Source: an optimization exercise on an open RTL-to-GDS flow (aim: small area and a short achievable clock period). Production flows keep margins and buffers that such runs may drop. Only simulation tests tie the RTL to the original design; equivalence was not proved. Not every run is shown, and edits may drop behaviour that the tests do not exercise.

### Floorplan with the power grid, run 1

Scale bar: 200 um. Pins as bars on the die edge. Tap cells in gray.
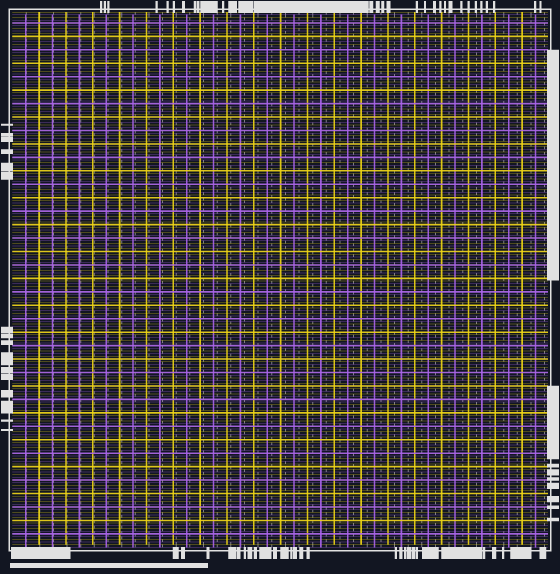
### Cells colored by class, run 1

Fill, decap, tap and diode cells in gray.
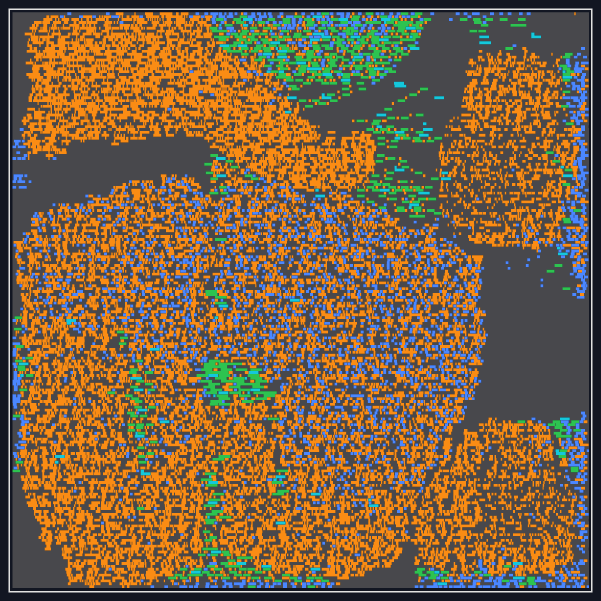
### Routed clock nets over the placement, run 1

Scale bar: 200 um.
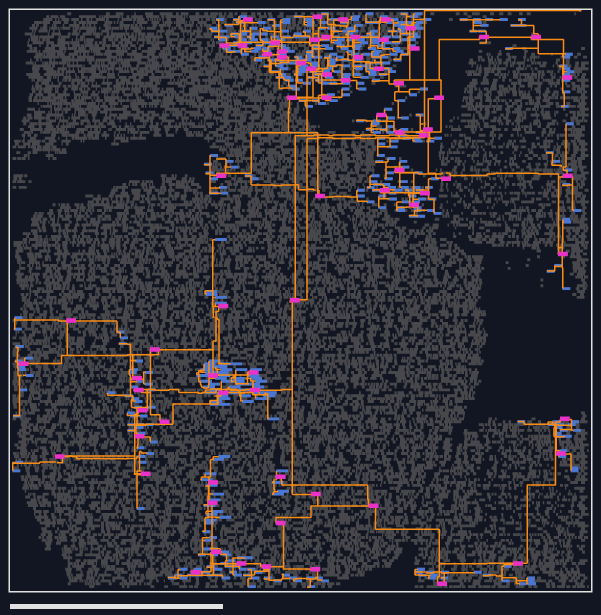
[design/flow/design.v]
/*verilator lint_off UNUSEDSIGNAL*/
/*verilator lint_off UNUSEDPARAM*/
/*verilator lint_off WIDTHEXPAND*/
/*verilator lint_off WIDTHTRUNC*/
/*verilator lint_off CASEINCOMPLETE*/
module IntegerUnits #(
    parameter NUM_PHYS_REGS = 64,
    parameter NUM_ALU = 2,
    parameter CDB_WIDTH = 4
) (
    input   logic                           clk,
    input   logic                           rst,
    input   logic   [NUM_ALU-1:0]           alu_valid,
    input   logic   [NUM_ALU-1:0][$clog2(NUM_PHYS_REGS)-1:0] alu_prd,
    input   logic   [NUM_ALU-1:0][31:0]                  alu_src1,
    input   logic   [NUM_ALU-1:0][31:0]                  alu_src2,
    input   logic   [NUM_ALU-1:0][3:0]                   alu_control,
    input   logic   [NUM_ALU-1:0][1:0]                   alu_src_sel,
    input   logic   [NUM_ALU-1:0][31:0]                  alu_imm,
    input   logic   [NUM_ALU-1:0][4:0]                   alu_shamt,
    input   logic   [NUM_ALU-1:0]           alu_reg_write,
    input   logic   [NUM_ALU-1:0][31:0]                  alu_pc,
    input   logic   [NUM_ALU-1:0][31:0]                  alu_pc_plus_4,
    input   logic   [NUM_ALU-1:0][6:0]                   alu_rob_idx,
    output  logic   [NUM_ALU-1:0]           alu_available,
    output  logic   [NUM_ALU-1:0]           alu_result_valid,
    output  logic   [NUM_ALU-1:0][$clog2(NUM_PHYS_REGS)-1:0] alu_result_prd,
    output  logic   [NUM_ALU-1:0][31:0]                  alu_result_data,
    output  logic   [NUM_ALU-1:0][6:0]                   alu_result_rob_idx,
    input   logic                           mul_valid,
    input   logic   [$clog2(NUM_PHYS_REGS)-1:0] mul_prd,
    input   logic   [31:0]                  mul_src1,
    input   logic   [31:0]                  mul_src2,
    input   logic                           mul_signed_op,   
    input   logic   [6:0]                   mul_rob_idx,
    output  logic                           mul_available,
    output  logic                           mul_result_valid,
    output  logic   [$clog2(NUM_PHYS_REGS)-1:0] mul_result_prd,
    output  logic   [31:0]                  mul_result_data,
    output  logic   [6:0]                   mul_result_rob_idx,
    input   logic                           div_valid,
    input   logic   [$clog2(NUM_PHYS_REGS)-1:0] div_prd,
    input   logic   [31:0]                  div_src1,
    input   logic   [31:0]                  div_src2,
    input   logic                           div_signed_op,   
    input   logic                           div_remainder,   
    input   logic   [6:0]                   div_rob_idx,
    output  logic                           div_available,
    output  logic                           div_result_valid,
    output  logic   [$clog2(NUM_PHYS_REGS)-1:0] div_result_prd,
    output  logic   [31:0]                  div_result_data,
    output  logic   [6:0]                   div_result_rob_idx,
    input   logic                           flush
);
    localparam PREG_BITS = $clog2(NUM_PHYS_REGS);
    logic [NUM_ALU-1:0][31:0] alu_op1;
    logic [NUM_ALU-1:0][31:0] alu_op2;
    logic [NUM_ALU-1:0][31:0] alu_raw_result;
    generate
        for (genvar a = 0; a < NUM_ALU; a++) begin : alu_gen
            always_comb begin
                alu_op1[a] = alu_src_sel[a][0] ? {27'b0, alu_shamt[a]} : alu_src1[a];
                alu_op2[a] = alu_src_sel[a][1] ? alu_imm[a] : alu_src2[a];
            end
            always_comb begin
                case (alu_control[a])
                    4'b0000: alu_raw_result[a] = alu_op1[a] + alu_op2[a];                     
                    4'b0001: alu_raw_result[a] = alu_op1[a] - alu_op2[a];                     
                    4'b0010: alu_raw_result[a] = alu_op1[a] & alu_op2[a];                     
                    4'b0011: alu_raw_result[a] = alu_op1[a] | alu_op2[a];                     
                    4'b0100: alu_raw_result[a] = ~(alu_op1[a] | alu_op2[a]);                  
                    4'b0101: alu_raw_result[a] = alu_op1[a] ^ alu_op2[a];                     
                    4'b0110: alu_raw_result[a] = alu_op2[a] << alu_op1[a][4:0];               
                    4'b0111: alu_raw_result[a] = $signed(alu_op2[a]) >>> alu_op1[a][4:0];     
                    4'b1000: alu_raw_result[a] = alu_op2[a] >> alu_op1[a][4:0];               
                    4'b1001: alu_raw_result[a] = {31'b0, $signed(alu_op1[a]) < $signed(alu_op2[a])};  
                    4'b1010: alu_raw_result[a] = {31'b0, alu_op1[a] < alu_op2[a]};            
                    4'b1011: alu_raw_result[a] = {alu_op2[a][15:0], 16'b0};                   
                    4'b1100: alu_raw_result[a] = alu_pc_plus_4[a] + 32'd4;                    
                    4'b1110: alu_raw_result[a] = alu_op1[a];                                  
                    4'b1111: alu_raw_result[a] = alu_op2[a];                                  
                    default: alu_raw_result[a] = 32'b0;
                endcase
            end
        end
    endgenerate
    assign alu_available = {NUM_ALU{1'b1}};
    always_ff @(posedge clk) begin
        if (rst || flush) begin
            for (int a = 0; a < NUM_ALU; a++) begin
                alu_result_valid[a] <= 1'b0;
                alu_result_prd[a] <= '0;
                alu_result_data[a] <= '0;
                alu_result_rob_idx[a] <= '0;
            end
        end else begin
            for (int a = 0; a < NUM_ALU; a++) begin
                alu_result_valid[a] <= alu_valid[a] && alu_reg_write[a];
                alu_result_prd[a] <= alu_prd[a];
                alu_result_data[a] <= alu_raw_result[a];
                alu_result_rob_idx[a] <= alu_rob_idx[a];
            end
        end
    end
    localparam MUL_STAGES = 4;
    logic [MUL_STAGES-1:0] mul_pipe_valid;
    logic [MUL_STAGES-1:0][PREG_BITS-1:0] mul_pipe_prd;
    logic [MUL_STAGES-1:0][6:0] mul_pipe_rob_idx;
    logic [MUL_STAGES-1:0][63:0] mul_pipe_result;
    assign mul_available = 1'b1;
    always_ff @(posedge clk) begin
        if (rst || flush) begin
            for (int s = 0; s < MUL_STAGES; s++) begin
                mul_pipe_valid[s] <= 1'b0;
                mul_pipe_prd[s] <= '0;
                mul_pipe_rob_idx[s] <= '0;
                mul_pipe_result[s] <= '0;
            end
            mul_result_valid <= 1'b0;
            mul_result_prd <= '0;
            mul_result_data <= '0;
            mul_result_rob_idx <= '0;
        end else begin
            mul_pipe_valid[0] <= mul_valid;
            mul_pipe_prd[0] <= mul_prd;
            mul_pipe_rob_idx[0] <= mul_rob_idx;
            if (mul_signed_op) begin
                mul_pipe_result[0] <= $signed(mul_src1) * $signed(mul_src2);
            end else begin
                mul_pipe_result[0] <= mul_src1 * mul_src2;
            end
            for (int s = 1; s < MUL_STAGES; s++) begin
                mul_pipe_valid[s] <= mul_pipe_valid[s-1];
                mul_pipe_prd[s] <= mul_pipe_prd[s-1];
                mul_pipe_rob_idx[s] <= mul_pipe_rob_idx[s-1];
                mul_pipe_result[s] <= mul_pipe_result[s-1];
            end
            mul_result_valid <= mul_pipe_valid[MUL_STAGES-1];
            mul_result_prd <= mul_pipe_prd[MUL_STAGES-1];
            mul_result_data <= mul_pipe_result[MUL_STAGES-1][31:0];  
            mul_result_rob_idx <= mul_pipe_rob_idx[MUL_STAGES-1];
        end
    end
    localparam DIV_LATENCY = 16;
    typedef enum logic [1:0] {
        DIV_IDLE,
        DIV_BUSY,
        DIV_DONE
    } div_state_t;
    div_state_t div_state;
    logic [4:0] div_counter;
    logic [PREG_BITS-1:0] div_saved_prd;
    logic [6:0] div_saved_rob_idx;
    logic [31:0] div_saved_src1, div_saved_src2;
    logic div_saved_signed, div_saved_remainder;
    logic [31:0] div_quotient, div_remainder_val;
    logic [31:0] div_abs1, div_abs2;
    assign div_abs1 = div_saved_src1[31] ? (~div_saved_src1 + 32'd1) : div_saved_src1;
    assign div_abs2 = div_saved_src2[31] ? (~div_saved_src2 + 32'd1) : div_saved_src2;
    assign div_available = (div_state == DIV_IDLE);
    always_ff @(posedge clk) begin
        if (rst || flush) begin
            div_state <= DIV_IDLE;
            div_counter <= '0;
            div_result_valid <= 1'b0;
            div_result_prd <= '0;
            div_result_data <= '0;
            div_result_rob_idx <= '0;
            div_saved_prd <= '0;
            div_saved_rob_idx <= '0;
            div_saved_src1 <= '0;
            div_saved_src2 <= '0;
            div_saved_signed <= 1'b0;
            div_saved_remainder <= 1'b0;
        end else begin
            div_result_valid <= 1'b0;
            case (div_state)
                DIV_IDLE: begin
                    if (div_valid && div_src2 != 32'b0) begin
                        div_state <= DIV_BUSY;
                        div_counter <= DIV_LATENCY - 1;
                        div_saved_prd <= div_prd;
                        div_saved_rob_idx <= div_rob_idx;
                        div_saved_src1 <= div_src1;
                        div_saved_src2 <= div_src2;
                        div_saved_signed <= div_signed_op;
                        div_saved_remainder <= div_remainder;
                    end
                end
                DIV_BUSY: begin
                    if (div_counter == 0) begin
                        div_state <= DIV_DONE;
                        if (div_saved_signed) begin
                            div_quotient <= (div_saved_src1[31] ^ div_saved_src2[31]) ?
                                            -(div_abs1 / div_abs2) : (div_abs1 / div_abs2);
                            div_remainder_val <= div_saved_src1[31] ?
                                            -(div_abs1 % div_abs2) : (div_abs1 % div_abs2);
                        end else begin
                            div_quotient <= div_saved_src1 / div_saved_src2;
                            div_remainder_val <= div_saved_src1 % div_saved_src2;
                        end
                    end else begin
                        div_counter <= div_counter - 1;
                    end
                end
                DIV_DONE: begin
                    div_state <= DIV_IDLE;
                    div_result_valid <= 1'b1;
                    div_result_prd <= div_saved_prd;
                    div_result_rob_idx <= div_saved_rob_idx;
                    div_result_data <= div_saved_remainder ? div_remainder_val : div_quotient;
                end
            endcase
        end
    end
endmodule
module int_exec (
    input  logic        clk,
    input  logic        rst,
    input  logic        flush,
    input  logic [1:0]  alu_valid,
    input  logic [11:0] alu_prd,
    input  logic [63:0] alu_src1,
    input  logic [63:0] alu_src2,
    input  logic [7:0]  alu_control,
    input  logic [3:0]  alu_src_sel,
    input  logic [63:0] alu_imm,
    input  logic [9:0]  alu_shamt,
    input  logic [1:0]  alu_reg_write,
    input  logic [63:0] alu_pc,
    input  logic [63:0] alu_pc_plus_4,
    input  logic [13:0] alu_rob_idx,
    output logic [1:0]  alu_available,
    output logic [1:0]  alu_result_valid,
    output logic [11:0] alu_result_prd,
    output logic [63:0] alu_result_data,
    output logic [13:0] alu_result_rob_idx,
    input  logic        mul_valid,
    input  logic [5:0]  mul_prd,
    input  logic [31:0] mul_src1,
    input  logic [31:0] mul_src2,
    input  logic        mul_signed_op,
    input  logic [6:0]  mul_rob_idx,
    output logic        mul_available,
    output logic        mul_result_valid,
    output logic [5:0]  mul_result_prd,
    output logic [31:0] mul_result_data,
    output logic [6:0]  mul_result_rob_idx,
    input  logic        div_valid,
    input  logic [5:0]  div_prd,
    input  logic [31:0] div_src1,
    input  logic [31:0] div_src2,
    input  logic        div_signed_op,
    input  logic        div_remainder,
    input  logic [6:0]  div_rob_idx,
    output logic        div_available,
    output logic        div_result_valid,
    output logic [5:0]  div_result_prd,
    output logic [31:0] div_result_data,
    output logic [6:0]  div_result_rob_idx
);
    IntegerUnits #(
        .NUM_PHYS_REGS(64),
        .NUM_ALU(2),
        .CDB_WIDTH(4)
    ) units (
        .clk(clk),
        .rst(rst),
        .alu_valid(alu_valid),
        .alu_prd(alu_prd),
        .alu_src1(alu_src1),
        .alu_src2(alu_src2),
        .alu_control(alu_control),
        .alu_src_sel(alu_src_sel),
        .alu_imm(alu_imm),
        .alu_shamt(alu_shamt),
        .alu_reg_write(alu_reg_write),
        .alu_pc(alu_pc),
        .alu_pc_plus_4(alu_pc_plus_4),
        .alu_rob_idx(alu_rob_idx),
        .alu_available(alu_available),
        .alu_result_valid(alu_result_valid),
        .alu_result_prd(alu_result_prd),
        .alu_result_data(alu_result_data),
        .alu_result_rob_idx(alu_result_rob_idx),
        .mul_valid(mul_valid),
        .mul_prd(mul_prd),
        .mul_src1(mul_src1),
        .mul_src2(mul_src2),
        .mul_signed_op(mul_signed_op),
        .mul_rob_idx(mul_rob_idx),
        .mul_available(mul_available),
        .mul_result_valid(mul_result_valid),
        .mul_result_prd(mul_result_prd),
        .mul_result_data(mul_result_data),
        .mul_result_rob_idx(mul_result_rob_idx),
        .div_valid(div_valid),
        .div_prd(div_prd),
        .div_src1(div_src1),
        .div_src2(div_src2),
        .div_signed_op(div_signed_op),
        .div_remainder(div_remainder),
        .div_rob_idx(div_rob_idx),
        .div_available(div_available),
        .div_result_valid(div_result_valid),
        .div_result_prd(div_result_prd),
        .div_result_data(div_result_data),
        .div_result_rob_idx(div_result_rob_idx),
        .flush(flush)
    );
endmodule
[design/flow/run.sh]
#!/bin/bash
# synth_recipe.tcl (not shown) runs the flow's synth.tcl, then flattens the netlist and writes it again
# the make line also repeats each setting of config.mk as NAME=value (left out here)
make -C /OpenROAD-flow-scripts/flow DESIGN_CONFIG=/design/flow/config.mk WORK_HOME=/design/flow/orfs CLKGATE_MAP_FILE= SYNTH_SCRIPT=/design/flow/synth_recipe.tcl finish
[design/flow/config.mk]
export PLATFORM = sky130hd
export DESIGN_NAME = int_exec
export DESIGN_NICKNAME = int_exec
export VERILOG_FILES = /design/flow/design.v
export SDC_FILE = /design/flow/constraint.sdc
export NUM_CORES = 4
export LEC_CHECK = 0
export CAP_MARGIN = 20
export CORE_MARGIN = 2
export CORE_UTILIZATION = 40
export SLEW_MARGIN = 20
[design/flow/constraint.sdc]
create_clock -name core_clock -period 90.0 [get_ports {clk}]
set_input_delay 18.0000 -clock core_clock [delete_from_list [all_inputs] [get_ports {clk}]]
set_output_delay 18.0000 -clock core_clock [all_outputs]
set_load 0.01 [all_outputs]
==> flow_summary_export.csv, run 1 <==
group,metric,value,unit
outcome,status,"no timing/DRC/antenna violations",
yosys,synth-compound-area-share,25.3,%
setup_path,start_kind,"flip-flop",
setup_path,critPathRequiredTime,90.50,ns
yosys,synthCells,16300,
clocking,clockBufferDepth,4,
yosys,synth_top_area_share,15.7,%
detailed_routing,via_per_inst,5.82,
sta,final_hold_viol_count,0,
setup_path,critPathLaunch,"units.div_saved_src2[1]$_SDFFE_PP0P_",
sta,min_period,85.25,ns
run,cap_viol_max_count,0,
sta,period_share,94.7,%
hold_path,min_to,"units.mul_pipe_result[215]$_SDFF_PP0_",
setup_path,regToRegEndpoint,"units.div_remainder_val[21]$_DFFE_PP_",
hold_path,hold_path.startpoint,"units.mul_pipe_result[151]$_SDFF_PP0_",
clocking,cts_root_buf,"clkbuf_16",
setup_path,crit_family,"compound AO/OA/AOI/OAI gates",
sta,worst_pin_slew,1.25,ns
yosys,synthMostInstantiatedCell,"nand2_1",
clocking,cts.clk_slew.worst_paths,0.06,ns
yosys,synth_top_family_by_area,"compound AO/OA/AOI/OAI gates",
detailed_routing,drtIter0Drc,12600,
place,io_buffers,654,
setup_path,cp-end-kind,"flip-flop",
clocking,htree_levels,3,
global_route,grt_pass1_vias,124000,
About 'Floorplan with the power grid':
- yellow: VDD
- purple: VSS
- signal pins: 722
- rows: 199
- met5 straps: 39
- met1 rails: 200
- tap cells: 3919
Die Wd: 546 um
core area: 293000 um^2

About 'Cells colored by class':
- cyan: clock drivers and dummy loads (cells 124; share of their area 1.7%)
- blue: remaining buffers and delay cells (cells 2827; share of their area 16%)
- orange: remaining logic cells (cells 15049; share of their area 74%)
- green: registers (cells 518; share of their area 7.8%)
final core utilization: 49.8%
Rows: 199

About 'Routed clock nets over the placement':
- magenta: clock-net drivers (count 73)
- blue: flip-flops (count 518)
- orange: clock wires (length 9750 um)
- routed clock nets: 74
Clock Latency Late Sink: 0.81 ns
Clock Skew: 0.0621 ns

run 1: final cells by class:
class,count,area [um^2]
inverter,1304,4900
fill,29700,147000
multi-input combinational,13700,99900
antenna,6,15.0
timing repair buffer,2827,22900
clock inverter,34,363
clock buffer,90,1970
sequential,518,11000
tap,3919,4900
run 1: cell usage in the layout, fill, tap and decap left out, types with 115 or more instances in the layout:
master / n
a31oi_1: 206
ha_1: 1473
and3_1: 130
a21oi_1: 1301
nor2b_1: 199
nor3_1: 408
xor2_1: 364
nand2b_1: 153
a21o_1: 346
nand2_1: 1953
a211oi_1: 173
buf_4: 2167
o21a_1: 264
o21ai_0: 871
o22ai_1: 115
mux2i_1: 221
nand3_1: 319
o211ai_1: 142
nor2_1: 1500
xnor2_1: 613
dfxtp_1: 449
nand4_1: 134
or3_1: 134
inv_1: 1288
clkdlybuf4s50_1: 647
and2_1: 417
fa_1: 565
o31ai_1: 122
run 1: worst reg2reg max path: cells and delay by family, from the launching register on:
kind	cells	cell delay [ns]
multiplexers	4	1.61
buffers and inverters	50	10.16
AO/OA/AOI/OAI	157	39.39
AND/OR/NAND/NOR	104	22.73
XOR/XNOR	2	0.30
adder cells (fa/ha/maj)	32	10.29
flip-flops	1	0.46
run 1: sequential cells by signal (all words and copies together) (netlist names), 6 cells and up:
signal and cells:
units.div_quotient 32, units.div_result_rob_idx 7, units.mul_result_data 32, units.div_saved_src2 32
units.mul_pipe_prd 24, units.div_remainder_val 32, units.div_saved_prd 6, units.div_result_prd 6
units.mul_result_prd 6, units.mul_result_rob_idx 7, units.div_saved_src1 32, units.mul_pipe_result 128
units.alu_result_rob_idx 14, units.div_saved_rob_idx 7, units.alu_result_prd 12, units.alu_result_data 64
units.div_result_data 32, units.mul_pipe_rob_idx 28
run 1: per-stage QoR:
| step | instance area [um^2] | utilization (%) | instances | hold WS, ns |
|---|---|---|---|---|
| global placement | 143000 | 48.8 | 22300 | 0.406 |
| finish | 146000 | 49.8 | 22400 | 0.414 |
| global route | 146000 | 49.7 | 22400 | 0.429 |
| CTS | 145000 | 49.6 | 22400 | 0.406 |
| floorplan | 118000 | - | 16300 | 0.406 |
| detailed placement | 143000 | 48.8 | 22300 | 0.410 |
--- run 2: outline of the changes from run 1 ---
design/flow/design.v: 311 -> 1256 lines; modules unchanged: 1
  IntegerUnits: edited, 211 -> 83 lines
  int_alu: new, 80 lines
  int_add: new, 39 lines
  int_csel: new, 25 lines
  int_mul: new, 28 lines
  int_div: new, 65 lines
  int_mul_lo32: new, 839 lines
==> module int_csel as of run 2 <==
module int_csel #(parameter W = 32, parameter H = 16) (
    input  logic [W-1:0] a,
    input  logic [W-1:0] b,
    input  logic         ci,
    output logic [W-1:0] s,
    output logic         co
);
    logic [W:0] c, c0, c1;
    logic [W-1:0] s0, s1;
    assign c[0] = ci;
    for (genvar i = 0; i < H; i++) begin : lo
        assign s[i]   = a[i] ^ b[i] ^ c[i];
        assign c[i+1] = (a[i] & b[i]) | (a[i] & c[i]) | (b[i] & c[i]);
    end
    assign c0[H] = 1'b0;
    assign c1[H] = 1'b1;
    for (genvar i = H; i < W; i++) begin : hi
        assign s0[i]   = a[i] ^ b[i] ^ c0[i];
        assign c0[i+1] = (a[i] & b[i]) | (a[i] & c0[i]) | (b[i] & c0[i]);
        assign s1[i]   = a[i] ^ b[i] ^ c1[i];
        assign c1[i+1] = (a[i] & b[i]) | (a[i] & c1[i]) | (b[i] & c1[i]);
    end
    assign s[W-1:H] = c[H] ? s1[W-1:H] : s0[W-1:H];
    assign co = c[H] ? c1[W] : c0[W];
endmodule
==> module int_mul as of run 2 <==
module int_mul #(parameter TAG_BITS = 13) (
    input  logic                clk,
    input  logic                kill,
    input  logic                valid,
    input  logic [TAG_BITS-1:0] tag,
    input  logic [31:0]         src1,
    input  logic [31:0]         src2,
    output logic                res_valid,
    output logic [TAG_BITS-1:0] res_tag,
    output logic [31:0]         res_data
);
    logic [31:0] a, b, p0, p1, p2, p3;
    logic [3:0]  v;
    logic [3:0][TAG_BITS-1:0] t;
    int_mul_lo32 core (.a(a), .b(b), .p(p0));
    always_ff @(posedge clk) begin
        v         <= {v[2:0], valid} & {4{~kill}};
        res_valid <= v[3] & ~kill;
        t         <= {t[2:0], tag};
        res_tag   <= t[3];
        a         <= src1;
        b         <= src2;
        p1        <= p0;
        p2        <= p1;
        p3        <= p2;
        res_data  <= p3;
    end
endmodule
==> module IntegerUnits as of run 2 <==
module IntegerUnits #(
    parameter NUM_PHYS_REGS = 64,
    parameter NUM_ALU = 2,
    parameter CDB_WIDTH = 4
) (
    input   logic                           clk,
    input   logic                           rst,
    input   logic   [NUM_ALU-1:0]           alu_valid,
    input   logic   [NUM_ALU-1:0][$clog2(NUM_PHYS_REGS)-1:0] alu_prd,
    input   logic   [NUM_ALU-1:0][31:0]                  alu_src1,
    input   logic   [NUM_ALU-1:0][31:0]                  alu_src2,
    input   logic   [NUM_ALU-1:0][3:0]                   alu_control,
    input   logic   [NUM_ALU-1:0][1:0]                   alu_src_sel,
    input   logic   [NUM_ALU-1:0][31:0]                  alu_imm,
    input   logic   [NUM_ALU-1:0][4:0]                   alu_shamt,
    input   logic   [NUM_ALU-1:0]           alu_reg_write,
    input   logic   [NUM_ALU-1:0][31:0]                  alu_pc,
    input   logic   [NUM_ALU-1:0][31:0]                  alu_pc_plus_4,
    input   logic   [NUM_ALU-1:0][6:0]                   alu_rob_idx,
    output  logic   [NUM_ALU-1:0]           alu_available,
    output  logic   [NUM_ALU-1:0]           alu_result_valid,
    output  logic   [NUM_ALU-1:0][$clog2(NUM_PHYS_REGS)-1:0] alu_result_prd,
    output  logic   [NUM_ALU-1:0][31:0]                  alu_result_data,
    output  logic   [NUM_ALU-1:0][6:0]                   alu_result_rob_idx,
    input   logic                           mul_valid,
    input   logic   [$clog2(NUM_PHYS_REGS)-1:0] mul_prd,
    input   logic   [31:0]                  mul_src1,
    input   logic   [31:0]                  mul_src2,
    input   logic                           mul_signed_op,
    input   logic   [6:0]                   mul_rob_idx,
    output  logic                           mul_available,
    output  logic                           mul_result_valid,
    output  logic   [$clog2(NUM_PHYS_REGS)-1:0] mul_result_prd,
    output  logic   [31:0]                  mul_result_data,
    output  logic   [6:0]                   mul_result_rob_idx,
    input   logic                           div_valid,
    input   logic   [$clog2(NUM_PHYS_REGS)-1:0] div_prd,
    input   logic   [31:0]                  div_src1,
    input   logic   [31:0]                  div_src2,
    input   logic                           div_signed_op,
    input   logic                           div_remainder,
    input   logic   [6:0]                   div_rob_idx,
    output  logic                           div_available,
    output  logic                           div_result_valid,
    output  logic   [$clog2(NUM_PHYS_REGS)-1:0] div_result_prd,
    output  logic   [31:0]                  div_result_data,
    output  logic   [6:0]                   div_result_rob_idx,
    input   logic                           flush
);
    localparam PREG_BITS = $clog2(NUM_PHYS_REGS);
    logic kill;
    assign kill = rst | flush;
    assign alu_available = {NUM_ALU{1'b1}};
    assign mul_available = 1'b1;
    generate
        for (genvar a = 0; a < NUM_ALU; a++) begin : alu_gen
            int_alu alu (
                .clk(clk), .kill(kill),
                .valid(alu_valid[a] & alu_reg_write[a]),
                .prd(alu_prd[a]), .rob_idx(alu_rob_idx[a]),
                .src1(alu_src1[a]), .src2(alu_src2[a]), .imm(alu_imm[a]),
                .shamt(alu_shamt[a]), .src_sel(alu_src_sel[a]), .ctl(alu_control[a]),
                .pc_plus_4(alu_pc_plus_4[a]),
                .res_valid(alu_result_valid[a]), .res_prd(alu_result_prd[a]),
                .res_data(alu_result_data[a]), .res_rob_idx(alu_result_rob_idx[a])
            );
        end
    endgenerate
    int_mul #(.TAG_BITS(PREG_BITS + 7)) mul (
        .clk(clk), .kill(kill), .valid(mul_valid),
        .tag({mul_prd, mul_rob_idx}), .src1(mul_src1), .src2(mul_src2),
        .res_valid(mul_result_valid), .res_tag({mul_result_prd, mul_result_rob_idx}),
        .res_data(mul_result_data)
    );
    int_div #(.TAG_BITS(PREG_BITS + 7)) div (
        .clk(clk), .kill(kill), .valid(div_valid),
        .tag({div_prd, div_rob_idx}), .src1(div_src1), .src2(div_src2),
        .signed_op(div_signed_op), .rem(div_remainder),
        .available(div_available),
        .res_valid(div_result_valid), .res_tag({div_result_prd, div_result_rob_idx}),
        .res_data(div_result_data)
    );
endmodule
==> module int_add as of run 2 <==
module int_add #(parameter W = 32) (
    input  logic [W-1:0] a,
    input  logic [W-1:0] b,
    input  logic         ci,
    output logic [W-1:0] s,
    output logic         co
);
    localparam L = $clog2(W);
    logic [W-1:0] g0, p0;
    logic [2*L-1:0][W-1:0] G, P;
    assign g0 = a & b;
    assign p0 = a ^ b;
    assign G[0] = {g0[W-1:1], g0[0] | (p0[0] & ci)};
    assign P[0] = p0;
    for (genvar l = 0; l < L; l++) begin : up
        for (genvar i = 0; i < W; i++) begin : b
            if (((i + 1) % (2 << l)) == 0) begin : n
                assign G[l+1][i] = G[l][i] | (P[l][i] & G[l][i-(1<<l)]);
                assign P[l+1][i] = P[l][i] & P[l][i-(1<<l)];
            end else begin : w
                assign G[l+1][i] = G[l][i];
                assign P[l+1][i] = P[l][i];
            end
        end
    end
    for (genvar l = L - 2; l >= 0; l--) begin : dn
        for (genvar i = 0; i < W; i++) begin : b
            if (((i + 1) % (2 << l)) == (1 << l) && i >= (2 << l)) begin : n
                assign G[2*L-1-l][i] = G[2*L-2-l][i] | (P[2*L-2-l][i] & G[2*L-2-l][i-(1<<l)]);
                assign P[2*L-1-l][i] = P[2*L-2-l][i] & P[2*L-2-l][i-(1<<l)];
            end else begin : w
                assign G[2*L-1-l][i] = G[2*L-2-l][i];
                assign P[2*L-1-l][i] = P[2*L-2-l][i];
            end
        end
    end
    assign s  = p0 ^ {G[2*L-1][W-2:0], ci};
    assign co = G[2*L-1][W-1];
endmodule
==> module int_div as of run 2 <==
module int_div #(parameter TAG_BITS = 13) (
    input  logic                clk,
    input  logic                kill,
    input  logic                valid,
    input  logic [TAG_BITS-1:0] tag,
    input  logic [31:0]         src1,
    input  logic [31:0]         src2,
    input  logic                signed_op,
    input  logic                rem,
    output logic                available,
    output logic                res_valid,
    output logic [TAG_BITS-1:0] res_tag,
    output logic [31:0]         res_data
);
    logic        busy, last;
    logic [3:0]  cnt;
    logic [31:0] r, q, dx;
    logic        dcin, negq, negr, rsel;
    assign available = ~busy;
    logic s1n, s2n;
    assign s1n = signed_op & src1[31];
    assign s2n = signed_op & src2[31];
    logic [31:0] x1, x2, t1, t2, r1, r2;
    logic        c1, c2, k1, k2;
    assign x1 = {r[30:0], q[31]};
    int_csel #(32, 16) a1 (.a(x1), .b(dx), .ci(dcin), .s(t1), .co(c1));
    assign k1 = r[31] | c1;
    assign r1 = k1 ? t1 : x1;
    assign x2 = {r1[30:0], q[30]};
    int_csel #(32, 16) a2 (.a(x2), .b(dx), .ci(dcin), .s(t2), .co(c2));
    assign k2 = r1[31] | c2;
    assign r2 = k2 ? t2 : x2;
    logic [31:0] nin, nout, por;
    logic        nen;
    assign nin = busy ? (rsel ? r : q) : src1;
    assign nen = busy ? (rsel ? negr : negq) : s1n;
    assign por[0] = 1'b0;
    for (genvar i = 1; i < 32; i++) begin : g_por
        assign por[i] = |nin[i-1:0];
    end
    assign nout = nin ^ (por & {32{nen}});
    always_ff @(posedge clk) begin
        if (kill) begin
            busy      <= 1'b0;
            res_valid <= 1'b0;
        end else begin
            res_valid <= busy & last;
            if (!busy) busy <= valid & (src2 != 32'b0);
            else if (last) busy <= 1'b0;
        end
        cnt  <= busy ? cnt + 4'd1 : 4'd0;
        last <= busy & ~last & (cnt == 4'd15);
        r    <= busy ? r2 : 32'b0;
        q    <= (busy & ~last) ? {q[29:0], k1, k2} : nout;
        if (!busy) begin
            dx      <= s2n ? src2 : ~src2;
            dcin    <= ~s2n;
            negq    <= s1n ^ s2n;
            negr    <= s1n;
            rsel    <= rem;
            res_tag <= tag;
        end
    end
    assign res_data = q;
endmodule
==> module int_alu as of run 2 <==
module int_alu (
    input  logic        clk,
    input  logic        kill,
    input  logic        valid,
    input  logic [5:0]  prd,
    input  logic [6:0]  rob_idx,
    input  logic [31:0] src1,
    input  logic [31:0] src2,
    input  logic [31:0] imm,
    input  logic [4:0]  shamt,
    input  logic [1:0]  src_sel,
    input  logic [3:0]  ctl,
    input  logic [31:0] pc_plus_4,
    output logic        res_valid,
    output logic [5:0]  res_prd,
    output logic [31:0] res_data,
    output logic [6:0]  res_rob_idx
);
    logic [31:0] op1, op2, res;
    assign op1 = src_sel[0] ? {27'b0, shamt} : src1;
    assign op2 = src_sel[1] ? imm : src2;
    logic        sub, co, slt, sltu, lt;
    logic [31:0] sum;
    assign sub = ctl[0] | ctl[3];       
    int_add #(32) add (.a(op1), .b(op2 ^ {32{sub}}), .ci(sub), .s(sum), .co(co));
    assign sltu = ~co;
    assign slt  = (op1[31] ^ op2[31]) ? op1[31] : sum[31];
    assign lt   = ctl[0] ? slt : sltu;
    logic        rev, fill, lui;
    logic [4:0]  amt;
    logic [31:0] shin, shr, shl, s0, s1, s2, s3;
    assign rev  = ~(ctl[3] ^ ctl[0]);   
    assign lui  = ctl[3] & ctl[0];      
    assign fill = ~ctl[3] & ctl[0] & op2[31];   
    assign amt  = lui ? 5'd16 : op1[4:0];
    for (genvar i = 0; i < 32; i++) begin : g_rev
        assign shin[i] = rev ? op2[31-i] : op2[i];
        assign shl[i]  = shr[31-i];
    end
    assign s0  = amt[0] ? {fill, shin[31:1]} : shin;
    assign s1  = amt[1] ? {{2{fill}}, s0[31:2]} : s0;
    assign s2  = amt[2] ? {{4{fill}}, s1[31:4]} : s1;
    assign s3  = amt[3] ? {{8{fill}}, s2[31:8]} : s2;
    assign shr = amt[4] ? {{16{fill}}, s3[31:16]} : s3;
    logic [3:0]  tt;
    logic [31:0] lg;
    always_comb begin
        case (ctl)
            4'd2:    tt = 4'b1000;    
            4'd3:    tt = 4'b1110;    
            4'd4:    tt = 4'b0001;    
            4'd5:    tt = 4'b0110;    
            4'd14:   tt = 4'b1100;    
            default: tt = 4'b1010;    
        endcase
    end
    for (genvar i = 0; i < 32; i++) begin : g_lg
        assign lg[i] = tt[{op1[i], op2[i]}];
    end
    logic [29:0] pcinc;
    int_add #(30) inc (.a(pc_plus_4[31:2]), .b(30'b0), .ci(1'b1), .s(pcinc), .co());
    always_comb begin
        case (ctl)
            4'd0, 4'd1:                     res = sum;
            4'd2, 4'd3, 4'd4, 4'd5,
            4'd14, 4'd15:                   res = lg;
            4'd6, 4'd11:                    res = shl;
            4'd7, 4'd8:                     res = shr;
            4'd9, 4'd10:                    res = {31'b0, lt};
            4'd12:                          res = {pcinc, pc_plus_4[1:0]};
            default:                        res = 32'b0;
        endcase
    end
    always_ff @(posedge clk) begin
        res_valid   <= ~kill & valid;
        res_prd     <= prd;
        res_data    <= res;
        res_rob_idx <= rob_idx;
    end
endmodule
--- a/design/flow/config.mk
+++ b/design/flow/config.mk
@@ -6,4 +6,5 @@
 export NUM_CORES = 4
 export LEC_CHECK = 0
+export ABC_AREA = 1
 export CAP_MARGIN = 20
 export CORE_MARGIN = 2
==> run 2 against run 1 <==
- maximum frequency grew to 3.4 times the previous value
- count of clock-buffer cells in the layout down 12
- via count decreased by 71%
- highest routed layer is now met4
- first-iteration DRC count down 71%
- critical endpoint is now units.alu_gen[1].alu.res_data[0]$_DFF_P_
- core utilization increased by 0.29 points
- critical path type is now input port to flip-flop
==> flow_summary_export.csv, run 2 <==
group,metric,value,unit
detailed_routing,via_per_inst,5.32,
clocking,htree_levels,2,
setup_path,cp-end-kind,"flip-flop",
final_layout,ff_latch_area,9980,um^2
clocking,cts_root_buf,"clkbuf_16",
clocking,cts.clk_slew.worst_paths,0.07,ns
sta,worst_pin_slew,1.17,ns
final_layout,multi_input_area,25700,um^2
sta,final.setup.tns,0,ns
final_layout,fillers,9514,
detailed_routing,ant_nets,0,
sta,final_hold_viol_count,0,
final_layout,top_register,"units.alu_gen.alu.res_data",
setup_path,crit_family,"compound AO/OA/AOI/OAI gates",
clocking,cts_resized,0,
yosys,synthMostInstantiatedCell,"nand2_1",
place,placed_area,47100,um^2
final_layout,stdcell_count,7056,
detailed_routing,first_pass_iters,6,
final_layout,final_cell_mix,"nand2_1, inv_1, clkdlybuf4s50_1",
detailed_routing,routed-via-count,37600,
run,cap_viol_max_count,0,
floorplanning,rows,115,
global_route,grt_pass1_vias,36000,
detailed_routing,drtIter0Drc,3604,
yosys,synth_common_cells,"nand2_1, inv_1, o21ai_0",
hold_path,hold_path.startpoint,"units.mul.p2[13]$_DFF_P_",
final_layout,layout_commonest_cell,"nand2_1",
setup_path,critPathRequiredTime,90.53,ns
setup_path,regToRegEndpoint,"units.div.r[1]$_SDFF_PN0_",
floorplanning,dieArea,101000,um^2
sta,period_share,28.1,%
sta,min_period,25.33,ns
yosys,synth_top_area_share,21.6,%
global_route,grt_pass1_wl,216,mm
final_layout,largest_registers,"units.alu_gen.alu.res_data: 64 flops, units.mul.t: 52 flops",
place,dpl.cell_count,6945,
final_layout,fin_area,49000,um^2
place,io_buffers,653,
clocking,cts_buffers,55,
final_layout,nets,6689,
outcome,status,"no timing/DRC/antenna violations",
place,post-place-ws,64.20,ns
global_route,antenna_found_initial,13,
yosys,synthFlopType,"dfxtp_1",
hold_path,min_to,"units.mul.p3[13]$_DFF_P_",
clocking,clockBufferDepth,3,
final_layout,largest_register_ffs,64,
yosys,synthCells,5227,
sta,setup_slack,64.68,ns
yosys,synthArstFlopShare,0,%
setup_path,crit_type,"input port to flip-flop",
setup_path,start_kind,"input port",
## run 2: kinds of logic (layout without fill, tap and decap cells)
family,Yosys count,count (layout),synth area share (%)
flip-flops,474,474,25.3
XOR/XNOR,471,471,10.5
other,1,12,0.00952
AO/OA/AOI/OAI,1286,1286,18.5
multiplexers,16,16,0.407
adder cells (fa/ha/maj),440,440,19.3
buffers and inverters,997,1528,9.66
AND/OR/NAND/NOR,1542,1542,16.3
## run 2: how the worst max path moves through the flow
stage / start / endpoint / slack, ns
floorplan: alu_control[4] / units.alu_gen[1].alu.res_data[0]$_DFF_P_ / 66.33
global placement: alu_control[4] / units.alu_gen[1].alu.res_data[0]$_DFF_P_ / 64.35
detailed placement: alu_control[4] / units.alu_gen[1].alu.res_data[0]$_DFF_P_ / 64.20
CTS: alu_control[4] / units.alu_gen[1].alu.res_data[0]$_DFF_P_ / 64.93
global route: alu_src_sel[3] / units.alu_gen[1].alu.res_data[0]$_DFF_P_ / 64.27
finish: alu_control[4] / units.alu_gen[1].alu.res_data[0]$_DFF_P_ / 64.68
## run 2: worst reg2reg max path, delay by kind of cell, from the launching register on
family	cells	cell delay [ns]
compound gates	1	0.23
fa+ha+maj	31	13.53
buf+inv	6	1.85
flops	1	0.44
simple gates	10	2.43
## run 2: layer usage
metal | vias to the layer above | wire length (um) | part of all wire [%]
li1 | 18000 | - | -
met1 | 17800 | 59400 | 42
met2 | 1469 | 68600 | 48
met3 | 233 | 9940 | 7.0
met4 | 0 | 4050 | 2.8
met5 | - | 0 | 0
## run 2: area by class of cell
| cell class | instances | area share [%] |
|---|---|---|
| antenna | 9 | 0.0459 |
| clock buffer | 78 | 3.38 |
| clock inverter | 24 | 0.544 |
| inverter | 690 | 5.28 |
| multi-input combinational | 3758 | 52.5 |
| sequential | 474 | 20.4 |
| tap | 1287 | 3.28 |
| timing repair buffer | 736 | 14.6 |
## run 2: stage by stage
step                utilization, %  hold WS, ns
floorplan                        -        0.310
global placement              48.0        0.310
detailed placement            48.1        0.312
CTS                           50.0        0.315
global route                  50.0        0.314
finish                        50.0        0.307
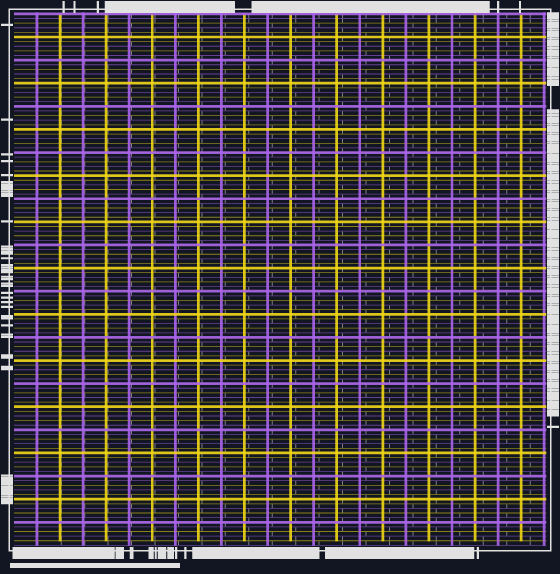
*Floorplan with the power grid, run 2*
Scale bar: 100 um. Pins as bars on the die edge. Tap cells in gray.
Die Span Y: 318 um
core area: 98000 um^2
Die Wd: 318 um

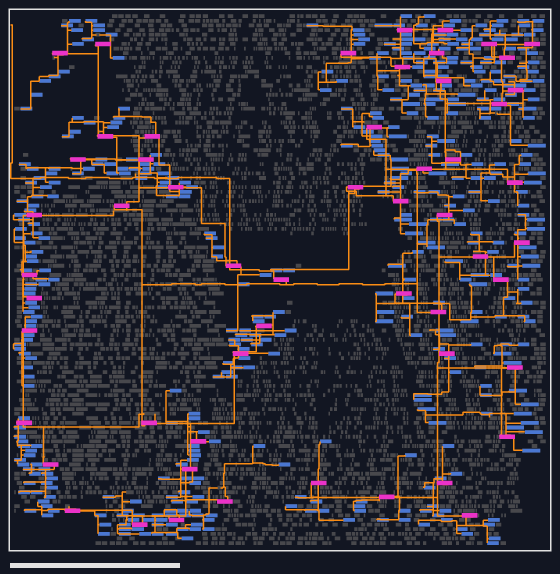
*Routed clock nets over the placement, run 2*
Scale bar: 100 um.
- orange: clock wires (length 6910 um)
- blue: flip-flops (count 474)
- magenta: clock-net drivers (count 55)
- routed clock nets: 56
- flops lie: all over the die
Clock Latency Late Sink: 0.64 ns
Clock Skew: 0.0246 ns

## Run 3: what changed since run 2
==> design/flow/flow/run.sh (new file) <==
#!/bin/bash
set -euo pipefail
bash standard.sh "BUFFER_PORTS_ARGS=-buffer_cell sky130_fd_sc_hd__buf_1" \
    SETUP_SLACK_MARGIN=${SETUP_MARGIN:-67} finish > flow_make.log 2>&1
==> design/flow/standard.sh (new file) <==
#!/bin/bash
# synth_recipe.tcl (not shown) runs the flow's synth.tcl, then flattens the netlist and writes it again
# the make line also repeats each setting of config.mk as NAME=value (left out here)
make -C /OpenROAD-flow-scripts/flow DESIGN_CONFIG=/design/flow/config.mk WORK_HOME=/design/flow/orfs CLKGATE_MAP_FILE= SYNTH_SCRIPT=/design/flow/synth_recipe.tcl "${@:-finish}"
--- a/design/flow/config.mk
+++ b/design/flow/config.mk
@@ -9,4 +9,5 @@
 export CAP_MARGIN = 20
 export CORE_MARGIN = 2
 export CORE_UTILIZATION = 40
+export CTS_BUF_LIST = sky130_fd_sc_hd__clkbuf_4
 export SLEW_MARGIN = 20
removed: design/flow/run.sh
==> run 3 against run 2 <==
- sequential share of layout area grew 1.8 points
- hold slack lost 0.030 ns
- maximum frequency grew 11%
- via count grew 1.9%
- largest cell class unchanged
- highest routed layer is now met5
==> flow_summary_export.csv, run 3 <==
group,metric,value,unit
outcome,status,"no timing/DRC/antenna violations",
detailed_routing,routed-via-count,38300,
yosys,synth_xor_area_share,10.5,%
setup_path,cp-end-kind,"flip-flop",
yosys,synth_common_cells,"nand2_1, inv_1, o21ai_0",
final_layout,stdcell_count,7209,
yosys,synth-simple-area-share,16.3,%
detailed_routing,dr_wl_met2,65.6,mm
detailed_routing,first_pass_iters,7,
setup_path,start_kind,"input port",
place,io_buffers,653,
floorplanning,dieArea,101000,um^2
sta,worst_pin_slew,1.03,ns
detailed_routing,highest_layer,"met5",
sta,finalClockSkew,0.0704,ns
final_layout,top_register,"units.alu_gen.alu.res_data",
setup_path,critPathRequiredTime,90.83,ns
sta,period_share,25.4,%
sta,final_hold_viol_count,0,
setup_path,crit_end,"units.alu_gen[1].alu.res_data[0]$_DFF_P_",
yosys,synth_top_area_share,21.6,%
sta,holdWs,0.277,ns
final_layout,ff_latch_area,9980,um^2
global_route,antenna_found_initial,12,
floorplanning,die_y,318,um
yosys,synthAdderAreaFrac,19.3,%
yosys,synth_top_family_by_area,"adder cells",
sta,min_period,22.87,ns
clocking,cts.clk_slew.worst_paths,0.06,ns
detailed_routing,wl_met1,56.9,mm
clocking,cts_root_buf,"clkbuf_4",
yosys,synth-compound-area-share,18.5,%
setup_path,crit_type,"input port to flip-flop",
floorplanning,coreArea,98000,um^2
floorplanning,die_w,318,um
setup_path,regToRegEndpoint,"units.div.r[26]$_SDFF_PN0_",
final_layout,final_cell_mix,"nand2_1, inv_1, buf_1",
setup_path,critPathLaunch,"alu_src_sel[2]",
clocking,clk_latency,1.03,ns
yosys,synthFlopType,"dfxtp_1",
final_layout,layout_commonest_cell,"nand2_1",
final_layout,nets,6785,
detailed_routing,wl_met3,10.7,mm
global_route,grt_pass1_vias,36300,
detailed_routing,ant_nets,0,
yosys,synthMuxAreaShare,0.407,%
final_layout,largest_registers,"units.alu_gen.alu.res_data: 64 flops, units.mul.t: 52 flops",
place,placed_area,42900,um^2
place,dpl.cell_count,6938,
final_layout,largest_register_ffs,64,
run,cap_viol_max_count,0,
final_layout,fillers,9984,
clocking,clockBufferDepth,3,
global_route,grt_pass1_wl,210,mm
clocking,htree_levels,4,
clocking,cts_buffers,137,
final_layout,multi_input_area,25900,um^2
## run 3: cell counts after synthesis
Identical to the previous run, type by type.
## run 3: cells by family after synthesis
kind of cell,Yosys count
simple gates,1542
compound gates,1286
buf+inv,997
flops,474
xor+xnor,471
fa+ha+maj,440
mux,16
other cells,1
## run 3: final cells by class
class                   instances  share of cell area [%]
diodes                          9                  0.0500
multi-input cells            3758                    57.4
clock buffers                 186                    3.10
inverters                     690                    5.77
repair inverters                3                  0.0333
flip-flops and latches        474                    22.1
well taps                    1287                    3.57
clock inverters                55                   0.705
repair buffers                747                    7.23
## run 3: routing by layer
layer  global-route usage [%]  vias up
met2                     44.2     1535
met4                     10.8       10
li1                         -    18300
met5                        0        -
met3                     4.75      302
met1                     34.2    18100
## run 3: how the worst min path moves through the flow
stage                            start                 endpoint  cells after the start
3_3_place_gp   units.mul.t[38]$_DFF_P_  units.mul.t[51]$_DFF_P_                      0
4_1_cts         units.mul.t[6]$_DFF_P_  units.mul.t[19]$_DFF_P_                      0
2_1_floorplan  units.mul.p1[0]$_DFF_P_  units.mul.p2[0]$_DFF_P_                      0
6_report        units.mul.t[6]$_DFF_P_  units.mul.t[19]$_DFF_P_                      0
5_1_grt         units.mul.t[6]$_DFF_P_  units.mul.t[19]$_DFF_P_                      0
3_5_place_dp   units.mul.p1[6]$_DFF_P_  units.mul.p2[6]$_DFF_P_                      0
## run 3: worst max-delay path, delay by kind of cell
family | cells | cell delay [ns]
AO/OA/AOI/OAI | 11 | 2.51
AND/OR/NAND/NOR | 12 | 1.42
buffers and inverters | 6 | 0.81
adder cells (fa/ha/maj) | 2 | 0.75
XOR/XNOR | 1 | 0.18
## run 3: stage by stage
stage	setup WS (ns)	util (%)
detailed placement	64.73	43.8
global route	66.97	46.0
finish	67.13	46.0
global placement	64.79	43.8
CTS	66.95	45.7
floorplan	67.05	-
## run 3: repair_timing
action	CTS	global route
pin swaps	1	11
gates cloned	2	2
gates resized for setup	17	41
endpoints found under the setup margin	10	9
setup buffers	6	10
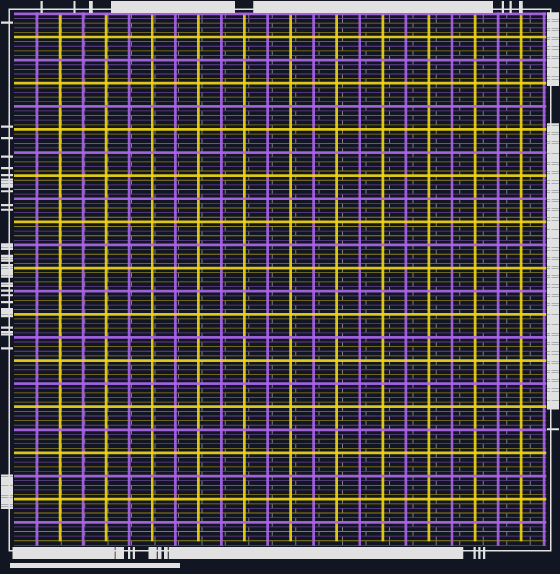
*Floorplan with the power grid, run 3*
Scale bar: 100 um. Pins as bars on the die edge. Tap cells in gray.

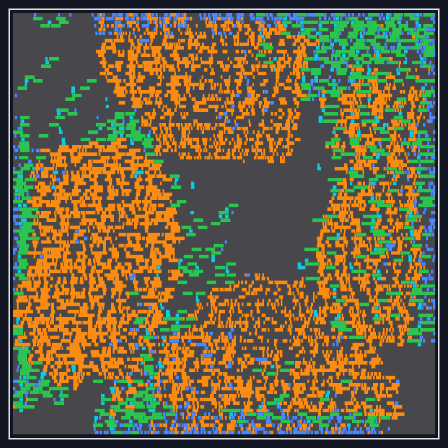
*Cells colored by class, run 3*
Fill, decap, tap and diode cells in gray.
- blue: remaining buffers and delay cells (cells 747; share of their area 7.5%)
- cyan: clock drivers and dummy loads (cells 241; share of their area 3.9%)
- orange: remaining logic cells (cells 4451; share of their area 66%)
- green: registers (cells 474; share of their area 23%)
sequential share of cell area: 22.1%
Post-Layout Inst Area: 45100 um^2
final core utilization: 46.0%
Rows: 115

## Run 4: what changed since run 3
==> design/flow/flow/run.sh (replaced) <==
#!/bin/bash
set -euo pipefail
bash standard.sh \
    "BUFFER_PORTS_ARGS=-buffer_cell sky130_fd_sc_hd__buf_1" \
    "CTS_ARGS=-sink_clustering_enable -repair_clock_nets -buf_list sky130_fd_sc_hd__clkbuf_4 -dont_use_dummy_load" \
    SETUP_SLACK_MARGIN=${SETUP_MARGIN:-68.5} finish > flow_make.log 2>&1
--- a/design/flow/config.mk
+++ b/design/flow/config.mk
@@ -8,6 +8,5 @@
 export ABC_AREA = 1
 export CAP_MARGIN = 20
 export CORE_MARGIN = 2
-export CORE_UTILIZATION = 40
-export CTS_BUF_LIST = sky130_fd_sc_hd__clkbuf_4
+export CORE_UTILIZATION = 60
 export SLEW_MARGIN = 20
==> run 4 against run 3 <==
- still clean
- hold slack got worse by 0.036 ns
- final area fell by 0.42%
- routed wire length fell by 4.6%
- register-to-register slack improved by 0.24 ns
- synthesized cell count did not move
- count of clock-buffer cells in the layout fell by 71
- final cell count fell by 6.9%
- critical path depth rose by 4
- sequential share of layout area rose by 0.090 points
- clock skew rose by 0.094 ns
==> flow_summary_export.csv, run 4 <==
group,metric,value,unit
setup_path,regToRegEndpoint,"units.div.r[17]$_SDFF_PN0_",
final_layout,largest_registers,"units.alu_gen.alu.res_data: 64 flops, units.mul.t: 52 flops",
clocking,clockBufferDepth,3,
setup_path,cp-end-kind,"flip-flop",
global_route,antenna_found_initial,6,
run,cap_viol_max_count,0,
yosys,synth_common_cells,"nand2_1, inv_1, o21ai_0",
setup_path,crit_family,"compound AO/OA/AOI/OAI gates",
floorplanning,rows,93,
detailed_routing,ant_nets,0,
outcome,status,"no timing/DRC/antenna violations",
clocking,cts_root_buf,"clkbuf_4",
sta,worst_pin_slew,1.17,ns
floorplanning,dieArea,67700,um^2
sta,min_period,22.06,ns
detailed_routing,first_pass_iters,6,
sta,period_share,24.5,%
floorplanning,die_w,260,um
setup_path,crit_type,"input port to flip-flop",
final_layout,largest_register_ffs,64,
clocking,clk_latency,0.94,ns
detailed_routing,routed-via-count,39000,
final_layout,top_register,"units.alu_gen.alu.res_data",
setup_path,start_kind,"input port",
sta,final_hold_viol_count,0,
place,post-place-ws,65.76,ns
place,io_buffers,653,
floorplanning,die_y,260,um
yosys,synth_top_area_share,21.6,%
hold_path,hold_path.startpoint,"units.mul.t[20]$_DFF_P_",
final_layout,nets,6828,
setup_path,worstPathBufferInverterCount,7,
final_layout,layout_commonest_cell,"nand2_1",
clocking,cts_buffers,115,
place,dpl.cell_count,6501,
global_route,grt_pass1_wl,199,mm
setup_path,critPathRequiredTime,90.76,ns
final_layout,final_cell_mix,"nand2_1, inv_1, buf_1",
global_route,grt_pass1_vias,36000,
sta,holdWs,0.240,ns
-- run 4: cell counts after synthesis --
No cell type changed its count.
-- run 4: timing repair --
item,4_1_cts,5_1_grt
resized for setup,110,58
hold buffers,0,0
gates cloned,7,1
endpoints found under the hold margin,0,0
pin swaps,39,44
buffers inserted,55,27
endpoints found under the setup margin,33,18
-- run 4: logic make-up after synthesis --
group	after synthesis	share of synthesized area (%)
xor gates and xnor gates	471	10.5
buffers and inverters	997	9.66
muxes	16	0.407
DFF	474	25.3
adders and majority gates	440	19.3
other	1	0.00952
AOI/OAI and AO/OA	1286	18.5
and+or+nand+nor	1542	16.3
-- run 4: how the worst max path moves through the flow --
| stage | to | slack [ns] | from | cells past startpoint |
|---|---|---|---|---|
| floorplan | units.alu_gen[1].alu.res_data[0]$_DFF_P_ | 67.40 | alu_control[4] | 35 |
| global placement | units.alu_gen[1].alu.res_data[0]$_DFF_P_ | 65.78 | alu_control[4] | 32 |
| detailed placement | units.alu_gen[1].alu.res_data[0]$_DFF_P_ | 65.76 | alu_control[4] | 32 |
| CTS | units.alu_gen[1].alu.res_data[0]$_DFF_P_ | 67.81 | alu_src_sel[3] | 35 |
| global route | units.alu_gen[1].alu.res_data[0]$_DFF_P_ | 67.84 | alu_src_sel[2] | 35 |
| finish | units.alu_gen[1].alu.res_data[0]$_DFF_P_ | 67.94 | alu_src_sel[3] | 36 |
-- run 4: per-layer routing --
layer  up-vias  routed length, um  track usage, %
met1     17900              51900            50.0
met4         0               6260            16.6
met5         -                  0               0
met2      2291              58600            58.9
met3       414              15100            8.41
li1      18300                  -               -
-- run 4: cell type report --
cell class	count	area [um^2]
Multi-Input combinational cell	3758	26300
Fill cell	5595	19800
Sequential cell	474	9980
Timing Repair Buffer	813	3990
Inverter	690	2630
Tap cell	855	1070
Clock buffer	115	863
Antenna cell	7	17.5
Timing Repair inverter	2	16.3
-- run 4: worst register-to-register path: cells and delay by family (launching register included) --
family / cells / cell delay [ns]
fa+ha+maj: 31 / 13.41
simple gates: 10 / 2.31
flops: 1 / 0.48
compound gates: 1 / 0.25
buf+inv: 6 / 1.76
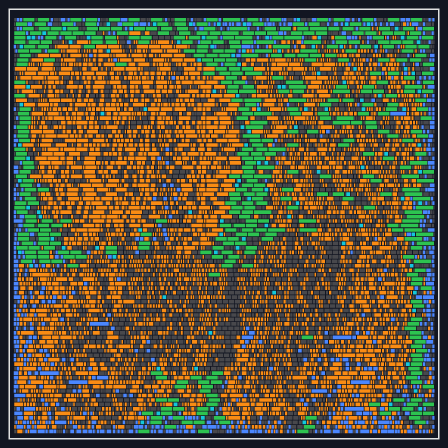
*Cells colored by class, run 4*
Fill, decap, tap and diode cells in gray.
final core utilization: 69.4%
Post-Layout Inst Area: 44900 um^2
sequential share of cell area: 22.2%
core area: 64700 um^2

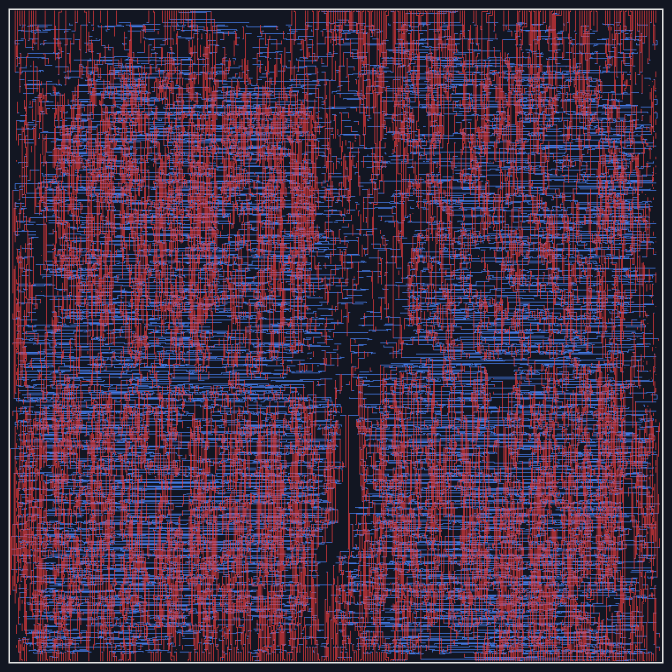
*Signal wires by layer, run 4*
Two of the layers only.
- blue: M1 (wire length 51.9 mm)
- red: M2 (wire length 58.6 mm)
average wire per standard cell: 19.6 um
Total Wirelength: 132 mm

## Run 5: what changed since run 4
--- a/design/flow/design.v
+++ b/design/flow/design.v
@@ -202,30 +202,20 @@
     assign s  = p0 ^ {G[2*L-1][W-2:0], ci};
     assign co = G[2*L-1][W-1];
 endmodule
-module int_csel #(parameter W = 32, parameter H = 16) (
+module int_rca #(parameter W = 32) (
     input  logic [W-1:0] a,
     input  logic [W-1:0] b,
     input  logic         ci,
     output logic [W-1:0] s,
     output logic         co
 );
-    logic [W:0] c, c0, c1;
-    logic [W-1:0] s0, s1;
+    logic [W:0] c;
     assign c[0] = ci;
-    for (genvar i = 0; i < H; i++) begin : lo
+    for (genvar i = 0; i < W; i++) begin : g
         assign s[i]   = a[i] ^ b[i] ^ c[i];
         assign c[i+1] = (a[i] & b[i]) | (a[i] & c[i]) | (b[i] & c[i]);
     end
-    assign c0[H] = 1'b0;
-    assign c1[H] = 1'b1;
-    for (genvar i = H; i < W; i++) begin : hi
-        assign s0[i]   = a[i] ^ b[i] ^ c0[i];
-        assign c0[i+1] = (a[i] & b[i]) | (a[i] & c0[i]) | (b[i] & c0[i]);
-        assign s1[i]   = a[i] ^ b[i] ^ c1[i];
-        assign c1[i+1] = (a[i] & b[i]) | (a[i] & c1[i]) | (b[i] & c1[i]);
-    end
-    assign s[W-1:H] = c[H] ? s1[W-1:H] : s0[W-1:H];
-    assign co = c[H] ? c1[W] : c0[W];
+    assign co = c[W];
 endmodule
 module int_mul #(parameter TAG_BITS = 13) (
     input  logic                clk,
@@ -277,16 +267,19 @@
     logic s1n, s2n;
     assign s1n = signed_op & src1[31];
     assign s2n = signed_op & src2[31];
-    logic [31:0] x1, x2, t1, t2, r1, r2;
-    logic        c1, c2, k1, k2;
+    logic [31:0] x1, xa, xb, t1, ta, tb, r2;
+    logic        c1, ca, cb, k1, ka, kb, k2;
     assign x1 = {r[30:0], q[31]};
-    int_csel #(32, 16) a1 (.a(x1), .b(dx), .ci(dcin), .s(t1), .co(c1));
+    int_rca #(32) a1 (.a(x1), .b(dx), .ci(dcin), .s(t1), .co(c1));
     assign k1 = r[31] | c1;
-    assign r1 = k1 ? t1 : x1;
-    assign x2 = {r1[30:0], q[30]};
-    int_csel #(32, 16) a2 (.a(x2), .b(dx), .ci(dcin), .s(t2), .co(c2));
-    assign k2 = r1[31] | c2;
-    assign r2 = k2 ? t2 : x2;
+    assign xa = {t1[30:0], q[30]};
+    int_rca #(32) aa (.a(xa), .b(dx), .ci(dcin), .s(ta), .co(ca));
+    assign ka = t1[31] | ca;
+    assign xb = {x1[30:0], q[30]};
+    int_rca #(32) ab (.a(xb), .b(dx), .ci(dcin), .s(tb), .co(cb));
+    assign kb = x1[31] | cb;
+    assign k2 = k1 ? ka : kb;
+    assign r2 = k1 ? (ka ? ta : xa) : (kb ? tb : xb);
     logic [31:0] nin, nout, por;
     logic        nen;
     assign nin = busy ? (rsel ? r : q) : src1;
==> run 5 against run 4 <==
- final cell count up 1.0%
- sequential cell count unchanged
- still clean
- area after synthesis up 2.6%
- critical path depth fell by 11
- first-iteration DRC count rose by 1.8%
- setup slack better by 0.74 ns
- critical path type unchanged
- routed wire length grew 4.3%
- register-to-register slack better by 1.3 ns
- maximum frequency is 3.5% higher
- clock skew fell by 0.011 ns
==> flow_summary_export.csv, run 5 <==
group,metric,value,unit
sta,worst_pin_slew,1.12,ns
global_route,grt_pass1_vias,37200,
detailed_routing,drt_wl_total,137,mm
outcome,status,"no timing/DRC/antenna violations",
clocking,cts_buffers,118,
final_layout,nets,6897,
clocking,clockBufferDepth,3,
sta,holdWs,0.230,ns
place,io_buffers,653,
floorplanning,die_w,264,um
sta,final_hold_viol_count,0,
detailed_routing,first_pass_iters,8,
setup_path,start_kind,"input port",
sta,min_period,21.32,ns
global_route,grt_pass1_wl,209,mm
sta,period_share,23.7,%
detailed_routing,routed-via-count,39700,
floorplanning,dieArea,69400,um^2
setup_path,critPathRequiredTime,90.74,ns
clocking,cts_root_buf,"clkbuf_4",
final_layout,final_cell_mix,"nand2_1, buf_1, inv_1",
final_layout,largest_register_ffs,64,
run,cap_viol_max_count,0,
run 5: worst paths after layout:
| path | startpoint | to | slack, ns |
|---|---|---|---|
| min | units.mul.t[27]$_DFF_P_ | units.mul.t[40]$_DFF_P_ | 0.23 |
| min reg2reg | units.mul.t[27]$_DFF_P_ | units.mul.t[40]$_DFF_P_ | 0.23 |
| max reg2reg | units.div.q[31]$_DFF_P_ | units.div.r[24]$_SDFF_PN0_ | 72.83 |
| max | alu_src_sel[0] | units.alu_gen[0].alu.res_data[0]$_DFF_P_ | 68.68 |
run 5: what timing repair did:
| item | in CTS | in global routing |
|---|---|---|
| hold endpoints to repair | 0 | 0 |
| resized for setup | 24 | 22 |
| pin swaps | 2 | 2 |
| setup endpoints to repair | 41 | 5 |
| gates cloned | 0 | 1 |
| buffers inserted | 5 | 1 |
run 5: metal layers:
metal | track usage, % | share of wire (%) | wire length, um
met2 | 62.7 | 46 | 63200
met4 | 19.0 | 5.4 | 7350
met1 | 49.5 | 38 | 52600
met5 | 0 | 0.018 | 25
met3 | 7.76 | 10 | 14200
run 5: worst max-delay path: cells and delay by family:
kind | cells | cell delay (ns)
AOI/OAI and AO/OA | 4 | 0.61
xor gates and xnor gates | 1 | 0.17
adders and majority gates | 3 | 1.16
buffers and inverters | 5 | 0.73
and+or+nand+nor | 12 | 1.39
run 5: through the flow:
step / instances / utilization, %
final: 6781 / 66.5
after global routing: 6777 / 66.4
after CTS: 6761 / 66.2
after detailed placement: 6638 / 64.7
after global placement: 6637 / 64.7
after floorplan: 5324 / -
run 5: logic make-up after synthesis:
logic type      synth area share [%]
other cells                  0.00928
simple gates                    21.9
flops                           24.7
xor+xnor                        8.91
fa+ha+maj                       20.9
mux                            0.124
compound gates                  14.4
buf+inv                         9.03
run 5: cell type report:
type / instances / area, um^2
clock buffers: 118 / 886
flip-flops and latches: 474 / 9980
inverters: 607 / 2320
well taps: 873 / 1090
fillers: 6023 / 22400
multi-input cells: 3947 / 27000
repair buffers: 745 / 3200
diodes: 17 / 42.5
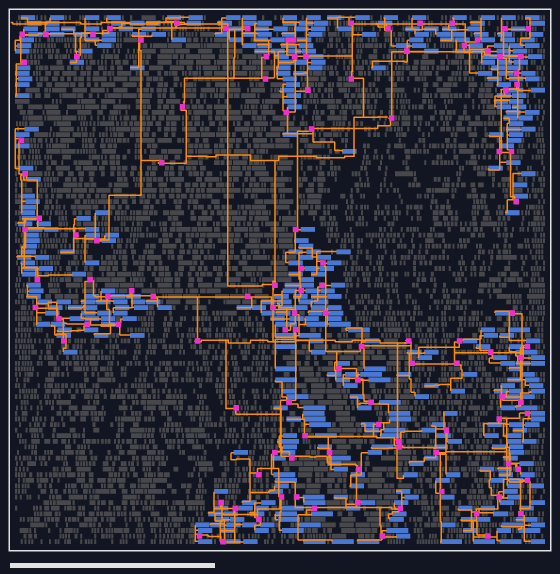
*Routed clock nets over the placement, run 5*
Scale bar: 100 um.
- blue: flip-flops (count 474)
- orange: clock wires (length 6110 um)
- magenta: clock-net drivers (count 118)
- flops lie: all over the die
Clock Skew: 0.154 ns
Clock Latency Late Sink: 0.99 ns

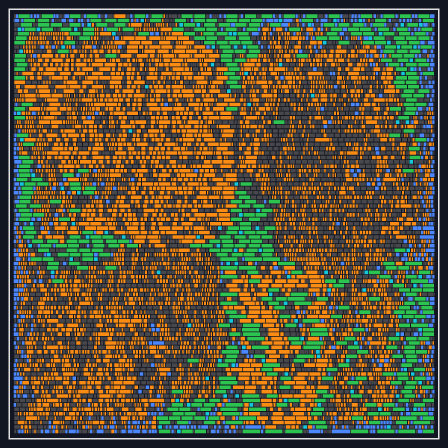
*Cells colored by class, run 5*
Fill, decap, tap and diode cells in gray.
Post-Layout Inst Area: 44500 um^2
final core utilization: 66.5%
core area: 66900 um^2
Rows: 95

## Run 6: large edit since run 5, in outline
design/flow/design.v: 1249 -> 1265 lines; modules unchanged: 7
  int_mul_lo32: edited, 839 -> 855 lines
==> run 6 against run 5 <==
- synthesized cell count decreased by 3.0%
- area after synthesis shrank 1.8%
- still clean on timing, DRC and antenna
- via count down 3.5%
- final cell count decreased by 3.2%
- core utilization about the same
==> flow_summary_export.csv, run 6 <==
group,metric,value,unit
detailed_routing,routed-via-count,38300,
setup_path,critPathLaunch,"alu_src_sel[0]",
clocking,cts_root_buf,"clkbuf_4",
final_layout,largest_register_ffs,64,
outcome,status,"no timing/DRC/antenna violations",
clocking,clockBufferDepth,3,
setup_path,regToRegEndpoint,"units.div.r[25]$_SDFF_PN0_",
sta,worst_pin_slew,1.10,ns
place,io_buffers,653,
global_route,grt_pass1_vias,35500,
detailed_routing,first_pass_iters,6,
detailed_routing,drt_wl_total,131,mm
setup_path,critPathRequiredTime,90.67,ns
global_route,grt_pass1_wl,198,mm
sta,period_share,23.7,%
floorplanning,dieArea,68200,um^2
setup_path,r2r-start,"units.div.q[31]$_DFF_P_",
hold_path,hold_path.startpoint,"units.mul.p3[19]$_DFF_P_",
place,dpl.cell_count,6436,
sta,finalClockSkew,0.118,ns
clocking,cts_buffers,115,
final_layout,final_cell_mix,"nand2_1, buf_1, inv_1",
floorplanning,coreArea,65600,um^2
setup_path,r2r_slack,72.95,ns
final_layout,stdcell_count,6563,
sta,min_period,21.34,ns
[run 6: cells by family after synthesis]
kind of cell	share of synthesized area, %
AO/OA/AOI/OAI	16.4
buffers and inverters	8.94
other	0.00945
flip-flops	25.1
XOR/XNOR	9.11
multiplexers	0.126
adder cells (fa/ha/maj)	21.3
AND/OR/NAND/NOR	18.9
[run 6: what timing repair did]
item | CTS | global route
gates resized for setup | 16 | 38
setup buffers | 2 | 4
gates cloned | 0 | 2
pin swaps | 1 | 1
endpoints found under the setup margin | 34 | 14
[run 6: critical path, stage by stage]
cell and delay (ns):
clkbuf_4 0.24, inv_6 0.14, or2_2 0.34, o21ai_1 0.20, inv_1 0.13, ha_1 0.30, nand3_1 0.08, nand3_1 0.10
nand2_1 0.08, and2_1 0.19, inv_1 0.08, nand3b_1 0.09, nand2_1 0.15, nand2_1 0.09, nand2_1 0.14, inv_1 0.13
nor2_1 0.06, nor2_2 0.11, o21ai_0 0.13, fa_1 0.40, xor2_1 0.19, maj3_1 0.35, nand2_1 0.07, a21oi_1 0.06
nand2_1 0.07, nand4_1 0.09
[run 6: through the flow]
stage	hold WS, ns
after floorplan	0.310
after global placement	0.310
after detailed placement	0.312
after CTS	0.200
after global routing	0.204
final	0.210
[run 6: cell type report]
cell class | instances | area, um^2
inverter | 599 | 2300
fill | 5925 | 22000
sequential | 474 | 9980
multi-input combinational | 3794 | 26400
clock buffer | 115 | 863
tap | 864 | 1080
timing repair buffer | 714 | 3010
antenna | 3 | 7.51
[run 6: routing by layer]
layer | vias up | wire (um) | track usage, % | share of wire (%)
li1 | 18100 | - | - | -
met2 | 2012 | 59300 | 59.0 | 45
met1 | 17900 | 51800 | 49.4 | 40
met3 | 402 | 12200 | 7.06 | 9.4
met5 | - | 54 | 0 | 0.041
met4 | 8 | 7120 | 18.9 | 5.5
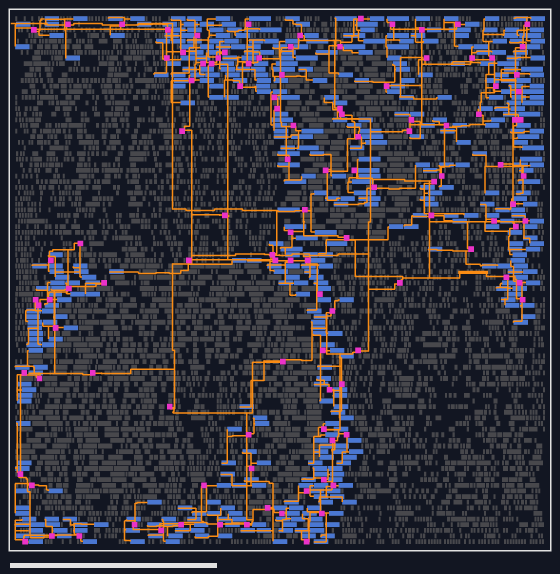
*Routed clock nets over the placement, run 6*
Scale bar: 100 um.
Clock Latency Late Sink: 0.88 ns

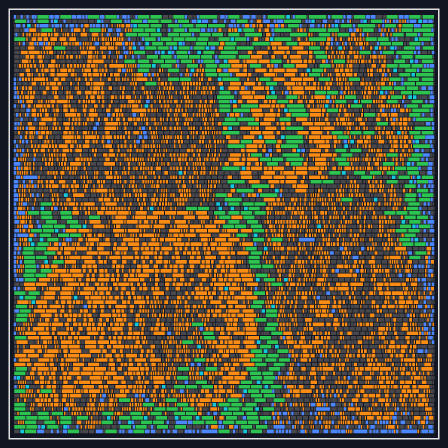
*Cells colored by class, run 6*
Fill, decap, tap and diode cells in gray.
Rows: 94
Post-Layout Inst Area: 43600 um^2

## Run 7: what changed since run 6
==> design/flow/flow/run.sh (replaced) <==
#!/bin/bash
set -euo pipefail
bash standard.sh \
    "BUFFER_PORTS_ARGS=-buffer_cell sky130_fd_sc_hd__buf_1" \
    "CTS_ARGS=-sink_clustering_enable -repair_clock_nets -buf_list sky130_fd_sc_hd__clkbuf_4 -dont_use_dummy_load" \
    SETUP_SLACK_MARGIN=${SETUP_MARGIN:-69} finish > flow_make.log 2>&1
==> run 7 against run 6 <==
- sequential cell count unchanged
- via count about the same
- setup slack better by 0.40 ns
- final area up 1.1%
- clock skew up 0.054 ns
- critical path depth up 1
- register-to-register slack worse by 0.02 ns
- core utilization up 0.72 points
- global-route usage down 0.39 points
==> flow_summary_export.csv, run 7 <==
group,metric,value,unit
setup_path,cpPeakStageDelay,0.41,ns
sta,finalClockSkew,0.171,ns
global_route,use_met1,49.3,%
final_layout,largest_class,"multi-input gates",
yosys,synth_edf_count,49,
place,post-place-ws,66.85,ns
detailed_routing,routed-via-count,38300,
outcome,status,"no timing/DRC/antenna violations",
floorplanning,dieArea,68200,um^2
setup_path,crit_top_cell,"nand2_1",
final_layout,multi_input_area_share,60.1,%
global_route,grt_util_met2,59.3,%
hold_path,min_path_type,"flip-flop to flip-flop",
clocking,cts_root_buf,"clkbuf_4",
setup_path,worstPathBufferInverterCount,4,
setup_path,critPathRequiredTime,90.73,ns
clocking,htree_levels,3,
detailed_routing,first_pass_iters,6,
final_layout,clockNetworkAreaShare,1.98,%
floorplanning,rows,94,
setup_path,crit_family,"simple AND/OR/NAND/NOR gates",
setup_path,cp-end-kind,"flip-flop",
final_layout,ff_latch_area,9980,um^2
floorplanning,tap_cells,864,
final_layout,nonClkBufAreaFrac,7.46,%
sta,holdWs,0.199,ns
global_route,grt_pass1_wl,196,mm
sta,finalMaxSlewViolations,0,
setup_path,crit_type,"input port to flip-flop",
final_layout,fillers,5887,
floorplanning,die_y,261,um
final_layout,largest_register_ffs,64,
place,io_buffers,653,
global_route,met3_usage,5.72,%
final_layout,multi_input_area,26500,um^2
final_layout,final_cell_mix,"nand2_1, buf_1, inv_1",
final_layout,nMultiInputCombCells,3794,
setup_path,cpMaxStageDelayCell,"fa_2",
clocking,clockBufferDepth,3,
final_layout,nNonClkBuffers,742,
clocking,cts_buffers,116,
final_layout,n_antenna_cell,7,
detailed_routing,drt_wl_total,130,mm
sta,min_period,20.95,ns
sta,worst_pin_slew,1.12,ns
final_layout,n_clock_buffer,116,
final_layout,inverters,600,
sta,period_share,23.3,%
run 7: changes by cell type in the layout (fill, tap and decap cells not counted), moves of 4 or more:
| cell | change |
|---|---|
| o21ai_0 | -8 |
| inv_1 | -7 |
| inv_2 | +5 |
| diode_2 | +4 |
| fa_2 | +5 |
| fa_1 | -5 |
| o21ai_2 | +9 |
| buf_4 | +26 |
run 7: metal layers:
layer | wire length [um] | part of all wire (%) | vias up
met3 | 11900 | 9.1 | 354
met5 | 12 | 0.0092 | -
met4 | 6650 | 5.1 | 2
met1 | 51400 | 39 | 17800
li1 | - | - | 18100
met2 | 60300 | 46 | 2005
run 7: timing repair:
| action | in CTS | in global routing |
|---|---|---|
| endpoints found under the setup margin | 54 | 13 |
| hold buffers | 0 | 0 |
| setup buffers | 6 | 18 |
| pin swaps | 1 | 9 |
| cloned | 3 | 1 |
| resized for setup | 47 | 40 |
run 7: path summary, 6_finish.rpt:
kind	from	endpoint	slack [ns]	cells after the start
hold / removal	units.mul.p2[16]$_DFF_P_	units.mul.p3[16]$_DFF_P_	0.20	0
hold reg to reg	units.mul.p2[16]$_DFF_P_	units.mul.p3[16]$_DFF_P_	0.20	0
setup reg to reg	units.div.q[31]$_DFF_P_	units.div.r[21]$_SDFF_PN0_	72.93	36
setup / recovery	alu_src_sel[1]	units.alu_gen[0].alu.res_data[0]$_DFF_P_	69.05	27
run 7: cell families (layout without fill, tap and decap cells):
kind of cell,count (synthesis),count (layout),synth area share [%]
AND/OR/NAND/NOR,1784,1784,18.9
AO/OA/AOI/OAI,1118,1118,16.4
buffers and inverters,895,1458,8.94
flip-flops,474,474,25.1
adder cells (fa/ha/maj),471,471,21.3
XOR/XNOR,413,413,9.11
multiplexers,5,5,0.126
other,1,10,0.00945
run 7: through the flow:
stage               cells  area, um^2  util (%)
detailed placement   6445       42600      64.9
finish               6597       44100      67.2
global route         6595       44100      67.1
global placement     6444       42600      64.9
CTS                  6570       43700      66.6
floorplan            5163       39900         -
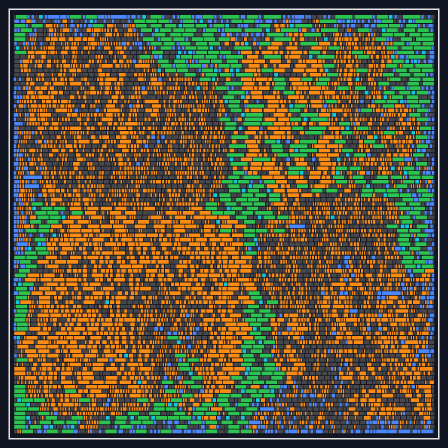
*Cells colored by class, run 7*
Fill, decap, tap and diode cells in gray.
- cyan: clock-net drivers (cells 116; share of their area 2.0%)
- green: registers (cells 474; share of their area 23%)
- orange: remaining logic cells (cells 4394; share of their area 67%)
- blue: remaining buffers and delay cells (cells 742; share of their area 7.7%)
core area: 65600 um^2
Post-Layout Inst Area: 44100 um^2
sequential share of cell area: 22.6%
final core utilization: 67.2%

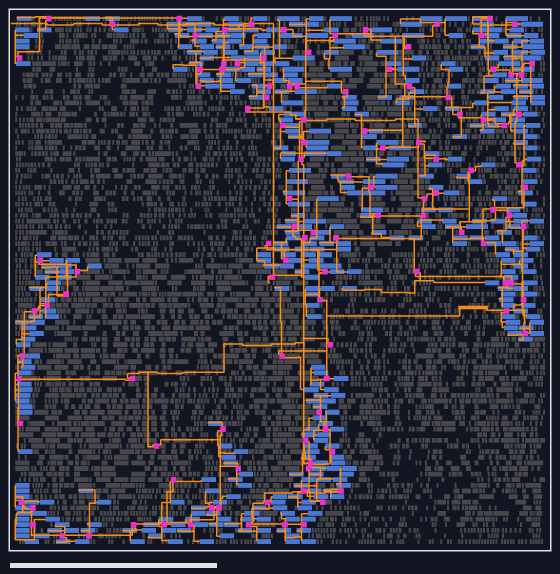
*Routed clock nets over the placement, run 7*
Scale bar: 100 um.
Clock Latency Late Sink: 0.98 ns

## Run 8: what changed since run 7
==> design/flow/flow/run.sh (replaced) <==
#!/bin/bash
set -euo pipefail
bash standard.sh \
    "BUFFER_PORTS_ARGS=-buffer_cell sky130_fd_sc_hd__buf_1" \
    "CTS_ARGS=-sink_clustering_enable -repair_clock_nets -buf_list sky130_fd_sc_hd__clkbuf_4 -dont_use_dummy_load -sink_clustering_size 8 -sink_clustering_max_diameter 40" \
    SETUP_SLACK_MARGIN=${SETUP_MARGIN:-69} finish > flow_make.log 2>&1
==> run 8 against run 7 <==
- die area unchanged
- still clean
- clock skew is 0.055 ns lower
- register-to-register slack better by 0.08 ns
- area after synthesis stayed put
- setup slack worse by 0.024 ns
- final area decreased by 0.35%
- maximum frequency fell by 0.11%
==> flow_summary_export.csv, run 8 <==
group,metric,value,unit
outcome,status,"no timing/DRC/antenna violations",
hold_path,min_path_type,"flip-flop to flip-flop",
setup_path,cpPeakStageDelay,0.39,ns
clocking,cts_setup_buffers,4,
setup_path,rr_worst_depth,36,
detailed_routing,drt_wl_total,130,mm
detailed_routing,routed-via-count,38200,
global_route,met3_usage,5.27,%
setup_path,r2r_slack,73.01,ns
detailed_routing,first_pass_iters,7,
sta,period_share,23.3,%
final_layout,final_cell_mix,"nand2_1, buf_1, inv_1",
clocking,cts_buffers,78,
hold_path,hold_path.startpoint,"units.mul.p3[12]$_DFF_P_",
sta,finalClockSkew,0.116,ns
sta,worst_pin_slew,1.17,ns
clocking,cts_root_buf,"clkbuf_4",
clocking,htree_levels,3,
place,placed_area,42600,um^2
sta,min_period,20.97,ns
detailed_routing,highest_layer,"met5",
detailed_routing,wl_met1,51.7,mm
setup_path,regToRegEndpoint,"units.div.r[24]$_SDFF_PN0_",
setup_path,crit_type,"input port to flip-flop",
clocking,cts_resized,43,
floorplanning,coreArea,65600,um^2
final_layout,stdcell_count,6568,
clocking,clockBufferDepth,3,
clocking,clk_latency,0.88,ns
## run 8: cell count changes in the layout (fill, tap and decap cells not counted), moves of 2 or more
cell | previous run | this run
inv_6 | 3 | 5
inv_8 | 3 | 1
a31oi_1 | 54 | 52
clkbuf_4 | 118 | 80
buf_4 | 80 | 87
a31oi_2 | 0 | 2
nand2_2 | 10 | 14
nand2_1 | 1172 | 1168
## run 8: logic make-up after synthesis
| group | count (synthesis) | synth area share, % |
|---|---|---|
| AOI/OAI and AO/OA | 1118 | 16.4 |
| and+or+nand+nor | 1784 | 18.9 |
| xor gates and xnor gates | 413 | 9.11 |
| buffers and inverters | 895 | 8.94 |
| muxes | 5 | 0.126 |
| adders and majority gates | 471 | 21.3 |
| other | 1 | 0.00945 |
| DFF | 474 | 25.1 |
## run 8: critical path, delay by kind of cell
family / cells / cell delay (ns)
AND/OR/NAND/NOR: 8 / 1.03
adder cells (fa/ha/maj): 3 / 0.95
buffers and inverters: 7 / 0.79
AO/OA/AOI/OAI: 3 / 0.53
XOR/XNOR: 2 / 0.34
## run 8: area by class of cell
cell class / instances / area [um^2]
multi-input cells: 3794 / 26500
fillers: 5930 / 21700
flip-flops and latches: 474 / 9980
repair buffers: 750 / 3350
inverters: 599 / 2340
well taps: 864 / 1080
clock buffers: 78 / 586
repair inverters: 3 / 26.3
diodes: 6 / 15.0
## run 8: per-stage QoR
step / hold slack [ns] / utilization, % / setup WS [ns]
CTS: 0.282 / 66.1 / 68.84
global route: 0.279 / 66.9 / 68.96
global placement: 0.310 / 64.9 / 66.85
finish: 0.285 / 66.9 / 69.03
detailed placement: 0.312 / 64.9 / 66.85
floorplan: 0.310 / - / 68.61
## run 8: worst min-delay path by stage
stage | to | depth (start not counted)
floorplan | units.mul.p2[0]$_DFF_P_ | 0
global placement | units.mul.p2[6]$_DFF_P_ | 0
detailed placement | units.mul.p2[18]$_DFF_P_ | 0
CTS | units.mul.res_data[12]$_DFF_P_ | 0
global route | units.mul.p3[16]$_DFF_P_ | 0
finish | units.mul.res_data[12]$_DFF_P_ | 0
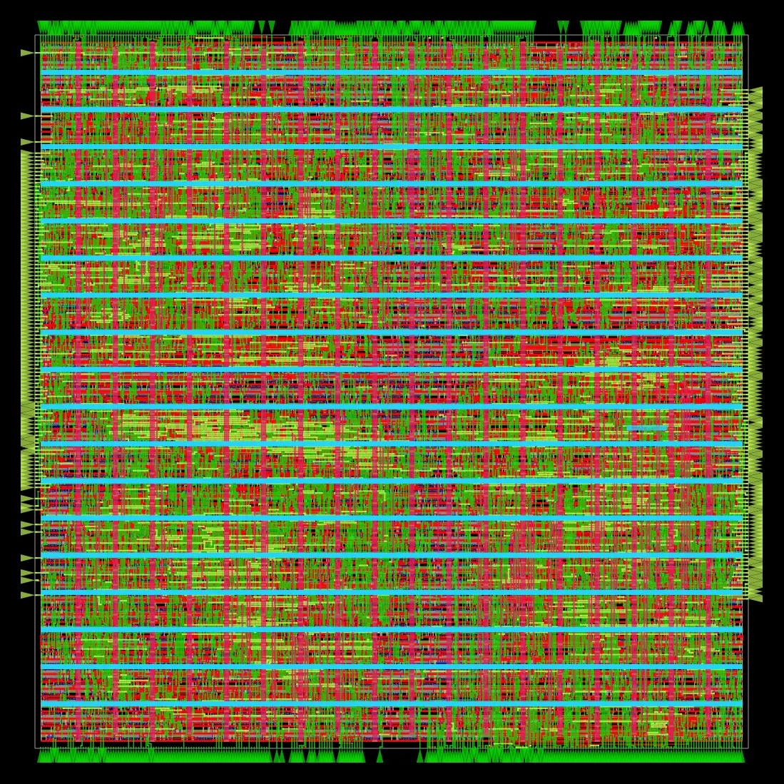
*The whole layout, all layers, run 8*
Die Span Y: 261 um
Die Wd: 261 um
Post-Layout Inst Area: 43900 um^2

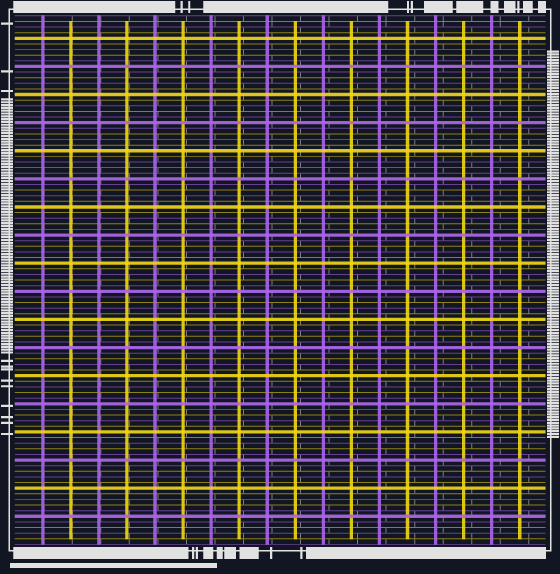
*Floorplan with the power grid, run 8*
Scale bar: 100 um. Pins as bars on the die edge. Tap cells in gray.
- purple: VSS
- yellow: VDD
- met4 straps: 18
- met5 straps: 18
- met1 rails: 95
- rows: 94


==> notes/layouts.md <==
Pictures saved along the way, in no particular order.

Signal wires by layer.
Two of the layers only.
picture 1
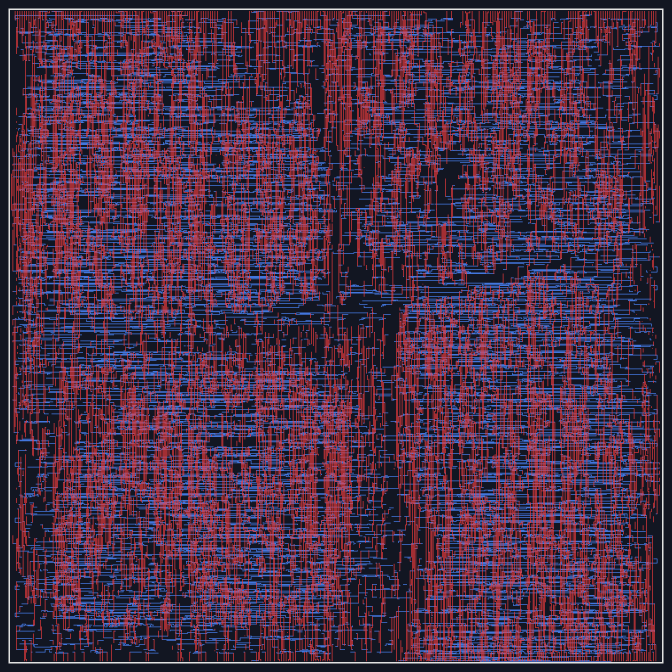
picture 2
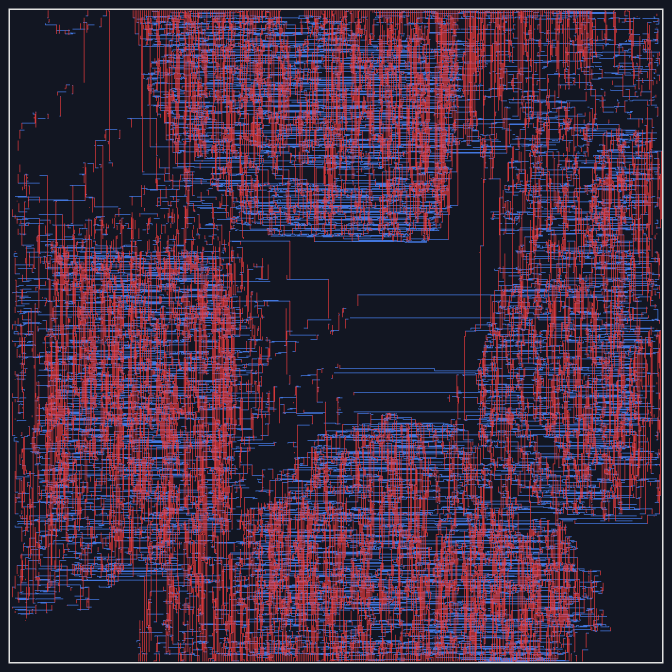
picture 3
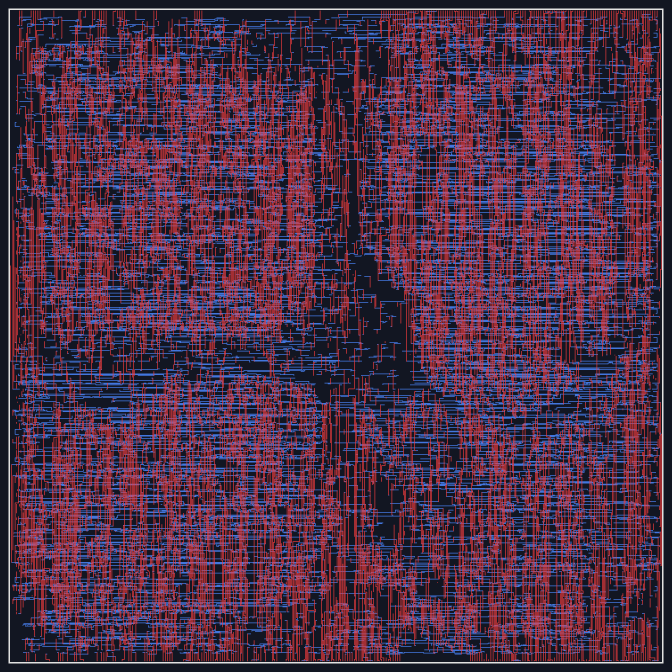
picture 4
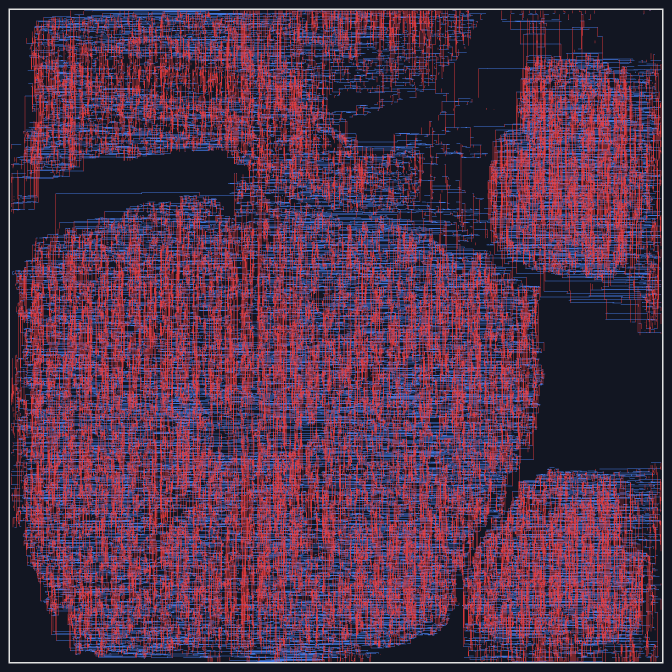
- most wire: picture 4
Picture 2 is run 3.
Picture 3 is run 5.
Picture 4 is run 1.
Picture 1 is run 6.


==> notes/layouts.md <==
Pictures saved along the way, in no particular order.

The whole layout, all layers.
(a)
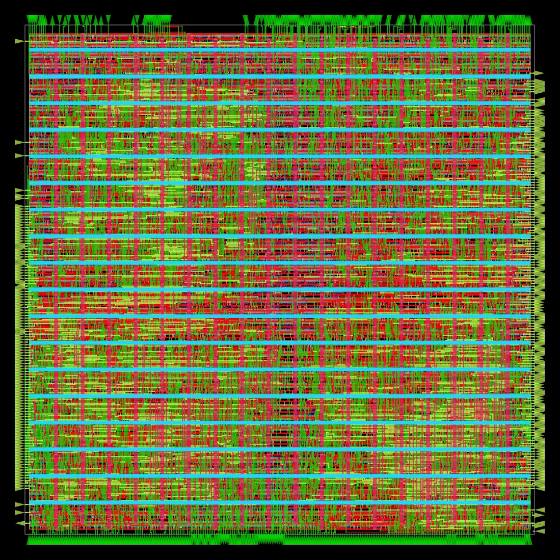
(b)
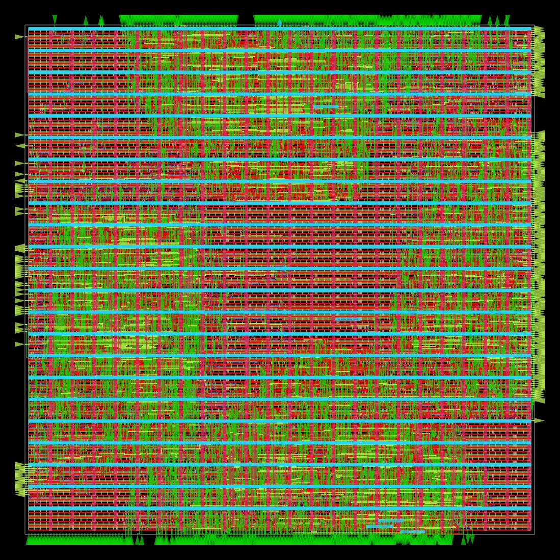
(c)
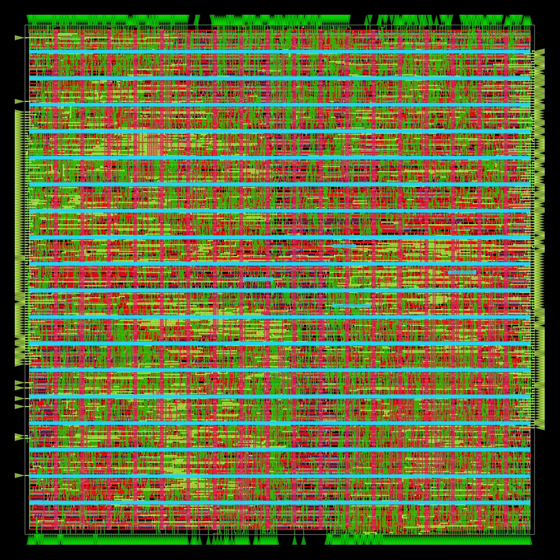
(d)
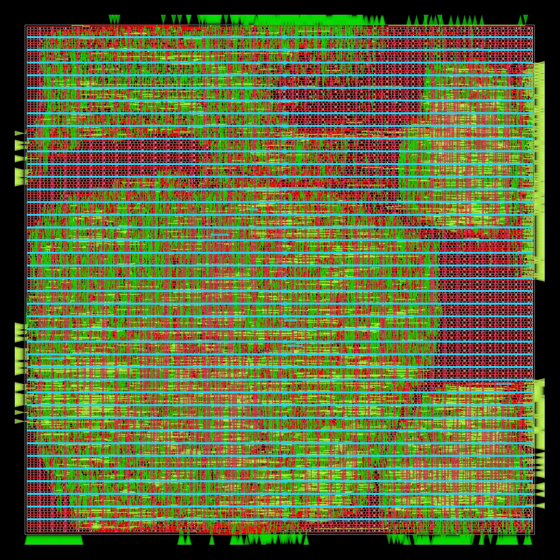
(e)
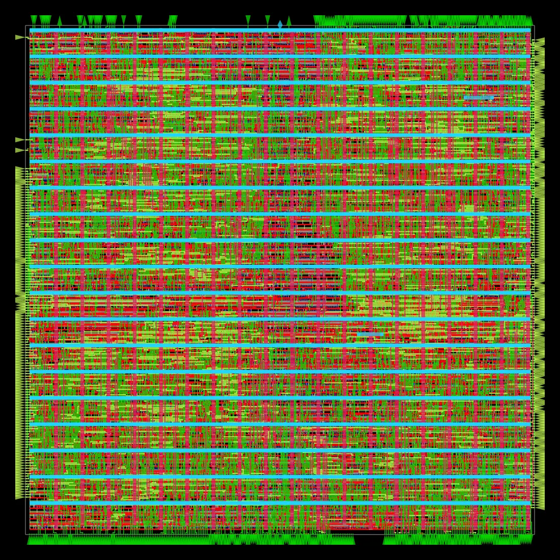
Run 3 is (b).
Run 4 is (a).
Run 1 is (d).
Run 6 is (c).
Run 5 is (e).
The one with the most wire is (d).
The one with the most cells is (d).

[afterwards: timing with drivers on the ports]
The results above use ideal ports. As a check the final layouts listed here were re-extracted and re-timed, cells and wires unchanged. Step 1, drivers: a clkbuf_16 drives clk and a buf_2 each remaining input, both assumed. Step 2 also shifts input and output timing later by t, the mid clock arrival at the registers, as if the neighbouring blocks saw the same clock. a / b / c = ideal / step 1 / step 2; a / b = the first two.
run	t (ns)	setup slack, ns	latest minus earliest clock arrival (ns)
run 1	0.873	4.749 / 4.749 / 4.749	0.065 / 0.065
run 2	0.704	64.675 / 64.687 / 63.983	0.041 / 0.041
run 3	1.049	67.128 / 67.155 / 66.106	0.104 / 0.104
run 4	0.893	67.936 / 67.936 / 67.043	0.218 / 0.218
run 5	0.962	68.676 / 68.714 / 67.753	0.181 / 0.181
run 6	0.909	68.656 / 68.689 / 67.779	0.199 / 0.199
run 7	0.943	69.054 / 69.067 / 68.124	0.209 / 0.210
run 8	0.868	69.030 / 69.064 / 68.196	0.151 / 0.152
After both steps setup and hold are still met in every run listed. The setup slack of run 3, which loses most, moves by +0.027 ns with the drivers and by -1.022 ns with both steps.
